This is an optimization exercise on Yosys and OpenROAD, whose aim is small area and a short achievable clock period, not a production implementation. Some runs may be left out. An edit can pass the tests and still lose a function that they never use. Function was not checked in any run shown here: the RTL went through the layout flow alone. Power figures rest on the tool's default switching activity, not on a simulated workload.

run_1/layer_met3.png
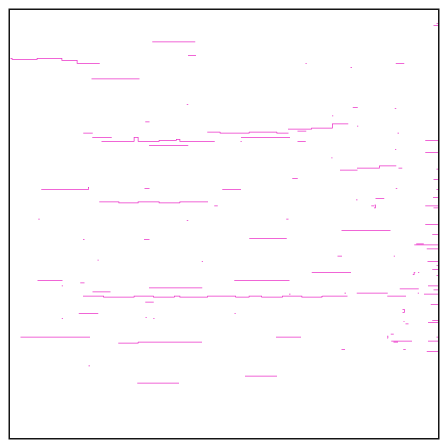
run_1/clk_routes.png
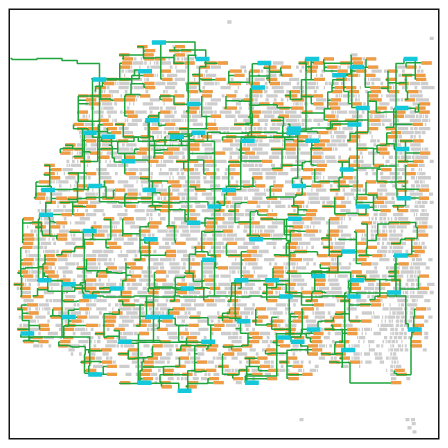
run_1/ir_drop.png
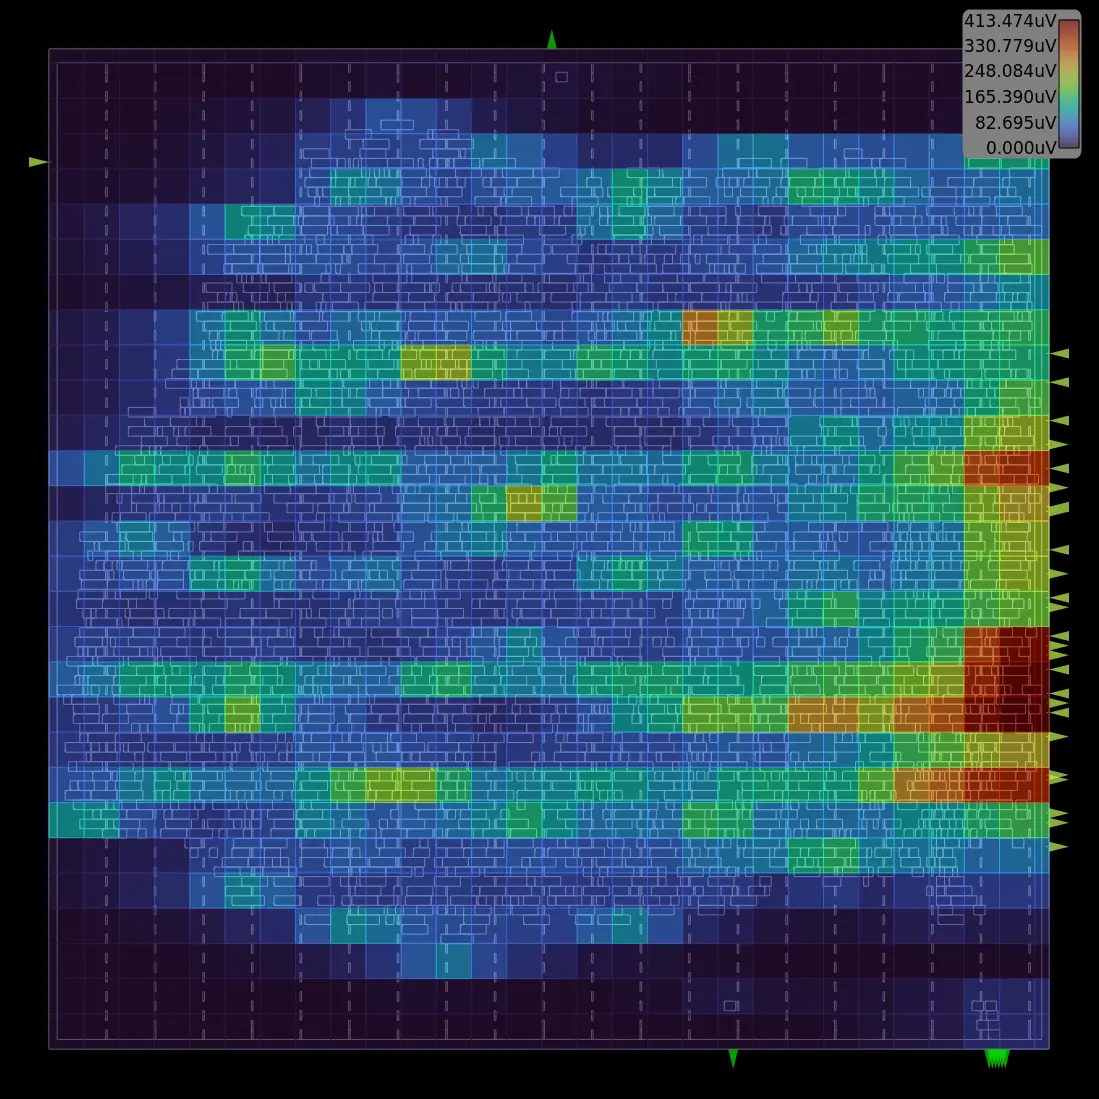
`flow/design.v`:
```
`timescale 1ns / 1ps
module FIR #
(
    parameter inbit = 11,
    parameter outbit = 23,
    parameter n=32
)
(
    input rst,
    input clk,
    input wire signed [inbit-1:0] infix,
    output reg signed [outbit-1:0] outfix
);
  wire [10:0] wi = infix ^ 11'h400;
  reg  [10:0] X;      
  reg  [11:0] U0;   
  reg  [11:0] U1;   
  reg  [11:0] U2;   
  reg  [11:0] U3;   
  reg  [11:0] U4;   
  reg  [11:0] U5;   
  reg  [11:0] U6;   
  reg  [11:0] U7;   
  reg  [11:0] U8;   
  reg  [11:0] U9;   
  reg  [11:0] U10;   
  reg  [11:0] U11;   
  reg  [11:0] U12;   
  reg  [11:0] U13;   
  reg  [11:0] U14;   
  reg  [11:0] U15;   
  reg  [11:0] U16;   
  reg  [11:0] U17;   
  reg  [11:0] U18;   
  reg  A0_0_0;
  reg  A0_0_1;
  reg  A0_1_0;
  reg  A0_1_1;
  reg  A0_2_0;
  reg  A0_3_0;
  reg  A0_3_1;
  reg  A0_4_0;
  reg  A0_4_1;
  reg  A0_5_0;
  reg  A0_5_1;
  reg  A0_6_0;
  reg  A0_6_1;
  reg  A0_7_0;
  reg  A0_7_1;
  reg  A0_8_0;
  reg  A0_8_1;
  reg  A0_9_0;
  reg  A0_9_1;
  reg  A0_10_0;
  reg  A0_10_1;
  reg  A0_11_0;
  reg  A0_11_1;
  reg  A0_12_0;
  reg  A0_12_1;
  reg  A0_13_0;
  reg  A0_13_1;
  reg  A0_14_0;
  reg  A0_14_1;
  reg  A0_15_0;
  reg  A0_15_1;
  reg  A0_16_0;
  reg  A0_16_1;
  reg  A0_17_0;
  reg  A0_17_1;
  reg  A0_18_0;
  reg  A0_18_1;
  reg  A0_19_0;
  reg  A0_19_1;
  reg  A1_0_0;
  reg  A1_0_1;
  reg  A1_1_0;
  reg  A1_1_1;
  reg  A1_2_0;
  reg  A1_3_0;
  reg  A1_3_1;
  reg  A1_4_0;
  reg  A1_4_1;
  reg  A1_5_0;
  reg  A1_5_1;
  reg  A1_6_0;
  reg  A1_6_1;
  reg  A1_7_0;
  reg  A1_7_1;
  reg  A1_8_0;
  reg  A1_8_1;
  reg  A1_9_0;
  reg  A1_9_1;
  reg  A1_10_0;
  reg  A1_10_1;
  reg  A1_11_0;
  reg  A1_11_1;
  reg  A1_12_0;
  reg  A1_12_1;
  reg  A1_13_0;
  reg  A1_13_1;
  reg  A1_14_0;
  reg  A1_14_1;
  reg  A1_15_0;
  reg  A1_15_1;
  reg  A1_16_0;
  reg  A1_16_1;
  reg  A1_17_0;
  reg  A1_17_1;
  reg  A1_18_0;
  reg  A1_18_1;
  reg  A1_19_0;
  reg  A1_19_1;
  reg  A2_0_0;
  reg  A2_0_1;
  reg  A2_1_0;
  reg  A2_1_1;
  reg  A2_2_0;
  reg  A2_2_1;
  reg  A2_3_0;
  reg  A2_4_0;
  reg  A2_4_1;
  reg  A2_5_0;
  reg  A2_5_1;
  reg  A2_6_0;
  reg  A2_6_1;
  reg  A2_7_0;
  reg  A2_7_1;
  reg  A2_8_0;
  reg  A2_8_1;
  reg  A2_9_0;
  reg  A2_9_1;
  reg  A2_10_0;
  reg  A2_10_1;
  reg  A2_11_0;
  reg  A2_11_1;
  reg  A2_12_0;
  reg  A2_12_1;
  reg  A2_13_0;
  reg  A2_13_1;
  reg  A2_14_0;
  reg  A2_14_1;
  reg  A2_15_0;
  reg  A2_15_1;
  reg  A2_16_0;
  reg  A2_16_1;
  reg  A2_17_0;
  reg  A2_17_1;
  reg  A2_18_0;
  reg  A2_18_1;
  reg  A2_19_0;
  reg  A2_19_1;
  reg  A3_0_0;
  reg  A3_0_1;
  reg  A3_1_0;
  reg  A3_2_0;
  reg  A3_2_1;
  reg  A3_3_0;
  reg  A3_3_1;
  reg  A3_4_0;
  reg  A3_4_1;
  reg  A3_5_0;
  reg  A3_5_1;
  reg  A3_6_0;
  reg  A3_6_1;
  reg  A3_7_0;
  reg  A3_7_1;
  reg  A3_8_0;
  reg  A3_8_1;
  reg  A3_9_0;
  reg  A3_9_1;
  reg  A3_10_0;
  reg  A3_10_1;
  reg  A3_11_0;
  reg  A3_11_1;
  reg  A3_12_0;
  reg  A3_12_1;
  reg  A3_13_0;
  reg  A3_13_1;
  reg  A3_14_0;
  reg  A3_14_1;
  reg  A3_15_0;
  reg  A3_15_1;
  reg  A3_16_0;
  reg  A3_16_1;
  reg  A3_17_0;
  reg  A3_17_1;
  reg  A3_18_0;
  reg  A3_18_1;
  reg  A3_19_0;
  reg  A3_19_1;
  reg  A4_0_0;
  reg  A4_0_1;
  reg  A4_1_0;
  reg  A4_2_0;
  reg  A4_3_0;
  reg  A4_4_0;
  reg  A4_4_1;
  reg  A4_5_0;
  reg  A4_6_0;
  reg  A4_6_1;
  reg  A4_7_0;
  reg  A4_7_1;
  reg  A4_8_0;
  reg  A4_8_1;
  reg  A4_9_0;
  reg  A4_9_1;
  reg  A4_10_0;
  reg  A4_10_1;
  reg  A4_11_0;
  reg  A4_11_1;
  reg  A4_12_0;
  reg  A4_12_1;
  reg  A4_13_0;
  reg  A4_13_1;
  reg  A4_14_0;
  reg  A4_14_1;
  reg  A4_15_0;
  reg  A4_15_1;
  reg  A4_16_0;
  reg  A4_16_1;
  reg  A4_17_0;
  reg  A4_17_1;
  reg  A4_18_0;
  reg  A4_18_1;
  reg  A4_19_0;
  reg  A4_19_1;
  reg  A5_0_0;
  reg  A5_0_1;
  reg  A5_1_0;
  reg  A5_2_0;
  reg  A5_3_0;
  reg  A5_4_0;
  reg  A5_4_1;
  reg  A5_5_0;
  reg  A5_5_1;
  reg  A5_6_0;
  reg  A5_6_1;
  reg  A5_7_0;
  reg  A5_7_1;
  reg  A5_8_0;
  reg  A5_8_1;
  reg  A5_9_0;
  reg  A5_9_1;
  reg  A5_10_0;
  reg  A5_10_1;
  reg  A5_11_0;
  reg  A5_11_1;
  reg  A5_12_0;
  reg  A5_12_1;
  reg  A5_13_0;
  reg  A5_13_1;
  reg  A5_14_0;
  reg  A5_14_1;
  reg  A5_15_0;
  reg  A5_15_1;
  reg  A5_16_0;
  reg  A5_16_1;
  reg  A5_17_0;
  reg  A5_17_1;
  reg  A5_18_0;
  reg  A5_18_1;
  reg  A5_19_0;
  reg  A5_19_1;
  reg  A6_0_0;
  reg  A6_0_1;
  reg  A6_1_0;
  reg  A6_2_0;
  reg  A6_2_1;
  reg  A6_3_0;
  reg  A6_3_1;
  reg  A6_4_0;
  reg  A6_4_1;
  reg  A6_5_0;
  reg  A6_6_0;
  reg  A6_6_1;
  reg  A6_7_0;
  reg  A6_7_1;
  reg  A6_8_0;
  reg  A6_8_1;
  reg  A6_9_0;
  reg  A6_9_1;
  reg  A6_10_0;
  reg  A6_10_1;
  reg  A6_11_0;
  reg  A6_11_1;
  reg  A6_12_0;
  reg  A6_12_1;
  reg  A6_13_0;
  reg  A6_13_1;
  reg  A6_14_0;
  reg  A6_14_1;
  reg  A6_15_0;
  reg  A6_15_1;
  reg  A6_16_0;
  reg  A6_16_1;
  reg  A6_17_0;
  reg  A6_17_1;
  reg  A6_18_0;
  reg  A6_18_1;
  reg  A6_19_0;
  reg  A7_0_0;
  reg  A7_0_1;
  reg  A7_1_0;
  reg  A7_2_0;
  reg  A7_3_0;
  reg  A7_4_0;
  reg  A7_5_0;
  reg  A7_5_1;
  reg  A7_6_0;
  reg  A7_6_1;
  reg  A7_7_0;
  reg  A7_7_1;
  reg  A7_8_0;
  reg  A7_8_1;
  reg  A7_9_0;
  reg  A7_9_1;
  reg  A7_10_0;
  reg  A7_10_1;
  reg  A7_11_0;
  reg  A7_11_1;
  reg  A7_12_0;
  reg  A7_12_1;
  reg  A7_13_0;
  reg  A7_13_1;
  reg  A7_14_0;
  reg  A7_14_1;
  reg  A7_15_0;
  reg  A7_15_1;
  reg  A7_16_0;
  reg  A7_16_1;
  reg  A7_17_0;
  reg  A7_17_1;
  reg  A7_18_0;
  reg  A8_0_0;
  reg  A8_0_1;
  reg  A8_1_0;
  reg  A8_2_0;
  reg  A8_3_0;
  reg  A8_4_0;
  reg  A8_4_1;
  reg  A8_5_0;
  reg  A8_5_1;
  reg  A8_6_0;
  reg  A8_6_1;
  reg  A8_7_0;
  reg  A8_7_1;
  reg  A8_8_0;
  reg  A8_8_1;
  reg  A8_9_0;
  reg  A8_9_1;
  reg  A8_10_0;
  reg  A8_10_1;
  reg  A8_11_0;
  reg  A8_11_1;
  reg  A8_12_0;
  reg  A8_12_1;
  reg  A8_13_0;
  reg  A8_13_1;
  reg  A8_14_0;
  reg  A8_14_1;
  reg  A8_15_0;
  reg  A8_15_1;
  reg  A8_16_0;
  reg  A8_16_1;
  reg  A8_17_0;
  reg  A9_0_0;
  reg  A9_0_1;
  reg  A9_1_0;
  reg  A9_2_0;
  reg  A9_2_1;
  reg  A9_3_0;
  reg  A9_3_1;
  reg  A9_4_0;
  reg  A9_5_0;
  reg  A9_5_1;
  reg  A9_6_0;
  reg  A9_6_1;
  reg  A9_7_0;
  reg  A9_7_1;
  reg  A9_8_0;
  reg  A9_8_1;
  reg  A9_9_0;
  reg  A9_9_1;
  reg  A9_10_0;
  reg  A9_10_1;
  reg  A9_11_0;
  reg  A9_11_1;
  reg  A9_12_0;
  reg  A9_12_1;
  reg  A9_13_0;
  reg  A9_13_1;
  reg  A9_14_0;
  reg  A9_14_1;
  reg  A9_15_0;
  reg  A9_15_1;
  reg  A9_16_0;
  reg  A10_0_0;
  reg  A10_0_1;
  reg  A10_1_0;
  reg  A10_2_0;
  reg  A10_3_0;
  reg  A10_3_1;
  reg  A10_4_0;
  reg  A10_4_1;
  reg  A10_5_0;
  reg  A10_5_1;
  reg  A10_6_0;
  reg  A10_6_1;
  reg  A10_7_0;
  reg  A10_7_1;
  reg  A10_8_0;
  reg  A10_8_1;
  reg  A10_9_0;
  reg  A10_9_1;
  reg  A10_10_0;
  reg  A10_10_1;
  reg  A10_11_0;
  reg  A10_11_1;
  reg  A10_12_0;
  reg  A10_12_1;
  reg  A10_13_0;
  reg  A10_13_1;
  reg  A10_14_0;
  reg  A10_14_1;
  reg  A10_15_0;
  reg  A10_15_1;
  reg  A11_0_0;
  reg  A11_0_1;
  reg  A11_1_0;
  reg  A11_1_1;
  reg  A11_2_0;
  reg  A11_2_1;
  reg  A11_3_0;
  reg  A11_4_0;
  reg  A11_4_1;
  reg  A11_5_0;
  reg  A11_5_1;
  reg  A11_6_0;
  reg  A11_6_1;
  reg  A11_7_0;
  reg  A11_7_1;
  reg  A11_8_0;
  reg  A11_8_1;
  reg  A11_9_0;
  reg  A11_9_1;
  reg  A11_10_0;
  reg  A11_10_1;
  reg  A11_11_0;
  reg  A11_11_1;
  reg  A11_12_0;
  reg  A11_12_1;
  reg  A11_13_0;
  reg  A11_13_1;
  reg  A11_14_0;
  wire s1, c2, s3, c4, s5, c6, s7, c8, s9, c10, s11, c12, s13, c14, s15, c16;
  wire s17, c18, s19, c20, s21, c22, s23, c24, s25, c26, s27, c28, s29, c30, s31, c32;
  wire s33, c34, s35, c36, s37, c38, s39, c40, s41, c42, s43, c44, s45, c46, s47, c48;
  wire s49, c50, s51, c52, s53, c54, s55, c56, s57, c58, s59, c60, s61, c62, s63, c64;
  wire s65, c66, s67, c68, s69, c70, s71, c72, s73, c74, s75, c76, s77, c78, s79, c80;
  wire s81, c82, s83, c84, s85, c86, s87, c88, s89, c90, s91, c92, s93, c94, s95, c96;
  wire s97, c98, s99, c100, s101, c102, s103, c104, s105, c106, s107, c108, s109, c110, s111, c112;
  wire s113, c114, s115, c116, s117, c118, s119, c120, s121, c122, s123, c124, s125, c126, s127, c128;
  wire s129, c130, s131, c132, s133, c134, s135, c136, s137, c138, s139, c140, s141, c142, s143, c144;
  wire s145, c146, s147, c148, s149, c150, s151, c152, s153, c154, s155, c156, s157, c158, s159, c160;
  wire s161, c162, s163, c164, s165, c166, s167, c168, s169, c170, s171, c172, s173, c174, s175, c176;
  wire s177, c178, s179, c180, s181, c182, s183, c184, s185, c186, s187, c188, s189, c190, s191, c192;
  wire s193, c194, s195, c196, s197, c198, s199, c200, s201, c202, s203, c204, s205, c206, s207, c208;
  wire s209, c210, s211, c212, s213, c214, s215, c216, s217, c218, s219, c220, s221, c222, s223, c224;
  wire s225, c226, s227, c228, s229, c230, s231, c232, s233, c234, s235, c236, s237, c238, s239, c240;
  wire s241, c242, s243, c244, s245, c246, s247, c248, s249, c250, s251, c252, s253, c254, s255, c256;
  wire s257, c258, s259, c260, s261, c262, s263, c264, s265, c266, s267, c268, s269, c270, s271, c272;
  wire s273, c274, s275, c276, s277, c278, s279, c280, s281, c282, s283, c284, s285, c286, s287, c288;
  wire s289, c290, s291, c292, s293, c294, s295, c296, s297, c298, s299, c300, s301, c302, s303, c304;
  wire s305, c306, s307, c308, s309, c310, s311, c312, s313, c314, s315, c316, s317, c318, s319, c320;
  wire s321, c322, s323, c324, s325, c326, s327, c328, s329, c330, s331, c332, s333, c334, s335, c336;
  wire s337, c338, s339, c340, s341, c342, s343, c344, s345, c346, s347, c348, s349, c350, s351, c352;
  wire s353, c354, s355, c356, s357, c358, s359, c360, s361, c362, s363, c364, s365, c366, s367, c368;
  wire s369, c370, s371, c372, s373, c374, s375, c376, s377, c378, s379, c380, s381, c382, s383, c384;
  wire s385, c386, s387, c388, s389, c390, s391, c392, s393, c394, s395, c396, s397, c398, s399, c400;
  wire s401, c402, s403, c404, s405, c406, s407, c408, s409, c410, s411, c412, s413, c414, s415, c416;
  wire s417, c418, s419, c420, s421, c422, s423, c424, s425, c426, s427, c428, s429, c430, s431, c432;
  wire s433, c434, s435, c436, s437, c438, s439, c440, s441, c442, s443, c444, s445, c446, s447, c448;
  wire s449, c450, s451, c452, s453, c454, s455, c456, s457, c458, s459, c460, s461, c462, s463, c464;
  wire s465, c466, s467, c468, s469, c470, s471, c472, s473, c474, s475, c476, s477, c478, s479, c480;
  wire s481, c482, s483, c484, s485, c486, s487, c488, s489, c490, s491, c492, s493, c494, s495, c496;
  wire s497, c498, s499, c500, s501, c502, s503, c504, s505, c506, s507, c508, s509, c510, s511, c512;
  wire s513, c514, s515, c516, s517, c518, s519, c520, s521, c522, s523, c524, s525, c526, s527, c528;
  wire s529, c530, s531, c532, s533, c534, s535, c536, s537, c538, s539, c540, s541, c542, s543, c544;
  wire s545, c546, s547, c548, s549, c550, s551, c552, s553, c554, s555, c556, s557, c558, s559, c560;
  wire s561, c562, s563, c564, s565, c566, s567, c568, s569, c570, s571, c572, s573, c574, s575, c576;
  wire s577, c578, s579, c580, s581, c582, s583, c584, s585, c586, s587, c588, s589, c590, s591, c592;
  wire s593, c594, s595, c596, s597, c598, s599, c600, s601, c602, s603, c604, s605, c606, s607, c608;
  wire s609, c610, s611, c612, s613, c614, s615, c616, s617, c618, s619, c620, s621, c622, s623, c624;
  wire s625, c626, s627, c628, s629, c630, s631, c632, s633, c634, s635, c636, s637, c638, s639, c640;
  wire s641, c642, s643, c644, s645, c646, s647, c648, s649, c650, s651, c652, s653, c654, s655, c656;
  wire s657, c658, s659, c660, s661, c662, s663, c664, s665, c666, s667, c668, s669, c670, s671, c672;
  wire s673, c674, s675, c676, s677, c678, s679, c680, s681, c682, s683, c684, s685, c686, s687, c688;
  wire s689, c690, s691, c692, s693, c694, s695, c696, s697, c698, s699, c700, s701, c702, s703, c704;
  wire s705, c706, s707, c708, s709, c710, s711, c712, s713, c714, s715, c716, s717, c718, s719, c720;
  wire s721, c722, s723, c724, s725, c726, s727, c728, s729, c730, s731, c732, s733, c734, s735, c736;
  wire s737, c738, s739, c740, s741, c742, s743, c744, s745, c746, s747, c748, s749, c750, s751, c752;
  wire s753, c754, s755, c756, s757, c758, s759, c760, s761, c762, s763, c764, s765, c766, s767, c768;
  wire s769, c770, s771, c772, s773, c774, s775, c776, s777, c778, s779, c780, s781, c782, s783, c784;
  wire s785, c786, s787, c788, s789, s790, c791, s792, c793, s794, c795, s796, c797, s798, c799, s800;
  wire c801, s802, c803, s804, c805, s806, c807, s808, c809, s810, c811, s812, c813, s814, c815, s816;
  wire c817, s818, c819, s820, c821, s822, c823, s824, c825, s826, c827, s828, c829, s830, c831, s832;
  wire c833, s834, c835, s836, c837, s838, c839, s840, c841, s842, c843, s844, c845, s846, c847, s848;
  wire c849, s850, c851, s852, c853, s854, c855, s856, c857, s858, c859, s860, c861, s862, c863, s864;
  wire c865, s866, c867, s868, c869, s870, c871, s872, c873, s874, c875, s876, c877, s878, c879, s880;
  wire c881, s882, c883, s884, c885, s886, c887, s888, s889, c890, s891, c892, s893, c894, s895, c896;
  wire s897, c898, s899, c900, s901, c902, s903, c904, s905, c906, s907, c908, s909, c910, s911, c912;
  wire s913, c914, s915, c916, s917, c918, s919, c920, s921, c922, s923, c924, s925, c926, s927, c928;
  wire s929, c930, s931, c932, s933, c934, s935, c936, s937, c938, s939, c940, s941, c942, s943, c944;
  wire s945, c946, s947, c948, s949, c950, s951, c952, s953, c954, s955, c956, s957, c958, s959, c960;
  wire s961, c962, s963, c964, s965, c966, s967, c968, s969, c970, s971, c972, s973, c974, s975, c976;
  wire s977, c978, s979, c980, s981, c982, s983, c984, s985, c986, s987, c988, s989, c990, s991, c992;
  wire s993, c994, s995, s996, c997, s998, c999, s1000, c1001, s1002, c1003, s1004, c1005, s1006, c1007, s1008;
  wire c1009, s1010, c1011, s1012, c1013, s1014, c1015, s1016, c1017, s1018, c1019, s1020, c1021, s1022, c1023, s1024;
  wire c1025, s1026, c1027, s1028, c1029, s1030, c1031, s1032, c1033, s1034, c1035, s1036, c1037, s1038, c1039, s1040;
  wire c1041, s1042, c1043, s1044, c1045, s1046, c1047, s1048, c1049, s1050, c1051, s1052, c1053, s1054, c1055, s1056;
  wire c1057, s1058, c1059, s1060, c1061, s1062, c1063, s1064, c1065, s1066, c1067, s1068, c1069, s1070, c1071, s1072;
  wire c1073, s1074, c1075, s1076, c1077, s1078, s1079, c1080, s1081, c1082, s1083, c1084, s1085, c1086, s1087, c1088;
  wire s1089, c1090, s1091, c1092, s1093, c1094, s1095, c1096, s1097, c1098, s1099, c1100, s1101, c1102, s1103, c1104;
  wire s1105, c1106, s1107, c1108, s1109, c1110, s1111, c1112, s1113, c1114, s1115, c1116, s1117, c1118, s1119, c1120;
  wire s1121, c1122, s1123, c1124, s1125, c1126, s1127, c1128, s1129, c1130, s1131, c1132, s1133, c1134, s1135, c1136;
  wire s1137, c1138, s1139, c1140, s1141, c1142, s1143, c1144, s1145, c1146, s1147, c1148, s1149, c1150, s1151, c1152;
  wire s1153, c1154, s1155, c1156, s1157, c1158, s1159, c1160, s1161;
  wire [11:0] v0 = {1'b0, wi} + {1'b0, X};    
  fa3 f0 (.a(U18[0]), .b(U15[0]), .c(U14[0]), .s(s1), .co(c2));
  fa3 f1 (.a(U18[1]), .b(U15[1]), .c(U14[1]), .s(s3), .co(c4));
  fa3 f2 (.a(~U17[1]), .b(~U16[0]), .c(c2), .s(s5), .co(c6));
  fa3 f3 (.a(U18[2]), .b(U15[2]), .c(U14[2]), .s(s7), .co(c8));
  fa3 f4 (.a(~U17[2]), .b(~U16[1]), .c(~U13[0]), .s(s9), .co(c10));
  fa3 f5 (.a(c4), .b(s7), .c(s9), .s(s11), .co(c12));
  fa3 f6 (.a(U18[3]), .b(U15[3]), .c(U14[3]), .s(s13), .co(c14));
  fa3 f7 (.a(~U17[3]), .b(~U16[2]), .c(~U13[1]), .s(s15), .co(c16));
  fa3 f8 (.a(c8), .b(c10), .c(s13), .s(s17), .co(c18));
  fa3 f9 (.a(s15), .b(c12), .c(s17), .s(s19), .co(c20));
  fa3 f10 (.a(U18[4]), .b(U15[4]), .c(U14[4]), .s(s21), .co(c22));
  fa3 f11 (.a(~U17[4]), .b(~U16[3]), .c(~U13[2]), .s(s23), .co(c24));
  fa3 f12 (.a(c14), .b(c16), .c(s21), .s(s25), .co(c26));
  fa3 f13 (.a(s23), .b(c18), .c(s25), .s(s27), .co(c28));
  fa3 f14 (.a(U18[5]), .b(U15[5]), .c(U14[5]), .s(s29), .co(c30));
  fa3 f15 (.a(~U17[5]), .b(~U16[4]), .c(~U13[3]), .s(s31), .co(c32));
  fa3 f16 (.a(c22), .b(c24), .c(s29), .s(s33), .co(c34));
  fa3 f17 (.a(s31), .b(c26), .c(s33), .s(s35), .co(c36));
  fa3 f18 (.a(U18[6]), .b(U15[6]), .c(U14[6]), .s(s37), .co(c38));
  fa3 f19 (.a(~U17[6]), .b(~U16[5]), .c(~U13[4]), .s(s39), .co(c40));
  fa3 f20 (.a(c30), .b(c32), .c(s37), .s(s41), .co(c42));
  fa3 f21 (.a(s39), .b(c34), .c(s41), .s(s43), .co(c44));
  fa3 f22 (.a(U18[7]), .b(U15[7]), .c(U14[7]), .s(s45), .co(c46));
  fa3 f23 (.a(~U17[7]), .b(~U16[6]), .c(~U13[5]), .s(s47), .co(c48));
  fa3 f24 (.a(c38), .b(c40), .c(s45), .s(s49), .co(c50));
  fa3 f25 (.a(s47), .b(c42), .c(s49), .s(s51), .co(c52));
  fa3 f26 (.a(U18[8]), .b(U15[8]), .c(U14[8]), .s(s53), .co(c54));
  fa3 f27 (.a(~U17[8]), .b(~U16[7]), .c(~U13[6]), .s(s55), .co(c56));
  fa3 f28 (.a(c46), .b(c48), .c(s53), .s(s57), .co(c58));
  fa3 f29 (.a(s55), .b(c50), .c(s57), .s(s59), .co(c60));
  fa3 f30 (.a(U18[9]), .b(U15[9]), .c(U14[9]), .s(s61), .co(c62));
  fa3 f31 (.a(~U17[9]), .b(~U16[8]), .c(~U13[7]), .s(s63), .co(c64));
  fa3 f32 (.a(c54), .b(c56), .c(s61), .s(s65), .co(c66));
  fa3 f33 (.a(s63), .b(c58), .c(s65), .s(s67), .co(c68));
  fa3 f34 (.a(U18[10]), .b(U15[10]), .c(U14[10]), .s(s69), .co(c70));
  fa3 f35 (.a(~U17[10]), .b(~U16[9]), .c(~U13[8]), .s(s71), .co(c72));
  fa3 f36 (.a(c62), .b(c64), .c(s69), .s(s73), .co(c74));
  fa3 f37 (.a(s71), .b(c66), .c(s73), .s(s75), .co(c76));
  fa3 f38 (.a(U18[11]), .b(U15[11]), .c(U14[11]), .s(s77), .co(c78));
  fa3 f39 (.a(~U17[11]), .b(~U16[10]), .c(~U13[9]), .s(s79), .co(c80));
  fa3 f40 (.a(c70), .b(c72), .c(s77), .s(s81), .co(c82));
  fa3 f41 (.a(s79), .b(c74), .c(s81), .s(s83), .co(c84));
  fa3 f42 (.a(~U16[11]), .b(~U13[10]), .c(c78), .s(s85), .co(c86));
  fa3 f43 (.a(c80), .b(s85), .c(c82), .s(s87), .co(c88));
  ha2 h44 (.a(~U13[11]), .b(c86), .s(s89), .co(c90));
  fa3 f45 (.a(A11_0_0), .b(A11_0_1), .c(~U14[0]), .s(s91), .co(c92));
  fa3 f46 (.a(A11_1_0), .b(A11_1_1), .c(~U14[1]), .s(s93), .co(c94));
  fa3 f47 (.a(~U12[1]), .b(c92), .c(s93), .s(s95), .co(c96));
  fa3 f48 (.a(A11_2_0), .b(A11_2_1), .c(~U14[2]), .s(s97), .co(c98));
  fa3 f49 (.a(~U12[0]), .b(~U12[2]), .c(c94), .s(s99), .co(c100));
  fa3 f50 (.a(s97), .b(c96), .c(s99), .s(s101), .co(c102));
  fa3 f51 (.a(U10[0]), .b(A11_3_0), .c(~U14[3]), .s(s103), .co(c104));
  fa3 f52 (.a(~U12[1]), .b(~U12[3]), .c(c98), .s(s105), .co(c106));
  fa3 f53 (.a(s103), .b(c100), .c(s105), .s(s107), .co(c108));
  fa3 f54 (.a(U10[1]), .b(A11_4_0), .c(A11_4_1), .s(s109), .co(c110));
  fa3 f55 (.a(~U14[4]), .b(~U12[2]), .c(~U12[4]), .s(s111), .co(c112));
  fa3 f56 (.a(c104), .b(s109), .c(s111), .s(s113), .co(c114));
  ha2 h57 (.a(c106), .b(s113), .s(s115), .co(c116));
  fa3 f58 (.a(U10[2]), .b(A11_5_0), .c(A11_5_1), .s(s117), .co(c118));
  fa3 f59 (.a(~U14[5]), .b(~U12[3]), .c(~U12[5]), .s(s119), .co(c120));
  fa3 f60 (.a(c110), .b(c112), .c(s117), .s(s121), .co(c122));
  fa3 f61 (.a(s119), .b(c114), .c(s121), .s(s123), .co(c124));
  fa3 f62 (.a(U10[3]), .b(A11_6_0), .c(A11_6_1), .s(s125), .co(c126));
  fa3 f63 (.a(~U14[6]), .b(~U12[4]), .c(~U12[6]), .s(s127), .co(c128));
  fa3 f64 (.a(c118), .b(c120), .c(s125), .s(s129), .co(c130));
  fa3 f65 (.a(s127), .b(c122), .c(s129), .s(s131), .co(c132));
  fa3 f66 (.a(U10[4]), .b(A11_7_0), .c(A11_7_1), .s(s133), .co(c134));
  fa3 f67 (.a(~U14[7]), .b(~U12[5]), .c(~U12[7]), .s(s135), .co(c136));
  fa3 f68 (.a(c126), .b(c128), .c(s133), .s(s137), .co(c138));
  fa3 f69 (.a(s135), .b(c130), .c(s137), .s(s139), .co(c140));
  fa3 f70 (.a(U10[5]), .b(A11_8_0), .c(A11_8_1), .s(s141), .co(c142));
  fa3 f71 (.a(~U14[8]), .b(~U12[6]), .c(~U12[8]), .s(s143), .co(c144));
  fa3 f72 (.a(c134), .b(c136), .c(s141), .s(s145), .co(c146));
  fa3 f73 (.a(s143), .b(c138), .c(s145), .s(s147), .co(c148));
  fa3 f74 (.a(U10[6]), .b(A11_9_0), .c(A11_9_1), .s(s149), .co(c150));
  fa3 f75 (.a(~U14[9]), .b(~U12[7]), .c(~U12[9]), .s(s151), .co(c152));
  fa3 f76 (.a(c142), .b(c144), .c(s149), .s(s153), .co(c154));
  fa3 f77 (.a(s151), .b(c146), .c(s153), .s(s155), .co(c156));
  fa3 f78 (.a(U10[7]), .b(A11_10_0), .c(A11_10_1), .s(s157), .co(c158));
  fa3 f79 (.a(~U14[10]), .b(~U12[8]), .c(~U12[10]), .s(s159), .co(c160));
  fa3 f80 (.a(c150), .b(c152), .c(s157), .s(s161), .co(c162));
  fa3 f81 (.a(s159), .b(c154), .c(s161), .s(s163), .co(c164));
  fa3 f82 (.a(U10[8]), .b(A11_11_0), .c(A11_11_1), .s(s165), .co(c166));
  fa3 f83 (.a(~U14[11]), .b(~U12[9]), .c(~U12[11]), .s(s167), .co(c168));
  fa3 f84 (.a(c158), .b(c160), .c(s165), .s(s169), .co(c170));
  fa3 f85 (.a(s167), .b(c162), .c(s169), .s(s171), .co(c172));
  fa3 f86 (.a(U10[9]), .b(A11_12_0), .c(A11_12_1), .s(s173), .co(c174));
  fa3 f87 (.a(~U12[10]), .b(c166), .c(c168), .s(s175), .co(c176));
  fa3 f88 (.a(s173), .b(c170), .c(s175), .s(s177), .co(c178));
  fa3 f89 (.a(U10[10]), .b(A11_13_0), .c(A11_13_1), .s(s179), .co(c180));
  fa3 f90 (.a(~U12[11]), .b(c174), .c(s179), .s(s181), .co(c182));
  ha2 h91 (.a(c176), .b(s181), .s(s183), .co(c184));
  fa3 f92 (.a(U10[11]), .b(A11_14_0), .c(c180), .s(s185), .co(c186));
  ha2 h93 (.a(s185), .b(c182), .s(s187), .co(c188));
  fa3 f94 (.a(A10_0_0), .b(A10_0_1), .c(~U12[0]), .s(s189), .co(c190));
  fa3 f95 (.a(U11[0]), .b(A10_1_0), .c(~U12[1]), .s(s191), .co(c192));
  fa3 f96 (.a(~U7[1]), .b(c190), .c(s191), .s(s193), .co(c194));
  fa3 f97 (.a(U11[1]), .b(A10_2_0), .c(~U12[2]), .s(s195), .co(c196));
  fa3 f98 (.a(~U7[2]), .b(c192), .c(s195), .s(s197), .co(c198));
  fa3 f99 (.a(U11[2]), .b(U10[0]), .c(A10_3_0), .s(s199), .co(c200));
  fa3 f100 (.a(A10_3_1), .b(~U12[3]), .c(~U7[3]), .s(s201), .co(c202));
  fa3 f101 (.a(c196), .b(s199), .c(s201), .s(s203), .co(c204));
  fa3 f102 (.a(U11[3]), .b(U10[1]), .c(A10_4_0), .s(s205), .co(c206));
  fa3 f103 (.a(A10_4_1), .b(~U12[4]), .c(~U7[4]), .s(s207), .co(c208));
  fa3 f104 (.a(c200), .b(c202), .c(s205), .s(s209), .co(c210));
  fa3 f105 (.a(s207), .b(c204), .c(s209), .s(s211), .co(c212));
  fa3 f106 (.a(U11[4]), .b(U10[2]), .c(A10_5_0), .s(s213), .co(c214));
  fa3 f107 (.a(A10_5_1), .b(~U12[5]), .c(~U7[5]), .s(s215), .co(c216));
  fa3 f108 (.a(c206), .b(c208), .c(s213), .s(s217), .co(c218));
  fa3 f109 (.a(s215), .b(c210), .c(s217), .s(s219), .co(c220));
  fa3 f110 (.a(U11[5]), .b(U10[3]), .c(A10_6_0), .s(s221), .co(c222));
  fa3 f111 (.a(A10_6_1), .b(~U12[6]), .c(~U7[6]), .s(s223), .co(c224));
  fa3 f112 (.a(c214), .b(c216), .c(s221), .s(s225), .co(c226));
  fa3 f113 (.a(s223), .b(c218), .c(s225), .s(s227), .co(c228));
  fa3 f114 (.a(U11[6]), .b(U10[4]), .c(A10_7_0), .s(s229), .co(c230));
  fa3 f115 (.a(A10_7_1), .b(~U12[7]), .c(~U7[7]), .s(s231), .co(c232));
  fa3 f116 (.a(c222), .b(c224), .c(s229), .s(s233), .co(c234));
  fa3 f117 (.a(s231), .b(c226), .c(s233), .s(s235), .co(c236));
  fa3 f118 (.a(U11[7]), .b(U10[5]), .c(A10_8_0), .s(s237), .co(c238));
  fa3 f119 (.a(A10_8_1), .b(~U12[8]), .c(~U7[8]), .s(s239), .co(c240));
  fa3 f120 (.a(c230), .b(c232), .c(s237), .s(s241), .co(c242));
  fa3 f121 (.a(s239), .b(c234), .c(s241), .s(s243), .co(c244));
  fa3 f122 (.a(U11[8]), .b(U10[6]), .c(A10_9_0), .s(s245), .co(c246));
  fa3 f123 (.a(A10_9_1), .b(~U12[9]), .c(~U7[9]), .s(s247), .co(c248));
  fa3 f124 (.a(c238), .b(c240), .c(s245), .s(s249), .co(c250));
  fa3 f125 (.a(s247), .b(c242), .c(s249), .s(s251), .co(c252));
  fa3 f126 (.a(U11[9]), .b(U10[7]), .c(A10_10_0), .s(s253), .co(c254));
  fa3 f127 (.a(A10_10_1), .b(~U12[10]), .c(~U7[10]), .s(s255), .co(c256));
  fa3 f128 (.a(c246), .b(c248), .c(s253), .s(s257), .co(c258));
  fa3 f129 (.a(s255), .b(c250), .c(s257), .s(s259), .co(c260));
  fa3 f130 (.a(U11[10]), .b(U10[8]), .c(A10_11_0), .s(s261), .co(c262));
  fa3 f131 (.a(A10_11_1), .b(~U12[11]), .c(~U7[11]), .s(s263), .co(c264));
  fa3 f132 (.a(c254), .b(c256), .c(s261), .s(s265), .co(c266));
  fa3 f133 (.a(s263), .b(c258), .c(s265), .s(s267), .co(c268));
  fa3 f134 (.a(U11[11]), .b(U10[9]), .c(A10_12_0), .s(s269), .co(c270));
  fa3 f135 (.a(A10_12_1), .b(c262), .c(c264), .s(s271), .co(c272));
  fa3 f136 (.a(s269), .b(c266), .c(s271), .s(s273), .co(c274));
  fa3 f137 (.a(U10[10]), .b(A10_13_0), .c(A10_13_1), .s(s275), .co(c276));
  fa3 f138 (.a(c270), .b(s275), .c(c272), .s(s277), .co(c278));
  fa3 f139 (.a(U10[11]), .b(A10_14_0), .c(A10_14_1), .s(s279), .co(c280));
  ha2 h140 (.a(c276), .b(s279), .s(s281), .co(c282));
  fa3 f141 (.a(A10_15_0), .b(A10_15_1), .c(c280), .s(s283), .co(c284));
  fa3 f142 (.a(U11[0]), .b(A9_1_0), .c(~U9[0]), .s(s285), .co(c286));
  fa3 f143 (.a(U11[1]), .b(A9_2_0), .c(A9_2_1), .s(s287), .co(c288));
  fa3 f144 (.a(~U9[1]), .b(c286), .c(s287), .s(s289), .co(c290));
  fa3 f145 (.a(U11[2]), .b(A9_3_0), .c(A9_3_1), .s(s291), .co(c292));
  fa3 f146 (.a(~U10[0]), .b(~U9[2]), .c(c288), .s(s293), .co(c294));
  fa3 f147 (.a(s291), .b(s293), .c(c290), .s(s295), .co(c296));
  fa3 f148 (.a(U11[3]), .b(U9[0]), .c(A9_4_0), .s(s297), .co(c298));
  fa3 f149 (.a(~U10[1]), .b(~U9[3]), .c(c292), .s(s299), .co(c300));
  fa3 f150 (.a(s297), .b(c294), .c(s299), .s(s301), .co(c302));
  fa3 f151 (.a(U11[4]), .b(U9[1]), .c(A9_5_0), .s(s303), .co(c304));
  fa3 f152 (.a(A9_5_1), .b(~U10[2]), .c(~U9[4]), .s(s305), .co(c306));
  fa3 f153 (.a(c298), .b(s303), .c(s305), .s(s307), .co(c308));
  ha2 h154 (.a(c300), .b(s307), .s(s309), .co(c310));
  fa3 f155 (.a(U11[5]), .b(U9[2]), .c(A9_6_0), .s(s311), .co(c312));
  fa3 f156 (.a(A9_6_1), .b(~U10[3]), .c(~U9[5]), .s(s313), .co(c314));
  fa3 f157 (.a(c304), .b(c306), .c(s311), .s(s315), .co(c316));
  fa3 f158 (.a(s313), .b(c308), .c(s315), .s(s317), .co(c318));
  fa3 f159 (.a(U11[6]), .b(U9[3]), .c(A9_7_0), .s(s319), .co(c320));
  fa3 f160 (.a(A9_7_1), .b(~U10[4]), .c(~U9[6]), .s(s321), .co(c322));
  fa3 f161 (.a(c312), .b(c314), .c(s319), .s(s323), .co(c324));
  fa3 f162 (.a(s321), .b(c316), .c(s323), .s(s325), .co(c326));
  fa3 f163 (.a(U11[7]), .b(U9[4]), .c(A9_8_0), .s(s327), .co(c328));
  fa3 f164 (.a(A9_8_1), .b(~U10[5]), .c(~U9[7]), .s(s329), .co(c330));
  fa3 f165 (.a(c320), .b(c322), .c(s327), .s(s331), .co(c332));
  fa3 f166 (.a(s329), .b(c324), .c(s331), .s(s333), .co(c334));
  fa3 f167 (.a(U11[8]), .b(U9[5]), .c(A9_9_0), .s(s335), .co(c336));
  fa3 f168 (.a(A9_9_1), .b(~U10[6]), .c(~U9[8]), .s(s337), .co(c338));
  fa3 f169 (.a(c328), .b(c330), .c(s335), .s(s339), .co(c340));
  fa3 f170 (.a(s337), .b(c332), .c(s339), .s(s341), .co(c342));
  fa3 f171 (.a(U11[9]), .b(U9[6]), .c(A9_10_0), .s(s343), .co(c344));
  fa3 f172 (.a(A9_10_1), .b(~U10[7]), .c(~U9[9]), .s(s345), .co(c346));
  fa3 f173 (.a(c336), .b(c338), .c(s343), .s(s347), .co(c348));
  fa3 f174 (.a(s345), .b(c340), .c(s347), .s(s349), .co(c350));
  fa3 f175 (.a(U11[10]), .b(U9[7]), .c(A9_11_0), .s(s351), .co(c352));
  fa3 f176 (.a(A9_11_1), .b(~U10[8]), .c(~U9[10]), .s(s353), .co(c354));
  fa3 f177 (.a(c344), .b(c346), .c(s351), .s(s355), .co(c356));
  fa3 f178 (.a(s353), .b(c348), .c(s355), .s(s357), .co(c358));
  fa3 f179 (.a(U11[11]), .b(U9[8]), .c(A9_12_0), .s(s359), .co(c360));
  fa3 f180 (.a(A9_12_1), .b(~U10[9]), .c(~U9[11]), .s(s361), .co(c362));
  fa3 f181 (.a(c352), .b(c354), .c(s359), .s(s363), .co(c364));
  fa3 f182 (.a(s361), .b(c356), .c(s363), .s(s365), .co(c366));
  fa3 f183 (.a(U9[9]), .b(A9_13_0), .c(A9_13_1), .s(s367), .co(c368));
  fa3 f184 (.a(~U10[10]), .b(c360), .c(c362), .s(s369), .co(c370));
  fa3 f185 (.a(s367), .b(c364), .c(s369), .s(s371), .co(c372));
  fa3 f186 (.a(U9[10]), .b(A9_14_0), .c(A9_14_1), .s(s373), .co(c374));
  fa3 f187 (.a(~U10[11]), .b(c368), .c(s373), .s(s375), .co(c376));
  ha2 h188 (.a(c370), .b(s375), .s(s377), .co(c378));
  fa3 f189 (.a(U9[11]), .b(A9_15_0), .c(A9_15_1), .s(s379), .co(c380));
  fa3 f190 (.a(c374), .b(s379), .c(c376), .s(s381), .co(c382));
  ha2 h191 (.a(A9_16_0), .b(c380), .s(s383), .co(c384));
  fa3 f192 (.a(U7[0]), .b(A8_2_0), .c(~U9[0]), .s(s385), .co(c386));
  fa3 f193 (.a(U8[0]), .b(U7[1]), .c(A8_3_0), .s(s387), .co(c388));
  fa3 f194 (.a(~U9[1]), .b(c386), .c(s387), .s(s389), .co(c390));
  fa3 f195 (.a(U8[1]), .b(U7[2]), .c(A8_4_0), .s(s391), .co(c392));
  fa3 f196 (.a(A8_4_1), .b(~U9[2]), .c(c388), .s(s393), .co(c394));
  fa3 f197 (.a(s391), .b(s393), .c(c390), .s(s395), .co(c396));
  fa3 f198 (.a(U8[0]), .b(U8[2]), .c(U7[3]), .s(s397), .co(c398));
  fa3 f199 (.a(A8_5_0), .b(A8_5_1), .c(~U9[3]), .s(s399), .co(c400));
  fa3 f200 (.a(c392), .b(s397), .c(s399), .s(s401), .co(c402));
  ha2 h201 (.a(c394), .b(s401), .s(s403), .co(c404));
  fa3 f202 (.a(U8[1]), .b(U8[3]), .c(U7[4]), .s(s405), .co(c406));
  fa3 f203 (.a(A8_6_0), .b(A8_6_1), .c(~U9[4]), .s(s407), .co(c408));
  fa3 f204 (.a(c398), .b(c400), .c(s405), .s(s409), .co(c410));
  fa3 f205 (.a(s407), .b(c402), .c(s409), .s(s411), .co(c412));
  fa3 f206 (.a(U8[2]), .b(U8[4]), .c(U7[5]), .s(s413), .co(c414));
  fa3 f207 (.a(A8_7_0), .b(A8_7_1), .c(~U9[5]), .s(s415), .co(c416));
  fa3 f208 (.a(c406), .b(c408), .c(s413), .s(s417), .co(c418));
  fa3 f209 (.a(s415), .b(c410), .c(s417), .s(s419), .co(c420));
  fa3 f210 (.a(U8[3]), .b(U8[5]), .c(U7[6]), .s(s421), .co(c422));
  fa3 f211 (.a(A8_8_0), .b(A8_8_1), .c(~U9[6]), .s(s423), .co(c424));
  fa3 f212 (.a(c414), .b(c416), .c(s421), .s(s425), .co(c426));
  fa3 f213 (.a(s423), .b(c418), .c(s425), .s(s427), .co(c428));
  fa3 f214 (.a(U8[4]), .b(U8[6]), .c(U7[7]), .s(s429), .co(c430));
  fa3 f215 (.a(A8_9_0), .b(A8_9_1), .c(~U9[7]), .s(s431), .co(c432));
  fa3 f216 (.a(c422), .b(c424), .c(s429), .s(s433), .co(c434));
  fa3 f217 (.a(s431), .b(c426), .c(s433), .s(s435), .co(c436));
  fa3 f218 (.a(U8[5]), .b(U8[7]), .c(U7[8]), .s(s437), .co(c438));
  fa3 f219 (.a(A8_10_0), .b(A8_10_1), .c(~U9[8]), .s(s439), .co(c440));
  fa3 f220 (.a(c430), .b(c432), .c(s437), .s(s441), .co(c442));
  fa3 f221 (.a(s439), .b(c434), .c(s441), .s(s443), .co(c444));
  fa3 f222 (.a(U8[6]), .b(U8[8]), .c(U7[9]), .s(s445), .co(c446));
  fa3 f223 (.a(A8_11_0), .b(A8_11_1), .c(~U9[9]), .s(s447), .co(c448));
  fa3 f224 (.a(c438), .b(c440), .c(s445), .s(s449), .co(c450));
  fa3 f225 (.a(s447), .b(c442), .c(s449), .s(s451), .co(c452));
  fa3 f226 (.a(U8[7]), .b(U8[9]), .c(U7[10]), .s(s453), .co(c454));
  fa3 f227 (.a(A8_12_0), .b(A8_12_1), .c(~U9[10]), .s(s455), .co(c456));
  fa3 f228 (.a(c446), .b(c448), .c(s453), .s(s457), .co(c458));
  fa3 f229 (.a(s455), .b(c450), .c(s457), .s(s459), .co(c460));
  fa3 f230 (.a(U8[8]), .b(U8[10]), .c(U7[11]), .s(s461), .co(c462));
  fa3 f231 (.a(A8_13_0), .b(A8_13_1), .c(~U9[11]), .s(s463), .co(c464));
  fa3 f232 (.a(c454), .b(c456), .c(s461), .s(s465), .co(c466));
  fa3 f233 (.a(s463), .b(c458), .c(s465), .s(s467), .co(c468));
  fa3 f234 (.a(U8[9]), .b(U8[11]), .c(A8_14_0), .s(s469), .co(c470));
  fa3 f235 (.a(A8_14_1), .b(c462), .c(c464), .s(s471), .co(c472));
  fa3 f236 (.a(s469), .b(c466), .c(s471), .s(s473), .co(c474));
  fa3 f237 (.a(U8[10]), .b(A8_15_0), .c(A8_15_1), .s(s475), .co(c476));
  fa3 f238 (.a(c470), .b(s475), .c(c472), .s(s477), .co(c478));
  fa3 f239 (.a(U8[11]), .b(A8_16_0), .c(A8_16_1), .s(s479), .co(c480));
  ha2 h240 (.a(c476), .b(s479), .s(s481), .co(c482));
  ha2 h241 (.a(A8_17_0), .b(c480), .s(s483), .co(c484));
  fa3 f242 (.a(U8[0]), .b(U6[0]), .c(A7_0_0), .s(s485), .co(c486));
  fa3 f243 (.a(U8[1]), .b(U6[1]), .c(A7_1_0), .s(s487), .co(c488));
  fa3 f244 (.a(~U9[0]), .b(c486), .c(s487), .s(s489), .co(c490));
  fa3 f245 (.a(U8[2]), .b(U6[2]), .c(A7_2_0), .s(s491), .co(c492));
  fa3 f246 (.a(~U9[1]), .b(c488), .c(s491), .s(s493), .co(c494));
  fa3 f247 (.a(U8[3]), .b(U6[3]), .c(A7_3_0), .s(s495), .co(c496));
  fa3 f248 (.a(~U9[2]), .b(c492), .c(s495), .s(s497), .co(c498));
  fa3 f249 (.a(U8[4]), .b(U6[4]), .c(A7_4_0), .s(s499), .co(c500));
  fa3 f250 (.a(~U9[3]), .b(c496), .c(s499), .s(s501), .co(c502));
  fa3 f251 (.a(U8[5]), .b(U6[5]), .c(A7_5_0), .s(s503), .co(c504));
  fa3 f252 (.a(A7_5_1), .b(~U9[4]), .c(c500), .s(s505), .co(c506));
  fa3 f253 (.a(s503), .b(s505), .c(c502), .s(s507), .co(c508));
  fa3 f254 (.a(U8[0]), .b(U8[6]), .c(U6[6]), .s(s509), .co(c510));
  fa3 f255 (.a(A7_6_0), .b(A7_6_1), .c(~U9[5]), .s(s511), .co(c512));
  fa3 f256 (.a(c504), .b(s509), .c(s511), .s(s513), .co(c514));
  ha2 h257 (.a(c506), .b(s513), .s(s515), .co(c516));
  fa3 f258 (.a(U8[1]), .b(U8[7]), .c(U6[7]), .s(s517), .co(c518));
  fa3 f259 (.a(A7_7_0), .b(A7_7_1), .c(~U9[6]), .s(s519), .co(c520));
  fa3 f260 (.a(c510), .b(c512), .c(s517), .s(s521), .co(c522));
  fa3 f261 (.a(s519), .b(c514), .c(s521), .s(s523), .co(c524));
  fa3 f262 (.a(U8[2]), .b(U8[8]), .c(U6[8]), .s(s525), .co(c526));
  fa3 f263 (.a(A7_8_0), .b(A7_8_1), .c(~U9[7]), .s(s527), .co(c528));
  fa3 f264 (.a(c518), .b(c520), .c(s525), .s(s529), .co(c530));
  fa3 f265 (.a(s527), .b(c522), .c(s529), .s(s531), .co(c532));
  fa3 f266 (.a(U8[3]), .b(U8[9]), .c(U6[9]), .s(s533), .co(c534));
  fa3 f267 (.a(A7_9_0), .b(A7_9_1), .c(~U9[8]), .s(s535), .co(c536));
  fa3 f268 (.a(c526), .b(c528), .c(s533), .s(s537), .co(c538));
  fa3 f269 (.a(s535), .b(c530), .c(s537), .s(s539), .co(c540));
  fa3 f270 (.a(U8[4]), .b(U8[10]), .c(U6[10]), .s(s541), .co(c542));
  fa3 f271 (.a(A7_10_0), .b(A7_10_1), .c(~U9[9]), .s(s543), .co(c544));
  fa3 f272 (.a(c534), .b(c536), .c(s541), .s(s545), .co(c546));
  fa3 f273 (.a(s543), .b(c538), .c(s545), .s(s547), .co(c548));
  fa3 f274 (.a(U8[5]), .b(U8[11]), .c(U6[11]), .s(s549), .co(c550));
  fa3 f275 (.a(A7_11_0), .b(A7_11_1), .c(~U9[10]), .s(s551), .co(c552));
  fa3 f276 (.a(c542), .b(c544), .c(s549), .s(s553), .co(c554));
  fa3 f277 (.a(s551), .b(c546), .c(s553), .s(s555), .co(c556));
  fa3 f278 (.a(U8[6]), .b(A7_12_0), .c(A7_12_1), .s(s557), .co(c558));
  fa3 f279 (.a(~U9[11]), .b(c550), .c(c552), .s(s559), .co(c560));
  fa3 f280 (.a(s557), .b(c554), .c(s559), .s(s561), .co(c562));
  fa3 f281 (.a(U8[7]), .b(A7_13_0), .c(A7_13_1), .s(s563), .co(c564));
  fa3 f282 (.a(c558), .b(s563), .c(c560), .s(s565), .co(c566));
  fa3 f283 (.a(U8[8]), .b(A7_14_0), .c(A7_14_1), .s(s567), .co(c568));
  ha2 h284 (.a(c564), .b(s567), .s(s569), .co(c570));
  fa3 f285 (.a(U8[9]), .b(A7_15_0), .c(A7_15_1), .s(s571), .co(c572));
  ha2 h286 (.a(c568), .b(s571), .s(s573), .co(c574));
  fa3 f287 (.a(U8[10]), .b(A7_16_0), .c(A7_16_1), .s(s575), .co(c576));
  ha2 h288 (.a(c572), .b(s575), .s(s577), .co(c578));
  fa3 f289 (.a(U8[11]), .b(A7_17_0), .c(A7_17_1), .s(s579), .co(c580));
  ha2 h290 (.a(c576), .b(s579), .s(s581), .co(c582));
  ha2 h291 (.a(A7_18_0), .b(c580), .s(s583), .co(c584));
  fa3 f292 (.a(U8[0]), .b(U6[0]), .c(A6_1_0), .s(s585), .co(c586));
  fa3 f293 (.a(U8[1]), .b(U6[1]), .c(A6_2_0), .s(s587), .co(c588));
  fa3 f294 (.a(A6_2_1), .b(c586), .c(s587), .s(s589), .co(c590));
  fa3 f295 (.a(U8[0]), .b(U8[2]), .c(U6[2]), .s(s591), .co(c592));
  fa3 f296 (.a(A6_3_0), .b(A6_3_1), .c(c588), .s(s593), .co(c594));
  fa3 f297 (.a(s591), .b(s593), .c(c590), .s(s595), .co(c596));
  fa3 f298 (.a(U8[1]), .b(U8[3]), .c(U6[3]), .s(s597), .co(c598));
  fa3 f299 (.a(A6_4_0), .b(A6_4_1), .c(c592), .s(s599), .co(c600));
  fa3 f300 (.a(s597), .b(c594), .c(s599), .s(s601), .co(c602));
  fa3 f301 (.a(U8[0]), .b(U8[2]), .c(U8[4]), .s(s603), .co(c604));
  fa3 f302 (.a(U6[4]), .b(A6_5_0), .c(c598), .s(s605), .co(c606));
  fa3 f303 (.a(s603), .b(c600), .c(s605), .s(s607), .co(c608));
  fa3 f304 (.a(U8[1]), .b(U8[3]), .c(U8[5]), .s(s609), .co(c610));
  fa3 f305 (.a(U6[5]), .b(A6_6_0), .c(A6_6_1), .s(s611), .co(c612));
  fa3 f306 (.a(c604), .b(s609), .c(s611), .s(s613), .co(c614));
  ha2 h307 (.a(c606), .b(s613), .s(s615), .co(c616));
  fa3 f308 (.a(U8[2]), .b(U8[4]), .c(U8[6]), .s(s617), .co(c618));
  fa3 f309 (.a(U6[6]), .b(A6_7_0), .c(A6_7_1), .s(s619), .co(c620));
  fa3 f310 (.a(c610), .b(c612), .c(s617), .s(s621), .co(c622));
  fa3 f311 (.a(s619), .b(c614), .c(s621), .s(s623), .co(c624));
  fa3 f312 (.a(U8[3]), .b(U8[5]), .c(U8[7]), .s(s625), .co(c626));
  fa3 f313 (.a(U6[7]), .b(A6_8_0), .c(A6_8_1), .s(s627), .co(c628));
  fa3 f314 (.a(c618), .b(c620), .c(s625), .s(s629), .co(c630));
  fa3 f315 (.a(s627), .b(c622), .c(s629), .s(s631), .co(c632));
  fa3 f316 (.a(U8[4]), .b(U8[6]), .c(U8[8]), .s(s633), .co(c634));
  fa3 f317 (.a(U6[8]), .b(A6_9_0), .c(A6_9_1), .s(s635), .co(c636));
  fa3 f318 (.a(c626), .b(c628), .c(s633), .s(s637), .co(c638));
  fa3 f319 (.a(s635), .b(c630), .c(s637), .s(s639), .co(c640));
  fa3 f320 (.a(U8[5]), .b(U8[7]), .c(U8[9]), .s(s641), .co(c642));
  fa3 f321 (.a(U6[9]), .b(A6_10_0), .c(A6_10_1), .s(s643), .co(c644));
  fa3 f322 (.a(c634), .b(c636), .c(s641), .s(s645), .co(c646));
  fa3 f323 (.a(s643), .b(c638), .c(s645), .s(s647), .co(c648));
  fa3 f324 (.a(U8[6]), .b(U8[8]), .c(U8[10]), .s(s649), .co(c650));
  fa3 f325 (.a(U6[10]), .b(A6_11_0), .c(A6_11_1), .s(s651), .co(c652));
  fa3 f326 (.a(c642), .b(c644), .c(s649), .s(s653), .co(c654));
  fa3 f327 (.a(s651), .b(c646), .c(s653), .s(s655), .co(c656));
  fa3 f328 (.a(U8[7]), .b(U8[9]), .c(U8[11]), .s(s657), .co(c658));
  fa3 f329 (.a(U6[11]), .b(A6_12_0), .c(A6_12_1), .s(s659), .co(c660));
  fa3 f330 (.a(c650), .b(c652), .c(s657), .s(s661), .co(c662));
  fa3 f331 (.a(s659), .b(c654), .c(s661), .s(s663), .co(c664));
  fa3 f332 (.a(U8[8]), .b(U8[10]), .c(A6_13_0), .s(s665), .co(c666));
  fa3 f333 (.a(A6_13_1), .b(c658), .c(c660), .s(s667), .co(c668));
  fa3 f334 (.a(s665), .b(c662), .c(s667), .s(s669), .co(c670));
  fa3 f335 (.a(U8[9]), .b(U8[11]), .c(A6_14_0), .s(s671), .co(c672));
  fa3 f336 (.a(A6_14_1), .b(c666), .c(s671), .s(s673), .co(c674));
  ha2 h337 (.a(c668), .b(s673), .s(s675), .co(c676));
  fa3 f338 (.a(U8[10]), .b(A6_15_0), .c(A6_15_1), .s(s677), .co(c678));
  fa3 f339 (.a(c672), .b(s677), .c(c674), .s(s679), .co(c680));
  fa3 f340 (.a(U8[11]), .b(A6_16_0), .c(A6_16_1), .s(s681), .co(c682));
  ha2 h341 (.a(c678), .b(s681), .s(s683), .co(c684));
  fa3 f342 (.a(A6_17_0), .b(A6_17_1), .c(c682), .s(s685), .co(c686));
  ha2 h343 (.a(A6_18_0), .b(A6_18_1), .s(s687), .co(c688));
  fa3 f344 (.a(U8[0]), .b(A5_2_0), .c(~U2[0]), .s(s689), .co(c690));
  fa3 f345 (.a(U8[1]), .b(A5_3_0), .c(~U6[0]), .s(s691), .co(c692));
  fa3 f346 (.a(~U2[1]), .b(c690), .c(s691), .s(s693), .co(c694));
  fa3 f347 (.a(U8[2]), .b(U7[0]), .c(A5_4_0), .s(s695), .co(c696));
  fa3 f348 (.a(A5_4_1), .b(~U6[1]), .c(~U2[2]), .s(s697), .co(c698));
  fa3 f349 (.a(c692), .b(s695), .c(s697), .s(s699), .co(c700));
  fa3 f350 (.a(U8[3]), .b(U7[1]), .c(A5_5_0), .s(s701), .co(c702));
  fa3 f351 (.a(A5_5_1), .b(~U6[2]), .c(~U2[3]), .s(s703), .co(c704));
  fa3 f352 (.a(c696), .b(c698), .c(s701), .s(s705), .co(c706));
  fa3 f353 (.a(s703), .b(c700), .c(s705), .s(s707), .co(c708));
  fa3 f354 (.a(U8[4]), .b(U7[2]), .c(A5_6_0), .s(s709), .co(c710));
  fa3 f355 (.a(A5_6_1), .b(~U6[3]), .c(~U2[4]), .s(s711), .co(c712));
  fa3 f356 (.a(c702), .b(c704), .c(s709), .s(s713), .co(c714));
  fa3 f357 (.a(s711), .b(c706), .c(s713), .s(s715), .co(c716));
  fa3 f358 (.a(U8[5]), .b(U7[3]), .c(A5_7_0), .s(s717), .co(c718));
  fa3 f359 (.a(A5_7_1), .b(~U6[4]), .c(~U2[5]), .s(s719), .co(c720));
  fa3 f360 (.a(c710), .b(c712), .c(s717), .s(s721), .co(c722));
  fa3 f361 (.a(s719), .b(c714), .c(s721), .s(s723), .co(c724));
  fa3 f362 (.a(U8[6]), .b(U7[4]), .c(A5_8_0), .s(s725), .co(c726));
  fa3 f363 (.a(A5_8_1), .b(~U6[5]), .c(~U2[6]), .s(s727), .co(c728));
  fa3 f364 (.a(c718), .b(c720), .c(s725), .s(s729), .co(c730));
  fa3 f365 (.a(s727), .b(c722), .c(s729), .s(s731), .co(c732));
  fa3 f366 (.a(U8[7]), .b(U7[5]), .c(A5_9_0), .s(s733), .co(c734));
  fa3 f367 (.a(A5_9_1), .b(~U6[6]), .c(~U2[7]), .s(s735), .co(c736));
  fa3 f368 (.a(c726), .b(c728), .c(s733), .s(s737), .co(c738));
  fa3 f369 (.a(s735), .b(c730), .c(s737), .s(s739), .co(c740));
  fa3 f370 (.a(U8[8]), .b(U7[6]), .c(A5_10_0), .s(s741), .co(c742));
  fa3 f371 (.a(A5_10_1), .b(~U6[7]), .c(~U2[8]), .s(s743), .co(c744));
  fa3 f372 (.a(c734), .b(c736), .c(s741), .s(s745), .co(c746));
  fa3 f373 (.a(s743), .b(c738), .c(s745), .s(s747), .co(c748));
  fa3 f374 (.a(U8[9]), .b(U7[7]), .c(A5_11_0), .s(s749), .co(c750));
  fa3 f375 (.a(A5_11_1), .b(~U6[8]), .c(~U2[9]), .s(s751), .co(c752));
  fa3 f376 (.a(c742), .b(c744), .c(s749), .s(s753), .co(c754));
  fa3 f377 (.a(s751), .b(c746), .c(s753), .s(s755), .co(c756));
  fa3 f378 (.a(U8[10]), .b(U7[8]), .c(A5_12_0), .s(s757), .co(c758));
  fa3 f379 (.a(A5_12_1), .b(~U6[9]), .c(~U2[10]), .s(s759), .co(c760));
  fa3 f380 (.a(c750), .b(c752), .c(s757), .s(s761), .co(c762));
  fa3 f381 (.a(s759), .b(c754), .c(s761), .s(s763), .co(c764));
  fa3 f382 (.a(U8[11]), .b(U7[9]), .c(A5_13_0), .s(s765), .co(c766));
  fa3 f383 (.a(A5_13_1), .b(~U6[10]), .c(~U2[11]), .s(s767), .co(c768));
  fa3 f384 (.a(c758), .b(c760), .c(s765), .s(s769), .co(c770));
  fa3 f385 (.a(s767), .b(c762), .c(s769), .s(s771), .co(c772));
  fa3 f386 (.a(U7[10]), .b(A5_14_0), .c(A5_14_1), .s(s773), .co(c774));
  fa3 f387 (.a(~U6[11]), .b(c766), .c(c768), .s(s775), .co(c776));
  fa3 f388 (.a(s773), .b(c770), .c(s775), .s(s777), .co(c778));
  fa3 f389 (.a(U7[11]), .b(A5_15_0), .c(A5_15_1), .s(s779), .co(c780));
  fa3 f390 (.a(c774), .b(s779), .c(c776), .s(s781), .co(c782));
  fa3 f391 (.a(A5_16_0), .b(A5_16_1), .c(c780), .s(s783), .co(c784));
  ha2 h392 (.a(A5_17_0), .b(A5_17_1), .s(s785), .co(c786));
  ha2 h393 (.a(A5_18_0), .b(A5_18_1), .s(s787), .co(c788));
  ha2 h394 (.a(A5_19_0), .b(A5_19_1), .s(s789), .co());
  fa3 f395 (.a(U5[0]), .b(A4_1_0), .c(~U6[0]), .s(s790), .co(c791));
  fa3 f396 (.a(U5[1]), .b(A4_2_0), .c(~U6[1]), .s(s792), .co(c793));
  fa3 f397 (.a(U6[0]), .b(U5[2]), .c(A4_3_0), .s(s794), .co(c795));
  fa3 f398 (.a(~U6[2]), .b(~U5[0]), .c(c793), .s(s796), .co(c797));
  fa3 f399 (.a(U6[1]), .b(U5[3]), .c(A4_4_0), .s(s798), .co(c799));
  fa3 f400 (.a(A4_4_1), .b(~U6[3]), .c(~U5[1]), .s(s800), .co(c801));
  fa3 f401 (.a(c795), .b(s798), .c(s800), .s(s802), .co(c803));
  fa3 f402 (.a(U6[2]), .b(U5[4]), .c(A4_5_0), .s(s804), .co(c805));
  fa3 f403 (.a(~U6[4]), .b(~U5[2]), .c(c799), .s(s806), .co(c807));
  fa3 f404 (.a(c801), .b(s804), .c(s806), .s(s808), .co(c809));
  fa3 f405 (.a(U6[3]), .b(U5[5]), .c(A4_6_0), .s(s810), .co(c811));
  fa3 f406 (.a(A4_6_1), .b(~U6[5]), .c(~U5[3]), .s(s812), .co(c813));
  fa3 f407 (.a(c805), .b(s810), .c(s812), .s(s814), .co(c815));
  ha2 h408 (.a(c807), .b(s814), .s(s816), .co(c817));
  fa3 f409 (.a(U6[4]), .b(U5[6]), .c(A4_7_0), .s(s818), .co(c819));
  fa3 f410 (.a(A4_7_1), .b(~U6[6]), .c(~U5[4]), .s(s820), .co(c821));
  fa3 f411 (.a(c811), .b(c813), .c(s818), .s(s822), .co(c823));
  fa3 f412 (.a(s820), .b(c815), .c(s822), .s(s824), .co(c825));
  fa3 f413 (.a(U6[5]), .b(U5[7]), .c(A4_8_0), .s(s826), .co(c827));
  fa3 f414 (.a(A4_8_1), .b(~U6[7]), .c(~U5[5]), .s(s828), .co(c829));
  fa3 f415 (.a(c819), .b(c821), .c(s826), .s(s830), .co(c831));
  fa3 f416 (.a(s828), .b(c823), .c(s830), .s(s832), .co(c833));
  fa3 f417 (.a(U6[6]), .b(U5[8]), .c(A4_9_0), .s(s834), .co(c835));
  fa3 f418 (.a(A4_9_1), .b(~U6[8]), .c(~U5[6]), .s(s836), .co(c837));
  fa3 f419 (.a(c827), .b(c829), .c(s834), .s(s838), .co(c839));
  fa3 f420 (.a(s836), .b(c831), .c(s838), .s(s840), .co(c841));
  fa3 f421 (.a(U6[7]), .b(U5[9]), .c(A4_10_0), .s(s842), .co(c843));
  fa3 f422 (.a(A4_10_1), .b(~U6[9]), .c(~U5[7]), .s(s844), .co(c845));
  fa3 f423 (.a(c835), .b(c837), .c(s842), .s(s846), .co(c847));
  fa3 f424 (.a(s844), .b(c839), .c(s846), .s(s848), .co(c849));
  fa3 f425 (.a(U6[8]), .b(U5[10]), .c(A4_11_0), .s(s850), .co(c851));
  fa3 f426 (.a(A4_11_1), .b(~U6[10]), .c(~U5[8]), .s(s852), .co(c853));
  fa3 f427 (.a(c843), .b(c845), .c(s850), .s(s854), .co(c855));
  fa3 f428 (.a(s852), .b(c847), .c(s854), .s(s856), .co(c857));
  fa3 f429 (.a(U6[9]), .b(U5[11]), .c(A4_12_0), .s(s858), .co(c859));
  fa3 f430 (.a(A4_12_1), .b(~U6[11]), .c(~U5[9]), .s(s860), .co(c861));
  fa3 f431 (.a(c851), .b(c853), .c(s858), .s(s862), .co(c863));
  fa3 f432 (.a(s860), .b(c855), .c(s862), .s(s864), .co(c865));
  fa3 f433 (.a(U6[10]), .b(A4_13_0), .c(A4_13_1), .s(s866), .co(c867));
  fa3 f434 (.a(~U5[10]), .b(c859), .c(c861), .s(s868), .co(c869));
  fa3 f435 (.a(s866), .b(c863), .c(s868), .s(s870), .co(c871));
  fa3 f436 (.a(U6[11]), .b(A4_14_0), .c(A4_14_1), .s(s872), .co(c873));
  fa3 f437 (.a(~U5[11]), .b(c867), .c(s872), .s(s874), .co(c875));
  ha2 h438 (.a(c869), .b(s874), .s(s876), .co(c877));
  fa3 f439 (.a(A4_15_0), .b(A4_15_1), .c(c873), .s(s878), .co(c879));
  ha2 h440 (.a(s878), .b(c875), .s(s880), .co(c881));
  fa3 f441 (.a(A4_16_0), .b(A4_16_1), .c(c879), .s(s882), .co(c883));
  ha2 h442 (.a(A4_17_0), .b(A4_17_1), .s(s884), .co(c885));
  ha2 h443 (.a(A4_18_0), .b(A4_18_1), .s(s886), .co(c887));
  ha2 h444 (.a(A4_19_0), .b(A4_19_1), .s(s888), .co());
  fa3 f445 (.a(U5[0]), .b(A3_0_0), .c(A3_0_1), .s(s889), .co(c890));
  ha2 h446 (.a(~U4[0]), .b(~U2[0]), .s(s891), .co(c892));
  fa3 f447 (.a(U5[1]), .b(A3_1_0), .c(~U4[1]), .s(s893), .co(c894));
  fa3 f448 (.a(~U2[1]), .b(c892), .c(c890), .s(s895), .co(c896));
  fa3 f449 (.a(U5[2]), .b(U2[0]), .c(A3_2_0), .s(s897), .co(c898));
  fa3 f450 (.a(A3_2_1), .b(~U4[2]), .c(~U2[2]), .s(s899), .co(c900));
  fa3 f451 (.a(c894), .b(s897), .c(s899), .s(s901), .co(c902));
  fa3 f452 (.a(U5[3]), .b(U2[1]), .c(A3_3_0), .s(s903), .co(c904));
  fa3 f453 (.a(A3_3_1), .b(~U4[3]), .c(~U2[3]), .s(s905), .co(c906));
  fa3 f454 (.a(c898), .b(c900), .c(s903), .s(s907), .co(c908));
  fa3 f455 (.a(s905), .b(c902), .c(s907), .s(s909), .co(c910));
  fa3 f456 (.a(U5[4]), .b(U2[2]), .c(A3_4_0), .s(s911), .co(c912));
  fa3 f457 (.a(A3_4_1), .b(~U4[4]), .c(~U2[4]), .s(s913), .co(c914));
  fa3 f458 (.a(c904), .b(c906), .c(s911), .s(s915), .co(c916));
  fa3 f459 (.a(s913), .b(c908), .c(s915), .s(s917), .co(c918));
  fa3 f460 (.a(U5[5]), .b(U2[3]), .c(A3_5_0), .s(s919), .co(c920));
  fa3 f461 (.a(A3_5_1), .b(~U4[5]), .c(~U2[5]), .s(s921), .co(c922));
  fa3 f462 (.a(c912), .b(c914), .c(s919), .s(s923), .co(c924));
  fa3 f463 (.a(s921), .b(c916), .c(s923), .s(s925), .co(c926));
  fa3 f464 (.a(U5[6]), .b(U2[4]), .c(A3_6_0), .s(s927), .co(c928));
  fa3 f465 (.a(A3_6_1), .b(~U4[6]), .c(~U2[6]), .s(s929), .co(c930));
  fa3 f466 (.a(c920), .b(c922), .c(s927), .s(s931), .co(c932));
  fa3 f467 (.a(s929), .b(c924), .c(s931), .s(s933), .co(c934));
  fa3 f468 (.a(U5[7]), .b(U2[5]), .c(A3_7_0), .s(s935), .co(c936));
  fa3 f469 (.a(A3_7_1), .b(~U4[7]), .c(~U2[7]), .s(s937), .co(c938));
  fa3 f470 (.a(c928), .b(c930), .c(s935), .s(s939), .co(c940));
  fa3 f471 (.a(s937), .b(c932), .c(s939), .s(s941), .co(c942));
  fa3 f472 (.a(U5[8]), .b(U2[6]), .c(A3_8_0), .s(s943), .co(c944));
  fa3 f473 (.a(A3_8_1), .b(~U4[8]), .c(~U2[8]), .s(s945), .co(c946));
  fa3 f474 (.a(c936), .b(c938), .c(s943), .s(s947), .co(c948));
  fa3 f475 (.a(s945), .b(c940), .c(s947), .s(s949), .co(c950));
  fa3 f476 (.a(U5[9]), .b(U2[7]), .c(A3_9_0), .s(s951), .co(c952));
  fa3 f477 (.a(A3_9_1), .b(~U4[9]), .c(~U2[9]), .s(s953), .co(c954));
  fa3 f478 (.a(c944), .b(c946), .c(s951), .s(s955), .co(c956));
  fa3 f479 (.a(s953), .b(c948), .c(s955), .s(s957), .co(c958));
  fa3 f480 (.a(U5[10]), .b(U2[8]), .c(A3_10_0), .s(s959), .co(c960));
  fa3 f481 (.a(A3_10_1), .b(~U4[10]), .c(~U2[10]), .s(s961), .co(c962));
  fa3 f482 (.a(c952), .b(c954), .c(s959), .s(s963), .co(c964));
  fa3 f483 (.a(s961), .b(c956), .c(s963), .s(s965), .co(c966));
  fa3 f484 (.a(U5[11]), .b(U2[9]), .c(A3_11_0), .s(s967), .co(c968));
  fa3 f485 (.a(A3_11_1), .b(~U4[11]), .c(~U2[11]), .s(s969), .co(c970));
  fa3 f486 (.a(c960), .b(c962), .c(s967), .s(s971), .co(c972));
  fa3 f487 (.a(s969), .b(c964), .c(s971), .s(s973), .co(c974));
  fa3 f488 (.a(U2[10]), .b(A3_12_0), .c(A3_12_1), .s(s975), .co(c976));
  fa3 f489 (.a(c968), .b(c970), .c(s975), .s(s977), .co(c978));
  ha2 h490 (.a(c972), .b(s977), .s(s979), .co(c980));
  fa3 f491 (.a(U2[11]), .b(A3_13_0), .c(A3_13_1), .s(s981), .co(c982));
  fa3 f492 (.a(c976), .b(s981), .c(c978), .s(s983), .co(c984));
  fa3 f493 (.a(A3_14_0), .b(A3_14_1), .c(c982), .s(s985), .co(c986));
  ha2 h494 (.a(A3_15_0), .b(A3_15_1), .s(s987), .co(c988));
  ha2 h495 (.a(A3_16_0), .b(A3_16_1), .s(s989), .co(c990));
  ha2 h496 (.a(A3_17_0), .b(A3_17_1), .s(s991), .co(c992));
  ha2 h497 (.a(A3_18_0), .b(A3_18_1), .s(s993), .co(c994));
  ha2 h498 (.a(A3_19_0), .b(A3_19_1), .s(s995), .co());
  fa3 f499 (.a(U2[0]), .b(U1[0]), .c(A2_0_0), .s(s996), .co(c997));
  fa3 f500 (.a(U2[1]), .b(U1[1]), .c(A2_1_0), .s(s998), .co(c999));
  fa3 f501 (.a(A2_1_1), .b(~U0[0]), .c(c997), .s(s1000), .co(c1001));
  fa3 f502 (.a(U2[2]), .b(U1[2]), .c(A2_2_0), .s(s1002), .co(c1003));
  fa3 f503 (.a(A2_2_1), .b(~U0[1]), .c(c999), .s(s1004), .co(c1005));
  fa3 f504 (.a(s1002), .b(c1001), .c(s1004), .s(s1006), .co(c1007));
  fa3 f505 (.a(U2[3]), .b(U1[3]), .c(A2_3_0), .s(s1008), .co(c1009));
  fa3 f506 (.a(~U0[2]), .b(c1003), .c(s1008), .s(s1010), .co(c1011));
  ha2 h507 (.a(c1005), .b(s1010), .s(s1012), .co(c1013));
  fa3 f508 (.a(U2[4]), .b(U1[4]), .c(A2_4_0), .s(s1014), .co(c1015));
  fa3 f509 (.a(A2_4_1), .b(~U0[3]), .c(c1009), .s(s1016), .co(c1017));
  fa3 f510 (.a(s1014), .b(s1016), .c(c1011), .s(s1018), .co(c1019));
  fa3 f511 (.a(U2[5]), .b(U1[5]), .c(A2_5_0), .s(s1020), .co(c1021));
  fa3 f512 (.a(A2_5_1), .b(~U0[4]), .c(c1015), .s(s1022), .co(c1023));
  fa3 f513 (.a(s1020), .b(c1017), .c(s1022), .s(s1024), .co(c1025));
  fa3 f514 (.a(U2[6]), .b(U1[6]), .c(A2_6_0), .s(s1026), .co(c1027));
  fa3 f515 (.a(A2_6_1), .b(~U0[5]), .c(c1021), .s(s1028), .co(c1029));
  fa3 f516 (.a(s1026), .b(c1023), .c(s1028), .s(s1030), .co(c1031));
  fa3 f517 (.a(U2[7]), .b(U1[7]), .c(A2_7_0), .s(s1032), .co(c1033));
  fa3 f518 (.a(A2_7_1), .b(~U0[6]), .c(c1027), .s(s1034), .co(c1035));
  fa3 f519 (.a(s1032), .b(c1029), .c(s1034), .s(s1036), .co(c1037));
  fa3 f520 (.a(U2[8]), .b(U1[8]), .c(A2_8_0), .s(s1038), .co(c1039));
  fa3 f521 (.a(A2_8_1), .b(~U0[7]), .c(c1033), .s(s1040), .co(c1041));
  fa3 f522 (.a(s1038), .b(c1035), .c(s1040), .s(s1042), .co(c1043));
  fa3 f523 (.a(U2[9]), .b(U1[9]), .c(A2_9_0), .s(s1044), .co(c1045));
  fa3 f524 (.a(A2_9_1), .b(~U0[8]), .c(c1039), .s(s1046), .co(c1047));
  fa3 f525 (.a(s1044), .b(c1041), .c(s1046), .s(s1048), .co(c1049));
  fa3 f526 (.a(U2[10]), .b(U1[10]), .c(A2_10_0), .s(s1050), .co(c1051));
  fa3 f527 (.a(A2_10_1), .b(~U0[9]), .c(c1045), .s(s1052), .co(c1053));
  fa3 f528 (.a(s1050), .b(c1047), .c(s1052), .s(s1054), .co(c1055));
  fa3 f529 (.a(U2[11]), .b(U1[11]), .c(A2_11_0), .s(s1056), .co(c1057));
  fa3 f530 (.a(A2_11_1), .b(~U0[10]), .c(c1051), .s(s1058), .co(c1059));
  fa3 f531 (.a(s1056), .b(c1053), .c(s1058), .s(s1060), .co(c1061));
  fa3 f532 (.a(A2_12_0), .b(A2_12_1), .c(~U0[11]), .s(s1062), .co(c1063));
  fa3 f533 (.a(c1057), .b(s1062), .c(c1059), .s(s1064), .co(c1065));
  fa3 f534 (.a(A2_13_0), .b(A2_13_1), .c(c1063), .s(s1066), .co(c1067));
  ha2 h535 (.a(A2_14_0), .b(A2_14_1), .s(s1068), .co(c1069));
  ha2 h536 (.a(A2_15_0), .b(A2_15_1), .s(s1070), .co(c1071));
  ha2 h537 (.a(A2_16_0), .b(A2_16_1), .s(s1072), .co(c1073));
  ha2 h538 (.a(A2_17_0), .b(A2_17_1), .s(s1074), .co(c1075));
  ha2 h539 (.a(A2_18_0), .b(A2_18_1), .s(s1076), .co(c1077));
  ha2 h540 (.a(A2_19_0), .b(A2_19_1), .s(s1078), .co());
  fa3 f541 (.a(U0[0]), .b(X[0]), .c(A1_0_0), .s(s1079), .co(c1080));
  ha2 h542 (.a(A1_0_1), .b(wi[0]), .s(s1081), .co(c1082));
  fa3 f543 (.a(U0[1]), .b(X[1]), .c(A1_1_0), .s(s1083), .co(c1084));
  fa3 f544 (.a(A1_1_1), .b(wi[1]), .c(c1082), .s(s1085), .co(c1086));
  ha2 h545 (.a(c1080), .b(s1083), .s(s1087), .co(c1088));
  fa3 f546 (.a(U0[2]), .b(X[2]), .c(A1_2_0), .s(s1089), .co(c1090));
  fa3 f547 (.a(wi[2]), .b(c1084), .c(s1089), .s(s1091), .co(c1092));
  fa3 f548 (.a(c1088), .b(c1086), .c(s1091), .s(s1093), .co(c1094));
  fa3 f549 (.a(U0[3]), .b(X[3]), .c(A1_3_0), .s(s1095), .co(c1096));
  fa3 f550 (.a(A1_3_1), .b(wi[3]), .c(c1090), .s(s1097), .co(c1098));
  fa3 f551 (.a(s1095), .b(s1097), .c(c1092), .s(s1099), .co(c1100));
  fa3 f552 (.a(U0[4]), .b(X[4]), .c(A1_4_0), .s(s1101), .co(c1102));
  fa3 f553 (.a(A1_4_1), .b(wi[4]), .c(c1096), .s(s1103), .co(c1104));
  fa3 f554 (.a(s1101), .b(c1098), .c(s1103), .s(s1105), .co(c1106));
  fa3 f555 (.a(U0[5]), .b(X[5]), .c(A1_5_0), .s(s1107), .co(c1108));
  fa3 f556 (.a(A1_5_1), .b(wi[5]), .c(c1102), .s(s1109), .co(c1110));
  fa3 f557 (.a(s1107), .b(c1104), .c(s1109), .s(s1111), .co(c1112));
  fa3 f558 (.a(U0[6]), .b(X[6]), .c(A1_6_0), .s(s1113), .co(c1114));
  fa3 f559 (.a(A1_6_1), .b(wi[6]), .c(c1108), .s(s1115), .co(c1116));
  fa3 f560 (.a(s1113), .b(c1110), .c(s1115), .s(s1117), .co(c1118));
  fa3 f561 (.a(U0[7]), .b(X[7]), .c(A1_7_0), .s(s1119), .co(c1120));
  fa3 f562 (.a(A1_7_1), .b(wi[7]), .c(c1114), .s(s1121), .co(c1122));
  fa3 f563 (.a(s1119), .b(c1116), .c(s1121), .s(s1123), .co(c1124));
  fa3 f564 (.a(U0[8]), .b(X[8]), .c(A1_8_0), .s(s1125), .co(c1126));
  fa3 f565 (.a(A1_8_1), .b(wi[8]), .c(c1120), .s(s1127), .co(c1128));
  fa3 f566 (.a(s1125), .b(c1122), .c(s1127), .s(s1129), .co(c1130));
  fa3 f567 (.a(U0[9]), .b(X[9]), .c(A1_9_0), .s(s1131), .co(c1132));
  fa3 f568 (.a(A1_9_1), .b(wi[9]), .c(c1126), .s(s1133), .co(c1134));
  fa3 f569 (.a(s1131), .b(c1128), .c(s1133), .s(s1135), .co(c1136));
  fa3 f570 (.a(U0[10]), .b(X[10]), .c(A1_10_0), .s(s1137), .co(c1138));
  fa3 f571 (.a(A1_10_1), .b(wi[10]), .c(c1132), .s(s1139), .co(c1140));
  fa3 f572 (.a(s1137), .b(c1134), .c(s1139), .s(s1141), .co(c1142));
  fa3 f573 (.a(U0[11]), .b(A1_11_0), .c(A1_11_1), .s(s1143), .co(c1144));
  fa3 f574 (.a(c1138), .b(s1143), .c(c1140), .s(s1145), .co(c1146));
  fa3 f575 (.a(A1_12_0), .b(A1_12_1), .c(c1144), .s(s1147), .co(c1148));
  ha2 h576 (.a(A1_13_0), .b(A1_13_1), .s(s1149), .co(c1150));
  ha2 h577 (.a(A1_14_0), .b(A1_14_1), .s(s1151), .co(c1152));
  ha2 h578 (.a(A1_15_0), .b(A1_15_1), .s(s1153), .co(c1154));
  ha2 h579 (.a(A1_16_0), .b(A1_16_1), .s(s1155), .co(c1156));
  ha2 h580 (.a(A1_17_0), .b(A1_17_1), .s(s1157), .co(c1158));
  ha2 h581 (.a(A1_18_0), .b(A1_18_1), .s(s1159), .co(c1160));
  ha2 h582 (.a(A1_19_0), .b(A1_19_1), .s(s1161), .co());
  wire [19:0] fs0 = {A0_19_0, A0_18_0, A0_17_0, A0_16_0, A0_15_0, A0_14_0, A0_13_0, A0_12_0, A0_11_0, A0_10_0, A0_9_0, A0_8_0, A0_7_0, A0_6_0, A0_5_0, A0_4_0, A0_3_0, A0_2_0, A0_1_0, A0_0_0};
  wire [19:0] fs1 = {A0_19_1, A0_18_1, A0_17_1, A0_16_1, A0_15_1, A0_14_1, A0_13_1, A0_12_1, A0_11_1, A0_10_1, A0_9_1, A0_8_1, A0_7_1, A0_6_1, A0_5_1, A0_4_1, A0_3_1, 1'b0, A0_1_1, A0_0_1};
  wire [19:0] fsum = fs0 + fs1 + 20'h6f850;
  always @(posedge clk) begin
    X <= rst ? 11'h400 : wi;
    U0 <= rst ? 12'h800 : v0;
    U1 <= rst ? 12'h7ff : ~U0;
    U2 <= rst ? 12'h800 : ~U1;
    U3 <= rst ? 12'h7ff : ~U2;
    U4 <= rst ? 12'h800 : ~U3;
    U5 <= rst ? 12'h7ff : ~U4;
    U6 <= rst ? 12'h800 : ~U5;
    U7 <= rst ? 12'h7ff : ~U6;
    U8 <= rst ? 12'h800 : ~U7;
    U9 <= rst ? 12'h7ff : ~U8;
    U10 <= rst ? 12'h800 : ~U9;
    U11 <= rst ? 12'h7ff : ~U10;
    U12 <= rst ? 12'h800 : ~U11;
    U13 <= rst ? 12'h7ff : ~U12;
    U14 <= rst ? 12'h800 : ~U13;
    U15 <= rst ? 12'h7ff : ~U14;
    U16 <= rst ? 12'h800 : ~U15;
    U17 <= rst ? 12'h7ff : ~U16;
    U18 <= rst ? 12'h800 : ~U17;
    A11_0_0 <= rst ? 1'b0 : ~U17[0];
    A11_0_1 <= rst ? 1'b1 : s1;
    A11_1_0 <= rst ? 1'b1 : s3;
    A11_1_1 <= rst ? 1'b1 : s5;
    A11_2_0 <= rst ? 1'b0 : c6;
    A11_2_1 <= rst ? 1'b0 : s11;
    A11_3_0 <= rst ? 1'b1 : s19;
    A11_4_0 <= rst ? 1'b1 : c20;
    A11_4_1 <= rst ? 1'b0 : s27;
    A11_5_0 <= rst ? 1'b1 : c28;
    A11_5_1 <= rst ? 1'b0 : s35;
    A11_6_0 <= rst ? 1'b1 : c36;
    A11_6_1 <= rst ? 1'b0 : s43;
    A11_7_0 <= rst ? 1'b1 : c44;
    A11_7_1 <= rst ? 1'b0 : s51;
    A11_8_0 <= rst ? 1'b1 : c52;
    A11_8_1 <= rst ? 1'b0 : s59;
    A11_9_0 <= rst ? 1'b1 : c60;
    A11_9_1 <= rst ? 1'b0 : s67;
    A11_10_0 <= rst ? 1'b1 : c68;
    A11_10_1 <= rst ? 1'b0 : s75;
    A11_11_0 <= rst ? 1'b1 : c76;
    A11_11_1 <= rst ? 1'b0 : s83;
    A11_12_0 <= rst ? 1'b0 : s87;
    A11_12_1 <= rst ? 1'b0 : c84;
    A11_13_0 <= rst ? 1'b1 : s89;
    A11_13_1 <= rst ? 1'b1 : c88;
    A11_14_0 <= rst ? 1'b0 : c90;
    A10_0_0 <= rst ? 1'b1 : ~U12[0];
    A10_0_1 <= rst ? 1'b0 : s91;
    A10_1_0 <= rst ? 1'b1 : s95;
    A10_2_0 <= rst ? 1'b1 : s101;
    A10_3_0 <= rst ? 1'b1 : c102;
    A10_3_1 <= rst ? 1'b1 : s107;
    A10_4_0 <= rst ? 1'b0 : c108;
    A10_4_1 <= rst ? 1'b0 : s115;
    A10_5_0 <= rst ? 1'b1 : c116;
    A10_5_1 <= rst ? 1'b0 : s123;
    A10_6_0 <= rst ? 1'b1 : c124;
    A10_6_1 <= rst ? 1'b0 : s131;
    A10_7_0 <= rst ? 1'b1 : c132;
    A10_7_1 <= rst ? 1'b0 : s139;
    A10_8_0 <= rst ? 1'b1 : c140;
    A10_8_1 <= rst ? 1'b0 : s147;
    A10_9_0 <= rst ? 1'b1 : c148;
    A10_9_1 <= rst ? 1'b0 : s155;
    A10_10_0 <= rst ? 1'b1 : c156;
    A10_10_1 <= rst ? 1'b0 : s163;
    A10_11_0 <= rst ? 1'b1 : c164;
    A10_11_1 <= rst ? 1'b0 : s171;
    A10_12_0 <= rst ? 1'b1 : c172;
    A10_12_1 <= rst ? 1'b0 : s177;
    A10_13_0 <= rst ? 1'b0 : s183;
    A10_13_1 <= rst ? 1'b1 : c178;
    A10_14_0 <= rst ? 1'b0 : s187;
    A10_14_1 <= rst ? 1'b0 : c184;
    A10_15_0 <= rst ? 1'b1 : c186;
    A10_15_1 <= rst ? 1'b0 : c188;
    A9_0_0 <= rst ? 1'b0 : ~U7[0];
    A9_0_1 <= rst ? 1'b0 : s189;
    A9_1_0 <= rst ? 1'b0 : s193;
    A9_2_0 <= rst ? 1'b1 : c194;
    A9_2_1 <= rst ? 1'b0 : s197;
    A9_3_0 <= rst ? 1'b1 : c198;
    A9_3_1 <= rst ? 1'b1 : s203;
    A9_4_0 <= rst ? 1'b0 : s211;
    A9_5_0 <= rst ? 1'b1 : c212;
    A9_5_1 <= rst ? 1'b0 : s219;
    A9_6_0 <= rst ? 1'b1 : c220;
    A9_6_1 <= rst ? 1'b0 : s227;
    A9_7_0 <= rst ? 1'b1 : c228;
    A9_7_1 <= rst ? 1'b0 : s235;
    A9_8_0 <= rst ? 1'b1 : c236;
    A9_8_1 <= rst ? 1'b0 : s243;
    A9_9_0 <= rst ? 1'b1 : c244;
    A9_9_1 <= rst ? 1'b0 : s251;
    A9_10_0 <= rst ? 1'b1 : c252;
    A9_10_1 <= rst ? 1'b0 : s259;
    A9_11_0 <= rst ? 1'b1 : c260;
    A9_11_1 <= rst ? 1'b0 : s267;
    A9_12_0 <= rst ? 1'b1 : c268;
    A9_12_1 <= rst ? 1'b0 : s273;
    A9_13_0 <= rst ? 1'b1 : s277;
    A9_13_1 <= rst ? 1'b1 : c274;
    A9_14_0 <= rst ? 1'b1 : s281;
    A9_14_1 <= rst ? 1'b0 : c278;
    A9_15_0 <= rst ? 1'b0 : c282;
    A9_15_1 <= rst ? 1'b1 : s283;
    A9_16_0 <= rst ? 1'b0 : c284;
    A8_0_0 <= rst ? 1'b0 : A9_0_0;
    A8_0_1 <= rst ? 1'b0 : A9_0_1;
    A8_1_0 <= rst ? 1'b1 : s285;
    A8_2_0 <= rst ? 1'b0 : s289;
    A8_3_0 <= rst ? 1'b1 : s295;
    A8_4_0 <= rst ? 1'b0 : c296;
    A8_4_1 <= rst ? 1'b1 : s301;
    A8_5_0 <= rst ? 1'b0 : c302;
    A8_5_1 <= rst ? 1'b0 : s309;
    A8_6_0 <= rst ? 1'b1 : c310;
    A8_6_1 <= rst ? 1'b0 : s317;
    A8_7_0 <= rst ? 1'b1 : c318;
    A8_7_1 <= rst ? 1'b0 : s325;
    A8_8_0 <= rst ? 1'b1 : c326;
    A8_8_1 <= rst ? 1'b0 : s333;
    A8_9_0 <= rst ? 1'b1 : c334;
    A8_9_1 <= rst ? 1'b0 : s341;
    A8_10_0 <= rst ? 1'b1 : c342;
    A8_10_1 <= rst ? 1'b0 : s349;
    A8_11_0 <= rst ? 1'b1 : c350;
    A8_11_1 <= rst ? 1'b0 : s357;
    A8_12_0 <= rst ? 1'b1 : c358;
    A8_12_1 <= rst ? 1'b0 : s365;
    A8_13_0 <= rst ? 1'b1 : c366;
    A8_13_1 <= rst ? 1'b0 : s371;
    A8_14_0 <= rst ? 1'b0 : s377;
    A8_14_1 <= rst ? 1'b1 : c372;
    A8_15_0 <= rst ? 1'b1 : c378;
    A8_15_1 <= rst ? 1'b0 : s381;
    A8_16_0 <= rst ? 1'b0 : s383;
    A8_16_1 <= rst ? 1'b1 : c382;
    A8_17_0 <= rst ? 1'b0 : c384;
    A7_0_0 <= rst ? 1'b0 : A8_0_0;
    A7_0_1 <= rst ? 1'b0 : A8_0_1;
    A7_1_0 <= rst ? 1'b1 : A8_1_0;
    A7_2_0 <= rst ? 1'b1 : s385;
    A7_3_0 <= rst ? 1'b0 : s389;
    A7_4_0 <= rst ? 1'b1 : s395;
    A7_5_0 <= rst ? 1'b0 : c396;
    A7_5_1 <= rst ? 1'b0 : s403;
    A7_6_0 <= rst ? 1'b1 : c404;
    A7_6_1 <= rst ? 1'b0 : s411;
    A7_7_0 <= rst ? 1'b1 : c412;
    A7_7_1 <= rst ? 1'b0 : s419;
    A7_8_0 <= rst ? 1'b1 : c420;
    A7_8_1 <= rst ? 1'b0 : s427;
    A7_9_0 <= rst ? 1'b1 : c428;
    A7_9_1 <= rst ? 1'b0 : s435;
    A7_10_0 <= rst ? 1'b1 : c436;
    A7_10_1 <= rst ? 1'b0 : s443;
    A7_11_0 <= rst ? 1'b1 : c444;
    A7_11_1 <= rst ? 1'b0 : s451;
    A7_12_0 <= rst ? 1'b1 : c452;
    A7_12_1 <= rst ? 1'b0 : s459;
    A7_13_0 <= rst ? 1'b1 : c460;
    A7_13_1 <= rst ? 1'b0 : s467;
    A7_14_0 <= rst ? 1'b0 : c468;
    A7_14_1 <= rst ? 1'b1 : s473;
    A7_15_0 <= rst ? 1'b0 : s477;
    A7_15_1 <= rst ? 1'b0 : c474;
    A7_16_0 <= rst ? 1'b0 : s481;
    A7_16_1 <= rst ? 1'b1 : c478;
    A7_17_0 <= rst ? 1'b1 : s483;
    A7_17_1 <= rst ? 1'b0 : c482;
    A7_18_0 <= rst ? 1'b0 : c484;
    A6_0_0 <= rst ? 1'b0 : A7_0_1;
    A6_0_1 <= rst ? 1'b0 : s485;
    A6_1_0 <= rst ? 1'b1 : s489;
    A6_2_0 <= rst ? 1'b0 : c490;
    A6_2_1 <= rst ? 1'b1 : s493;
    A6_3_0 <= rst ? 1'b0 : c494;
    A6_3_1 <= rst ? 1'b0 : s497;
    A6_4_0 <= rst ? 1'b0 : c498;
    A6_4_1 <= rst ? 1'b1 : s501;
    A6_5_0 <= rst ? 1'b0 : s507;
    A6_6_0 <= rst ? 1'b0 : c508;
    A6_6_1 <= rst ? 1'b1 : s515;
    A6_7_0 <= rst ? 1'b0 : c516;
    A6_7_1 <= rst ? 1'b1 : s523;
    A6_8_0 <= rst ? 1'b0 : c524;
    A6_8_1 <= rst ? 1'b1 : s531;
    A6_9_0 <= rst ? 1'b0 : c532;
    A6_9_1 <= rst ? 1'b1 : s539;
    A6_10_0 <= rst ? 1'b0 : c540;
    A6_10_1 <= rst ? 1'b1 : s547;
    A6_11_0 <= rst ? 1'b0 : c548;
    A6_11_1 <= rst ? 1'b1 : s555;
    A6_12_0 <= rst ? 1'b0 : c556;
    A6_12_1 <= rst ? 1'b1 : s561;
    A6_13_0 <= rst ? 1'b0 : s565;
    A6_13_1 <= rst ? 1'b0 : c562;
    A6_14_0 <= rst ? 1'b1 : s569;
    A6_14_1 <= rst ? 1'b1 : c566;
    A6_15_0 <= rst ? 1'b0 : c570;
    A6_15_1 <= rst ? 1'b0 : s573;
    A6_16_0 <= rst ? 1'b0 : c574;
    A6_16_1 <= rst ? 1'b1 : s577;
    A6_17_0 <= rst ? 1'b0 : c578;
    A6_17_1 <= rst ? 1'b0 : s581;
    A6_18_0 <= rst ? 1'b1 : s583;
    A6_18_1 <= rst ? 1'b0 : c582;
    A6_19_0 <= rst ? 1'b0 : c584;
    A5_0_0 <= rst ? 1'b0 : A6_0_0;
    A5_0_1 <= rst ? 1'b0 : A6_0_1;
    A5_1_0 <= rst ? 1'b1 : s585;
    A5_2_0 <= rst ? 1'b1 : s589;
    A5_3_0 <= rst ? 1'b0 : s595;
    A5_4_0 <= rst ? 1'b0 : c596;
    A5_4_1 <= rst ? 1'b1 : s601;
    A5_5_0 <= rst ? 1'b0 : c602;
    A5_5_1 <= rst ? 1'b0 : s607;
    A5_6_0 <= rst ? 1'b0 : c608;
    A5_6_1 <= rst ? 1'b1 : s615;
    A5_7_0 <= rst ? 1'b0 : c616;
    A5_7_1 <= rst ? 1'b1 : s623;
    A5_8_0 <= rst ? 1'b0 : c624;
    A5_8_1 <= rst ? 1'b1 : s631;
    A5_9_0 <= rst ? 1'b0 : c632;
    A5_9_1 <= rst ? 1'b1 : s639;
    A5_10_0 <= rst ? 1'b0 : c640;
    A5_10_1 <= rst ? 1'b1 : s647;
    A5_11_0 <= rst ? 1'b0 : c648;
    A5_11_1 <= rst ? 1'b1 : s655;
    A5_12_0 <= rst ? 1'b0 : c656;
    A5_12_1 <= rst ? 1'b1 : s663;
    A5_13_0 <= rst ? 1'b0 : c664;
    A5_13_1 <= rst ? 1'b1 : s669;
    A5_14_0 <= rst ? 1'b1 : s675;
    A5_14_1 <= rst ? 1'b0 : c670;
    A5_15_0 <= rst ? 1'b0 : c676;
    A5_15_1 <= rst ? 1'b1 : s679;
    A5_16_0 <= rst ? 1'b0 : s683;
    A5_16_1 <= rst ? 1'b0 : c680;
    A5_17_0 <= rst ? 1'b0 : c684;
    A5_17_1 <= rst ? 1'b1 : s685;
    A5_18_0 <= rst ? 1'b1 : s687;
    A5_18_1 <= rst ? 1'b0 : c686;
    A5_19_0 <= rst ? 1'b0 : A6_19_0;
    A5_19_1 <= rst ? 1'b0 : c688;
    A4_0_0 <= rst ? 1'b0 : A5_0_0;
    A4_0_1 <= rst ? 1'b0 : A5_0_1;
    A4_1_0 <= rst ? 1'b1 : A5_1_0;
    A4_2_0 <= rst ? 1'b0 : s689;
    A4_3_0 <= rst ? 1'b1 : s693;
    A4_4_0 <= rst ? 1'b1 : c694;
    A4_4_1 <= rst ? 1'b0 : s699;
    A4_5_0 <= rst ? 1'b1 : s707;
    A4_6_0 <= rst ? 1'b0 : c708;
    A4_6_1 <= rst ? 1'b0 : s715;
    A4_7_0 <= rst ? 1'b1 : c716;
    A4_7_1 <= rst ? 1'b0 : s723;
    A4_8_0 <= rst ? 1'b1 : c724;
    A4_8_1 <= rst ? 1'b0 : s731;
    A4_9_0 <= rst ? 1'b1 : c732;
    A4_9_1 <= rst ? 1'b0 : s739;
    A4_10_0 <= rst ? 1'b1 : c740;
    A4_10_1 <= rst ? 1'b0 : s747;
    A4_11_0 <= rst ? 1'b1 : c748;
    A4_11_1 <= rst ? 1'b0 : s755;
    A4_12_0 <= rst ? 1'b1 : c756;
    A4_12_1 <= rst ? 1'b0 : s763;
    A4_13_0 <= rst ? 1'b1 : c764;
    A4_13_1 <= rst ? 1'b0 : s771;
    A4_14_0 <= rst ? 1'b1 : c772;
    A4_14_1 <= rst ? 1'b0 : s777;
    A4_15_0 <= rst ? 1'b1 : s781;
    A4_15_1 <= rst ? 1'b0 : c778;
    A4_16_0 <= rst ? 1'b0 : s783;
    A4_16_1 <= rst ? 1'b1 : c782;
    A4_17_0 <= rst ? 1'b1 : s785;
    A4_17_1 <= rst ? 1'b0 : c784;
    A4_18_0 <= rst ? 1'b0 : c786;
    A4_18_1 <= rst ? 1'b1 : s787;
    A4_19_0 <= rst ? 1'b0 : c788;
    A4_19_1 <= rst ? 1'b0 : s789;
    A3_0_0 <= rst ? 1'b0 : A4_0_0;
    A3_0_1 <= rst ? 1'b0 : A4_0_1;
    A3_1_0 <= rst ? 1'b1 : s790;
    A3_2_0 <= rst ? 1'b1 : c791;
    A3_2_1 <= rst ? 1'b0 : s792;
    A3_3_0 <= rst ? 1'b0 : s794;
    A3_3_1 <= rst ? 1'b0 : s796;
    A3_4_0 <= rst ? 1'b1 : c797;
    A3_4_1 <= rst ? 1'b0 : s802;
    A3_5_0 <= rst ? 1'b1 : c803;
    A3_5_1 <= rst ? 1'b0 : s808;
    A3_6_0 <= rst ? 1'b0 : c809;
    A3_6_1 <= rst ? 1'b0 : s816;
    A3_7_0 <= rst ? 1'b1 : c817;
    A3_7_1 <= rst ? 1'b0 : s824;
    A3_8_0 <= rst ? 1'b1 : c825;
    A3_8_1 <= rst ? 1'b0 : s832;
    A3_9_0 <= rst ? 1'b1 : c833;
    A3_9_1 <= rst ? 1'b0 : s840;
    A3_10_0 <= rst ? 1'b1 : c841;
    A3_10_1 <= rst ? 1'b0 : s848;
    A3_11_0 <= rst ? 1'b1 : c849;
    A3_11_1 <= rst ? 1'b0 : s856;
    A3_12_0 <= rst ? 1'b1 : c857;
    A3_12_1 <= rst ? 1'b0 : s864;
    A3_13_0 <= rst ? 1'b0 : c865;
    A3_13_1 <= rst ? 1'b0 : s870;
    A3_14_0 <= rst ? 1'b1 : s876;
    A3_14_1 <= rst ? 1'b1 : c871;
    A3_15_0 <= rst ? 1'b0 : s880;
    A3_15_1 <= rst ? 1'b0 : c877;
    A3_16_0 <= rst ? 1'b0 : c881;
    A3_16_1 <= rst ? 1'b0 : s882;
    A3_17_0 <= rst ? 1'b1 : s884;
    A3_17_1 <= rst ? 1'b1 : c883;
    A3_18_0 <= rst ? 1'b0 : c885;
    A3_18_1 <= rst ? 1'b1 : s886;
    A3_19_0 <= rst ? 1'b0 : c887;
    A3_19_1 <= rst ? 1'b0 : s888;
    A2_0_0 <= rst ? 1'b0 : s891;
    A2_0_1 <= rst ? 1'b1 : s889;
    A2_1_0 <= rst ? 1'b1 : s893;
    A2_1_1 <= rst ? 1'b0 : s895;
    A2_2_0 <= rst ? 1'b1 : c896;
    A2_2_1 <= rst ? 1'b1 : s901;
    A2_3_0 <= rst ? 1'b1 : s909;
    A2_4_0 <= rst ? 1'b0 : c910;
    A2_4_1 <= rst ? 1'b0 : s917;
    A2_5_0 <= rst ? 1'b1 : c918;
    A2_5_1 <= rst ? 1'b0 : s925;
    A2_6_0 <= rst ? 1'b0 : c926;
    A2_6_1 <= rst ? 1'b0 : s933;
    A2_7_0 <= rst ? 1'b1 : c934;
    A2_7_1 <= rst ? 1'b0 : s941;
    A2_8_0 <= rst ? 1'b1 : c942;
    A2_8_1 <= rst ? 1'b0 : s949;
    A2_9_0 <= rst ? 1'b0 : c950;
    A2_9_1 <= rst ? 1'b1 : s957;
    A2_10_0 <= rst ? 1'b0 : c958;
    A2_10_1 <= rst ? 1'b1 : s965;
    A2_11_0 <= rst ? 1'b0 : c966;
    A2_11_1 <= rst ? 1'b0 : s973;
    A2_12_0 <= rst ? 1'b0 : s979;
    A2_12_1 <= rst ? 1'b1 : c974;
    A2_13_0 <= rst ? 1'b1 : c980;
    A2_13_1 <= rst ? 1'b1 : s983;
    A2_14_0 <= rst ? 1'b0 : s985;
    A2_14_1 <= rst ? 1'b0 : c984;
    A2_15_0 <= rst ? 1'b0 : s987;
    A2_15_1 <= rst ? 1'b1 : c986;
    A2_16_0 <= rst ? 1'b0 : c988;
    A2_16_1 <= rst ? 1'b0 : s989;
    A2_17_0 <= rst ? 1'b0 : c990;
    A2_17_1 <= rst ? 1'b0 : s991;
    A2_18_0 <= rst ? 1'b1 : c992;
    A2_18_1 <= rst ? 1'b1 : s993;
    A2_19_0 <= rst ? 1'b0 : c994;
    A2_19_1 <= rst ? 1'b0 : s995;
    A1_0_0 <= rst ? 1'b1 : A2_0_1;
    A1_0_1 <= rst ? 1'b1 : s996;
    A1_1_0 <= rst ? 1'b0 : s998;
    A1_1_1 <= rst ? 1'b1 : s1000;
    A1_2_0 <= rst ? 1'b1 : s1006;
    A1_3_0 <= rst ? 1'b1 : s1012;
    A1_3_1 <= rst ? 1'b0 : c1007;
    A1_4_0 <= rst ? 1'b0 : c1013;
    A1_4_1 <= rst ? 1'b0 : s1018;
    A1_5_0 <= rst ? 1'b1 : c1019;
    A1_5_1 <= rst ? 1'b0 : s1024;
    A1_6_0 <= rst ? 1'b1 : c1025;
    A1_6_1 <= rst ? 1'b1 : s1030;
    A1_7_0 <= rst ? 1'b0 : c1031;
    A1_7_1 <= rst ? 1'b0 : s1036;
    A1_8_0 <= rst ? 1'b1 : c1037;
    A1_8_1 <= rst ? 1'b0 : s1042;
    A1_9_0 <= rst ? 1'b0 : c1043;
    A1_9_1 <= rst ? 1'b1 : s1048;
    A1_10_0 <= rst ? 1'b1 : c1049;
    A1_10_1 <= rst ? 1'b0 : s1054;
    A1_11_0 <= rst ? 1'b1 : c1055;
    A1_11_1 <= rst ? 1'b1 : s1060;
    A1_12_0 <= rst ? 1'b1 : c1061;
    A1_12_1 <= rst ? 1'b1 : s1064;
    A1_13_0 <= rst ? 1'b0 : s1066;
    A1_13_1 <= rst ? 1'b0 : c1065;
    A1_14_0 <= rst ? 1'b0 : s1068;
    A1_14_1 <= rst ? 1'b1 : c1067;
    A1_15_0 <= rst ? 1'b0 : c1069;
    A1_15_1 <= rst ? 1'b1 : s1070;
    A1_16_0 <= rst ? 1'b0 : c1071;
    A1_16_1 <= rst ? 1'b0 : s1072;
    A1_17_0 <= rst ? 1'b0 : c1073;
    A1_17_1 <= rst ? 1'b0 : s1074;
    A1_18_0 <= rst ? 1'b0 : c1075;
    A1_18_1 <= rst ? 1'b0 : s1076;
    A1_19_0 <= rst ? 1'b1 : c1077;
    A1_19_1 <= rst ? 1'b0 : s1078;
    A0_0_0 <= rst ? 1'b1 : s1081;
    A0_0_1 <= rst ? 1'b1 : s1079;
    A0_1_0 <= rst ? 1'b0 : s1087;
    A0_1_1 <= rst ? 1'b1 : s1085;
    A0_2_0 <= rst ? 1'b1 : s1093;
    A0_3_0 <= rst ? 1'b0 : c1094;
    A0_3_1 <= rst ? 1'b1 : s1099;
    A0_4_0 <= rst ? 1'b0 : c1100;
    A0_4_1 <= rst ? 1'b0 : s1105;
    A0_5_0 <= rst ? 1'b0 : c1106;
    A0_5_1 <= rst ? 1'b1 : s1111;
    A0_6_0 <= rst ? 1'b0 : c1112;
    A0_6_1 <= rst ? 1'b0 : s1117;
    A0_7_0 <= rst ? 1'b1 : c1118;
    A0_7_1 <= rst ? 1'b0 : s1123;
    A0_8_0 <= rst ? 1'b0 : c1124;
    A0_8_1 <= rst ? 1'b1 : s1129;
    A0_9_0 <= rst ? 1'b0 : c1130;
    A0_9_1 <= rst ? 1'b1 : s1135;
    A0_10_0 <= rst ? 1'b0 : c1136;
    A0_10_1 <= rst ? 1'b1 : s1141;
    A0_11_0 <= rst ? 1'b0 : c1142;
    A0_11_1 <= rst ? 1'b0 : s1145;
    A0_12_0 <= rst ? 1'b1 : s1147;
    A0_12_1 <= rst ? 1'b1 : c1146;
    A0_13_0 <= rst ? 1'b0 : s1149;
    A0_13_1 <= rst ? 1'b1 : c1148;
    A0_14_0 <= rst ? 1'b0 : c1150;
    A0_14_1 <= rst ? 1'b1 : s1151;
    A0_15_0 <= rst ? 1'b0 : c1152;
    A0_15_1 <= rst ? 1'b1 : s1153;
    A0_16_0 <= rst ? 1'b0 : c1154;
    A0_16_1 <= rst ? 1'b0 : s1155;
    A0_17_0 <= rst ? 1'b0 : c1156;
    A0_17_1 <= rst ? 1'b0 : s1157;
    A0_18_0 <= rst ? 1'b0 : c1158;
    A0_18_1 <= rst ? 1'b0 : s1159;
    A0_19_0 <= rst ? 1'b0 : c1160;
    A0_19_1 <= rst ? 1'b1 : s1161;
    outfix <= rst ? 0 : {{3{fsum[19]}}, fsum};
  end
endmodule
module fa3 (input a, input b, input c, output s, output co);
  assign s = a ^ b ^ c;
  assign co = (a & b) | (a & c) | (b & c);
endmodule
module ha2 (input a, input b, output s, output co);
  assign s = a ^ b;
  assign co = a & b;
endmodule
```
`flow/run.sh`:
```
#!/bin/bash
# synth_recipe.tcl (not shown) runs the flow's synth.tcl, then flattens the netlist and writes it again
# the make line also repeats each setting of config.mk as NAME=value (left out here)
make -C /OpenROAD-flow-scripts/flow DESIGN_CONFIG=/design/flow/config.mk WORK_HOME=/design/flow/orfs CLKGATE_MAP_FILE= SYNTH_SCRIPT=/design/flow/synth_recipe.tcl finish
```
`flow/config.mk`:
```
export PLATFORM = sky130hd
export DESIGN_NAME = FIR
export DESIGN_NICKNAME = FIR
export VERILOG_FILES = /design/flow/design.v
export SDC_FILE = /design/flow/constraint.sdc
export NUM_CORES = 4
export LEC_CHECK = 0
export CAP_MARGIN = 20
export CORE_MARGIN = 2
export CORE_UTILIZATION = 40
export SETUP_SLACK_MARGIN = 2.0
export SLEW_MARGIN = 20
export SYNTH_HIERARCHICAL = 1
```
`flow/constraint.sdc`:
```
create_clock -name core_clock -period 4.2 [get_ports {clk}]
set_input_delay 0.8400 -clock core_clock [delete_from_list [all_inputs] [get_ports {clk}]]
set_output_delay 0.8400 -clock core_clock [all_outputs]
set_load 0.01 [all_outputs]
```
==> flow_metrics.env, run 1 <==
export IMPL_outcome="finished clean"
export IMPL_worstHoldStart="U3[11]"
export IMPL_crit_path_max_fanout=3
export IMPL_dp_final_hpwl_microns=35570
export IMPL_worst_path_max_delay_cell="sky130_fd_sc_hd__or3_4"
export IMPL_post_synth_inst_count=2409
export IMPL_ios=36
export IMPL_timing_final_setup_violations=0
export IMPL_largest_reg_flops=20
export IMPL_number_of_cells_on_the_worst_hold_path=1
export IMPL_intPower_w=0.01268
export IMPL_synthesis_nets=3053
export IMPL_top_cell_type_by_total_area_after_synthesis="sky130_fd_sc_hd__dfxtp_1"
export IMPL_critical_path_reg2reg_startpoint="A0_4_0"
export IMPL_synth_distinct_cells=48
export IMPL_synthTopCellsByArea="sky130_fd_sc_hd__dfxtp_1 (43%), sky130_fd_sc_hd__fa_1 (34%), sky130_fd_sc_hd__nor2b_1 (5.1%), sky130_fd_sc_hd__ha_1 (3.9%), sky130_fd_sc_hd__or2_2 (3.6%)"
export IMPL_worst_setup_path_start_kind="flop"
export IMPL_post_route_util_pct=47.47
export IMPL_std_cell_rows=102
export IMPL_finalSetupTns_ns=0
export IMPL_synth_area_sq_um=31370
export IMPL_hold_violations=0
export IMPL_fillers=6882
export IMPL_ys_warnings_count=7
export IMPL_slowest_stage_delay_cp_ns=0.36
export IMPL_count_of_input_and_output_buffers=35
export IMPL_proportion_of_layout_cells_with_a_drive_suffix_above_1_pct=24.76
export IMPL_synth_area_per_cell_sq_um=13.02
export IMPL_placed_cell_area_sq_um=32920
export IMPL_rsz_0062_raised_after_global_routing="yes"
export IMPL_regMostFlops="outfix"
export IMPL_die_height_microns=284.0
export IMPL_core_area_sq_um=77590
export IMPL_router_iterations_before_antenna_repair=4
export IMPL_critical_path_required_ns=4.68
export IMPL_drt_initial_drc_count=541
export IMPL_die_width_microns=284.0
export IMPL_gr_usage_all_layers_pct=13.03
export IMPL_yosysSeqAreaShare_pct=43.14
export IMPL_final_cell_count_no_fill=3609
export IMPL_commonest_cells_after_routing_fill_and_taps_aside="sky130_fd_sc_hd__dfxtp_1 (583), sky130_fd_sc_hd__fa_1 (448), sky130_fd_sc_hd__nor2b_1 (253)"
export IMPL_numPlacedInstances=3410
export IMPL_layout_cells_most_common="sky130_fd_sc_hd__dfxtp_1"
export IMPL_post_place_setup_slack_ns=0.8822
export IMPL_design_final_nets=3156
export IMPL_grt_pass1_wl_microns=84850
export IMPL_part_of_the_power_in_registers_pct=40.8
export IMPL_critPathArrivalTime_ns=2.87
export IMPL_drc=0
export IMPL_max_clock_path_buffers=3
export IMPL_synth_cells_most_frequent="sky130_fd_sc_hd__dfxtp_1 (676), sky130_fd_sc_hd__fa_1 (532), sky130_fd_sc_hd__nor2b_1 (257)"
export IMPL_p_sw_share_pct=26.65
export IMPL_grt_overflow_total=0
export IMPL_critPathMostFrequentCell="sky130_fd_sc_hd__inv_1"
export IMPL_leak_pwr_nw=14.55
export IMPL_area_fraction_of_the_dominant_cell_type_after_synthesis_pct=43.14
export IMPL_clock_root_buffer="sky130_fd_sc_hd__clkbuf_16"
export IMPL_hold_path_endpoint="U4[11]"
export IMPL_setup_worst_path_class="reg2reg"
export IMPL_timing_final_crit_share_pct=56.88
export IMPL_comb_pwr_share_pct=21.8
export IMPL_residual_antenna_violating_net_count_after_detailed_routing=0
export IMPL_async_reset_ff_share_pct=0
export IMPL_reg2reg_to="outfix[15]"
export IMPL_slew_headroom_pct=35.30
export IMPL_r2r_depth=9
export IMPL_fin_area_sq_um=36830
export IMPL_start_util_pct=40.43
export IMPL_least_setup_slack_across_all_paths_after_layout_ns=1.811
export IMPL_postSynth_topFlopCell="sky130_fd_sc_hd__dfxtp_1"
export IMPL_crit_path_end="outfix[15]"
export IMPL_cp_end_kind="flop"
export IMPL_area_growth_pct=17.41
export IMPL_cts_htree_levels=3
export IMPL_die_area_sq_um=80680
export IMPL_routabilityCongestion=0.7755
export IMPL_cts_made_buffers=71
export IMPL_grt_pass1_vias=17345
export IMPL_initial_antenna_violation_count=0
export IMPL_average_wire_length_per_cell_after_detail_routing_microns=14.00
export IMPL_worst_r2r_setup_slack_ns=1.81
export IMPL_tritoncts_num_sinks=676
export IMPL_antenna_diode_count=0
export IMPL_path_cells="inv_1, ha_1, inv_1, ha_4, or3_4, o22a_4, a311oi_4, o21bai_1, mux2_1"
export IMPL_hold_ws_ns=0.3782
export IMPL_cts_hold_fix_buffers=0
export IMPL_holdCritPathClass="reg2reg"
export IMPL_cts_tree="done"
Notes on layer_met3.png above:
The layer carries 1370 microns of wire. The longest straight run is 45.8 microns.
wire length after detailed routing: 50520 microns
detailed-route via count: 15765
met3 GRT Util: 2.460%

Notes on clk_routes.png above:
Key: orange = flip-flops [count 676]; green = clock wires [length 8320 microns]; cyan = clock drivers [count 71]
There are 72 routed clock nets. Position of the flops: spread over the die.
Clock Skews: 0.01623 ns
clock network fraction of design power: 37.3%
clock latency of the later-clocked register in the worst-skew pair: 0.61 ns
clock distribution power: 0.00645 W

Notes on ir_drop.png above:
Final Total Pwr: 0.01728 W
P_sw: 0.004606 W
power per unit of standard cell area: 469.2 nW/um^2

-- run 1: Yosys stat by module, one instance, submodules excluded --
| module | area (sq um) | flops+latches | times used | cells |
|---|---|---|---|---|
| FIR | 20100 | 676 | 1 | 1826 |
| ha2 | 12.51 | 0 | 53 | 1 |
| fa3 | 20.02 | 0 | 530 | 1 |
-- run 1: power groups by stage --
stage / clock (W) / sequential, W / combinational [W]
6_report: 0.00645 / 0.00706 / 0.00377
5_1_grt: 0.00693 / 0.00711 / 0.00426
4_1_cts: 0.00666 / 0.00708 / 0.00345
3_5_place_dp: 0 / 0.00723 / 0.00310
3_3_place_gp: 0 / 0.00722 / 0.00300
2_1_floorplan: 0 / 0.00721 / 0.00227
-- run 1: metal layers --
metal	GRT usage (%)	share of wire, %	up-vias	wire length, microns
met2	22.57	51	145	26000
li1	-	-	7497	-
met5	0	0	-	0
met3	2.460	2.7	87	1365
met1	16.57	43	8036	21860
met4	3.855	2.6	0	1295
-- run 1: kinds of logic (layout without fill, tap and decap cells) --
group,Yosys count,count (layout),synth area share (%)
simple gates,732,732,13.39
fa+ha+maj,631,631,37.90
compound gates,67,67,1.504
flops,676,676,43.14
xor+xnor,15,15,0.4188
buf+inv,281,441,3.398
mux,7,7,0.2513
-- run 1: what timing repair did --
item,CTS,global route
resized for setup,209,171
gates cloned,0,0
endpoints found under the setup margin,144,120
pin swaps,57,95
setup buffers,45,24
endpoints found under the hold margin,0,0
-- run 1: final cells by class --
| type | instances | area (sq um) | share of cell area [%] |
|---|---|---|---|
| well taps | 1040 | 1301 | 3.533 |
| repair buffers | 114 | 1139 | 3.091 |
| clock buffers | 106 | 2143 | 5.819 |
| inverters | 197 | 739.5 | 2.008 |
| flip-flops and latches | 676 | 13770 | 37.38 |
| clock inverters | 24 | 300.3 | 0.8153 |
| multi-input cells | 1452 | 17440 | 47.36 |
-- run 1: worst max-delay path: cells and delay by family, from the launching register on --
kind | cells | cell delay, ns
AO/OA/AOI/OAI | 3 | 0.77
flip-flops | 1 | 0.31
multiplexers | 1 | 0.31
AND/OR/NAND/NOR | 1 | 0.36
buffers and inverters | 2 | 0.09
adder cells (fa/ha/maj) | 2 | 0.43
run_1/sizes.png
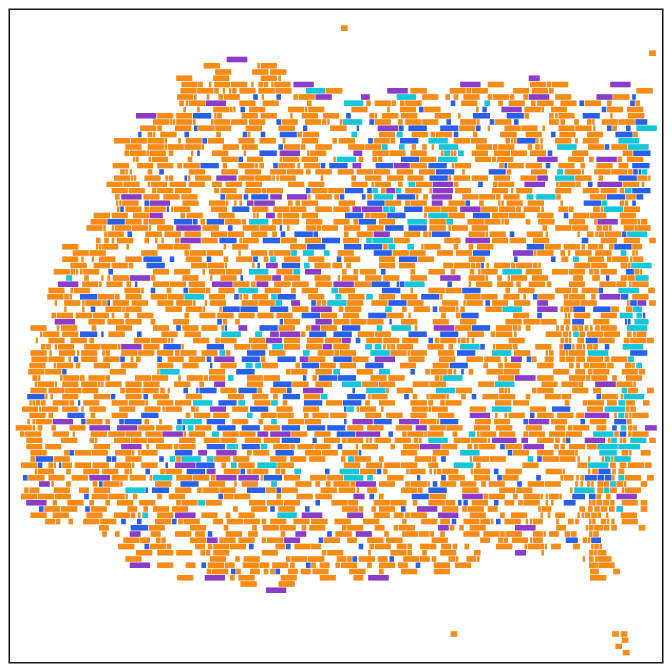

## Run 2: large edit since run 1, in outline
flow/design.v: 1566 -> 1281 lines; modules unchanged: 2
  FIR: edited, 1557 -> 1272 lines
--- a/flow/config.mk
+++ b/flow/config.mk
@@ -9,5 +9,5 @@
 export CORE_MARGIN = 2
 export CORE_UTILIZATION = 40
-export SETUP_SLACK_MARGIN = 2.0
+export SETUP_SLACK_MARGIN = 1.55
 export SLEW_MARGIN = 20
 export SYNTH_HIERARCHICAL = 1
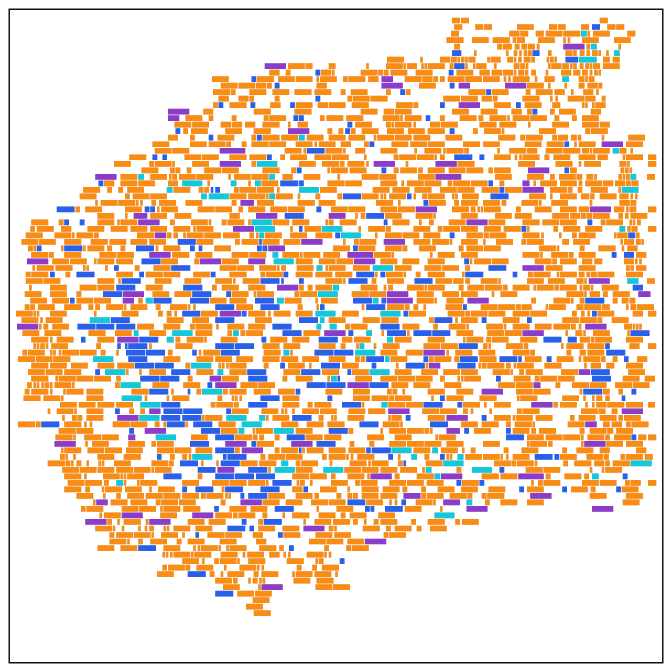
run_2/sizes.png
Key: purple = _6 and larger [cells 95, most used clkbuf_16]; cyan = _3 and _4 cells [cells 87, most used dfxtp_4]; blue = _2 cells [cells 280, most used or2_2]; orange = _0 and _1 cells [cells 1863, most used dfxtp_1]
layout-stage area growth over the synthesis result: 14.77%
least setup slack across all paths after layout: 1.534 ns
post-route cell area: 33050 sq um

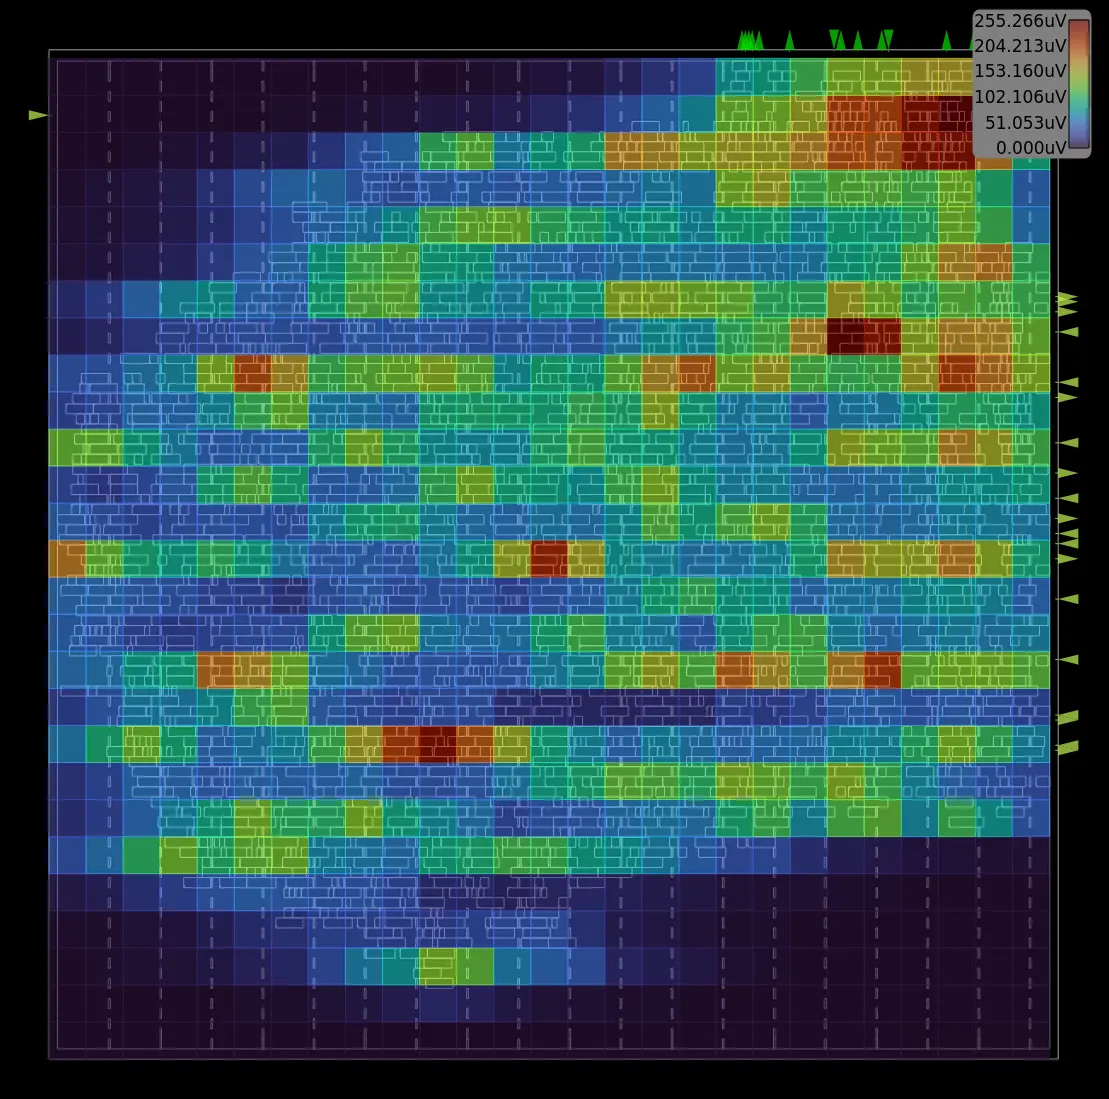
run_2/ir_drop.png
Power Internal: 0.01097 W
P_sw: 0.004155 W
Final Total Pwr: 0.01513 W
power per unit of standard cell area: 457.7 nW/um^2

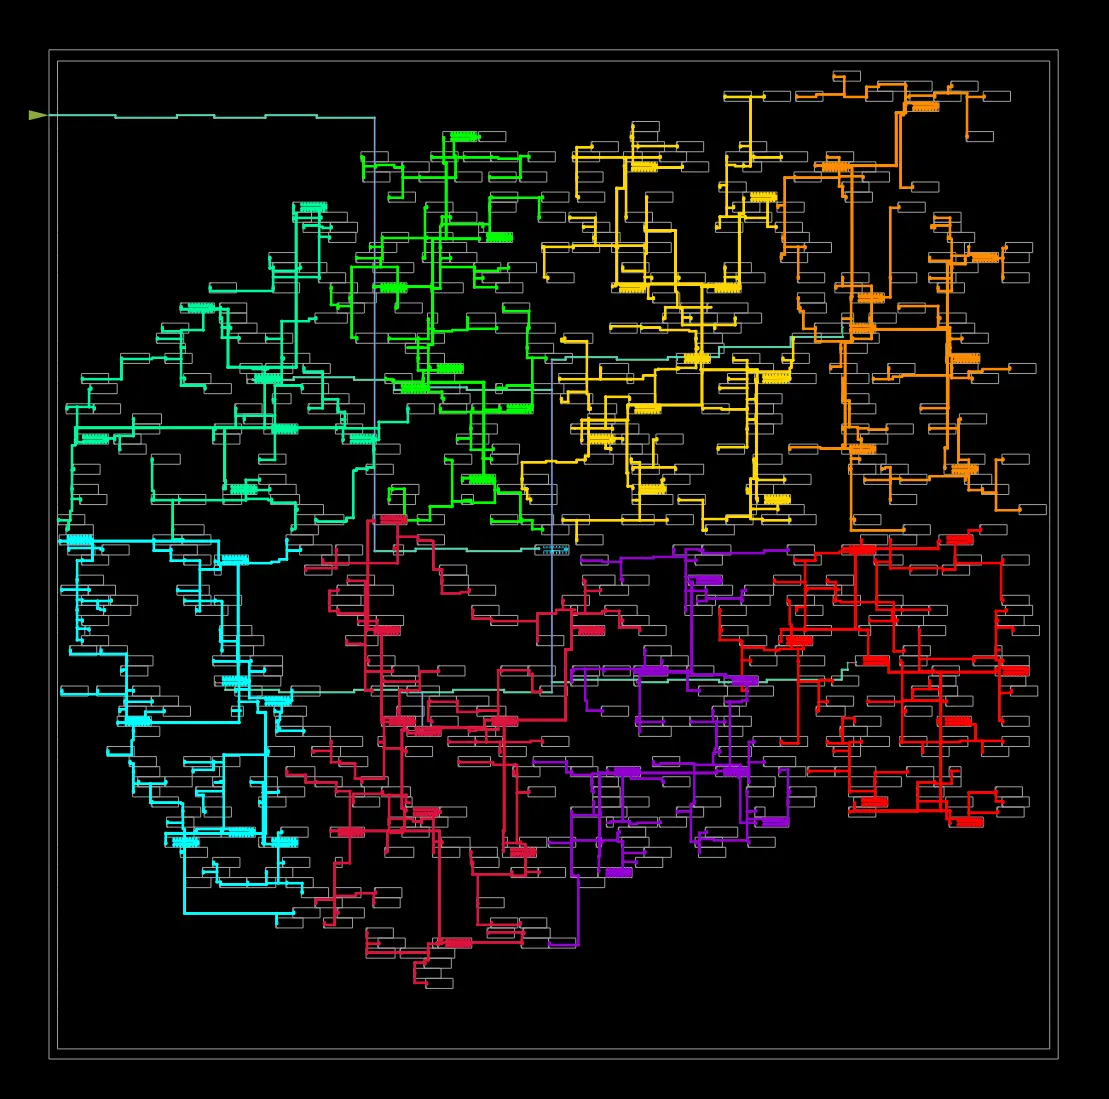
run_2/clock_tree.png
H-tree lvl count: 3
clock buffers created by TritonCTS: 66
Clock Tree Root: sky130_fd_sc_hd__clkbuf_16
layout sequential cell count: 589
sink count of the clock tree: 589

==> flow_metrics.env, run 2 <==
export IMPL_synthTopCellsByArea="sky130_fd_sc_hd__dfxtp_1 (41%), sky130_fd_sc_hd__fa_1 (37%), sky130_fd_sc_hd__nor2b_1 (3.8%), sky130_fd_sc_hd__ha_1 (3.6%), sky130_fd_sc_hd__nand2b_1 (3.0%)"
export IMPL_drt_initial_drc_count=566
export IMPL_p_sw_share_pct=27.47
export IMPL_largest_reg_flops=20
export IMPL_fmaxAchievable_mhz=375.1
export IMPL_hold_violations=0
export IMPL_design_final_nets=2906
export IMPL_ir_drop_v=0.0003406
export IMPL_cp_end_kind="flop"
export IMPL_finalSetupTns_ns=0
export IMPL_worstHoldStart="U16[2]"
export IMPL_proportion_of_layout_cells_with_a_drive_suffix_above_1_pct=19.87
export IMPL_yosysSeqAreaShare_pct=40.95
export IMPL_synth_most_common_cell="sky130_fd_sc_hd__dfxtp_1"
export IMPL_count_of_input_and_output_buffers=35
export IMPL_groute_layer_met2_usage_pct=25.50
export IMPL_leak_pwr_nw=13.10
export IMPL_synth_area_sq_um=28800
export IMPL_pwr_share_clk_pct=38.0
export IMPL_worst_setup_path_start_kind="flop"
export IMPL_detail_route_wirelength_microns=48140
export IMPL_dp_final_hpwl_microns=34760
export IMPL_setup_worst_path_class="reg2reg"
export IMPL_timing_final_setup_violations=0
export IMPL_worst_slew_pin_transition_ns=0.8653
export IMPL_grt_pass1_wl_microns=82460
export IMPL_regArea_sq_um=11980
export IMPL_die_height_microns=272.3
export IMPL_final_cell_count_no_fill=3275
export IMPL_routed_top_layer="met4"
export IMPL_crit_path_max_fanout=4
export IMPL_commonest_cells_after_routing_fill_and_taps_aside="sky130_fd_sc_hd__dfxtp_1 (508), sky130_fd_sc_hd__fa_1 (450), sky130_fd_sc_hd__inv_1 (195)"
export IMPL_number_of_max_slew_violations_in_the_final_report=0
export IMPL_cts_hold_fix_buffers=0
export IMPL_layout_cells_most_common="sky130_fd_sc_hd__dfxtp_1"
export IMPL_route_detailed_vias_per_inst=4.441
export IMPL_global_route_usage_met1_pct=16.69
export IMPL_routabilityCongestion=0.7926
export IMPL_critical_path_top_delay_family="adder cells"
export IMPL_wl_met3_microns=1360
export IMPL_clock_skews_ns=0.02304
export IMPL_cts_tree="done"
export IMPL_drc=0
export IMPL_outcome="finished clean"
export IMPL_fillers=6342
export IMPL_ys_ff_latch=589
export IMPL_part_of_the_power_in_registers_pct=40.2
export IMPL_start_util_pct=40.35
export IMPL_post_route_util_pct=46.31
export IMPL_ios=36
export IMPL_area_taken_by_multi_input_logic_gates_sq_um=16200
export IMPL_comb_pwr_share_pct=21.8
export IMPL_post_synth_inst_count=2209
export IMPL_numPlacedInstances=3128
export IMPL_worst_path_max_delay_cell="sky130_fd_sc_hd__fa_2"
export IMPL_via_count=14544
export IMPL_die_width_microns=272.3
export IMPL_top_cell_type_by_total_area_after_synthesis="sky130_fd_sc_hd__dfxtp_1"
export IMPL_critical_path_reg2reg_startpoint="U13[6]"
export IMPL_postSynth_topFlopCell="sky130_fd_sc_hd__dfxtp_1"
export IMPL_die_area_sq_um=74150
export IMPL_global_route_usage_met3_pct=2.707
export IMPL_ys_warnings_count=7
export IMPL_grt_max_degree=145
export IMPL_slowest_stage_delay_cp_ns=0.55
export IMPL_synth_edf_count=0
export IMPL_initial_antenna_violation_count=0
export IMPL_synthesis_nets=2840
export IMPL_m1WireLength_microns=20260
export IMPL_period_minus_slack_ns=2.666
export IMPL_synth_cells_most_frequent="sky130_fd_sc_hd__dfxtp_1 (589), sky130_fd_sc_hd__fa_1 (535), sky130_fd_sc_hd__inv_1 (209)"
export IMPL_max_clock_path_buffers=3
export IMPL_critical_path_required_ns=4.67
export IMPL_met2RoutedLength_microns=25470
export IMPL_core_area_sq_um=71360
export IMPL_router_iterations_before_antenna_repair=4
export IMPL_clk_transition_reported_paths_ns=0.06
export IMPL_slew_headroom_pct=42.31
export IMPL_globalRoute_busiestLayer="met2"
export IMPL_synth_area_per_cell_sq_um=13.04
export IMPL_max_cap_viol_count=0
export IMPL_holdCritPathClass="reg2reg"
export IMPL_worst_skew_pair_late_latency_ns=0.60
export IMPL_synth_distinct_cells=48
export IMPL_rsz_0062_raised_after_global_routing="yes"
export IMPL_residual_antenna_violating_net_count_after_detailed_routing=0
export IMPL_startpoint="U13[6]"
export IMPL_regMostFlops="outfix"
export IMPL_async_reset_ff_share_pct=0
export IMPL_std_cell_rows=98
export IMPL_antenna_diode_count=0
export IMPL_grt_pass1_vias=16895
export IMPL_area_fraction_of_the_dominant_cell_type_after_synthesis_pct=40.95
export IMPL_average_wire_length_per_cell_after_detail_routing_microns=14.70
export IMPL_grt_overflow_total=0
export IMPL_critPathArrivalTime_ns=3.14
export IMPL_gr_usage_all_layers_pct=13.95
export IMPL_wp_buf_inv=1
export IMPL_path_cells="buf_4, fa_2, fa_2, fa_1, fa_1, or2_2"
export IMPL_timing_final_crit_share_pct=63.47
==> run 2: cell types whose count changed after synthesis, moves of 5 or more <==
cell,before,now
sky130_fd_sc_hd__clkbuf_1,76,66
sky130_fd_sc_hd__dfxtp_1,676,589
sky130_fd_sc_hd__ha_1,99,83
sky130_fd_sc_hd__inv_1,197,209
sky130_fd_sc_hd__mux2_1,7,1
sky130_fd_sc_hd__nand2b_1,110,137
sky130_fd_sc_hd__nor2_1,143,166
sky130_fd_sc_hd__nor2b_1,257,173
sky130_fd_sc_hd__or2_2,181,125
sky130_fd_sc_hd__xnor2_1,7,12
==> run 2: layout make-up <==
type | count | area share [%]
multi-input combinational | 1338 | 49.01
sequential | 589 | 36.26
clock buffer | 89 | 5.592
tap | 950 | 3.597
inverter | 209 | 2.419
timing repair buffer | 71 | 2.116
clock inverter | 29 | 1.011
==> run 2: power by group through the flow <==
stage               Clock (W)  Combinational (W)  Sequential (W)
CTS                   0.00592            0.00321         0.00609
floorplan                   0            0.00232         0.00623
finish                0.00575            0.00330         0.00608
detailed placement          0            0.00314         0.00623
global placement            0            0.00305         0.00623
global route          0.00614            0.00378         0.00612
==> run 2: final timing paths <==
| check | endpoint | slack, ns | cells past startpoint |
|---|---|---|---|
| min | U17[2] | 0.36 | 1 |
| max | A5_10_1 | 1.53 | 6 |
| min reg2reg | U17[2] | 0.36 | 1 |
| max reg2reg | A5_10_1 | 1.53 | 6 |
==> run 2: kinds of logic (layout without fill, tap and decap cells) <==
logic type,count (synthesis),after routing,synth area share [%]
mux,3,3,0.1130
fa+ha+maj,618,618,40.80
xor+xnor,21,21,0.6388
compound gates,66,66,1.634
flops,589,589,40.95
simple gates,630,630,12.14
buf+inv,282,398,3.728
==> run 2: through the flow <==
stage	power, W	hold slack, ns	cell area [sq um]	worst slack (ns)
finish	0.01513	0.3624	33050	1.534
global placement	0.009274	0.3585	30180	0.8624
CTS	0.01523	0.3644	32730	1.458
floorplan	0.008552	0.3557	28820	1.455
detailed placement	0.009376	0.3603	30180	0.8354
global route	0.01604	0.3830	33050	1.445
==> run 2: repair_timing <==
item / CTS / global route
setup buffers: 19 / 10
pin swaps: 22 / 41
setup endpoints to repair: 59 / 62
resized for setup: 121 / 99
gates cloned: 0 / 0
==> run 2: modules after synthesis (local to each module, per instance) <==
module  cells  cell area (sq um)  flops+latches
fa3         1              20.02              0
FIR      1641              17690            589
ha2         1              12.51              0

==> what the ideal ports hide <==
No port has a modelled driver above. Below, the same layouts with a new extraction and two added sets of constraints. Step 1 sets driving cells, clkbuf_16 on the clock port and buf_2 on the other inputs (assumed; they add their load-dependent delay and slew). Step 2 adds t to the input delays and takes it off the output delays; t is the mean of the earliest and latest rising clock arrival at the registers after step 1. Input paths then give back, and output paths get back, about the clock's delay inside the block. Slacks: no drivers / after step 1 / after step 2; pairs: no drivers / after step 1.
| run | t (ns) | slack for setup (ns) | worst hold slack (ns) | worst setup path at the end | worst register clock-pin slew, ns |
|---|---|---|---|---|---|
| run 1 | 0.656 | 1.811 / 1.811 / 1.387 | 0.378 / 0.378 / 0.378 | input to register | 0.07 / 0.07 |
| run 2 | 0.651 | 1.534 / 1.534 / 0.984 | 0.362 / 0.362 / 0.362 | input to register | 0.06 / 0.06 |
After both steps every run listed still meets setup and hold. The setup slack of run 2, which loses most, moves by 0.000 ns with the drivers and by -0.550 ns with both steps.
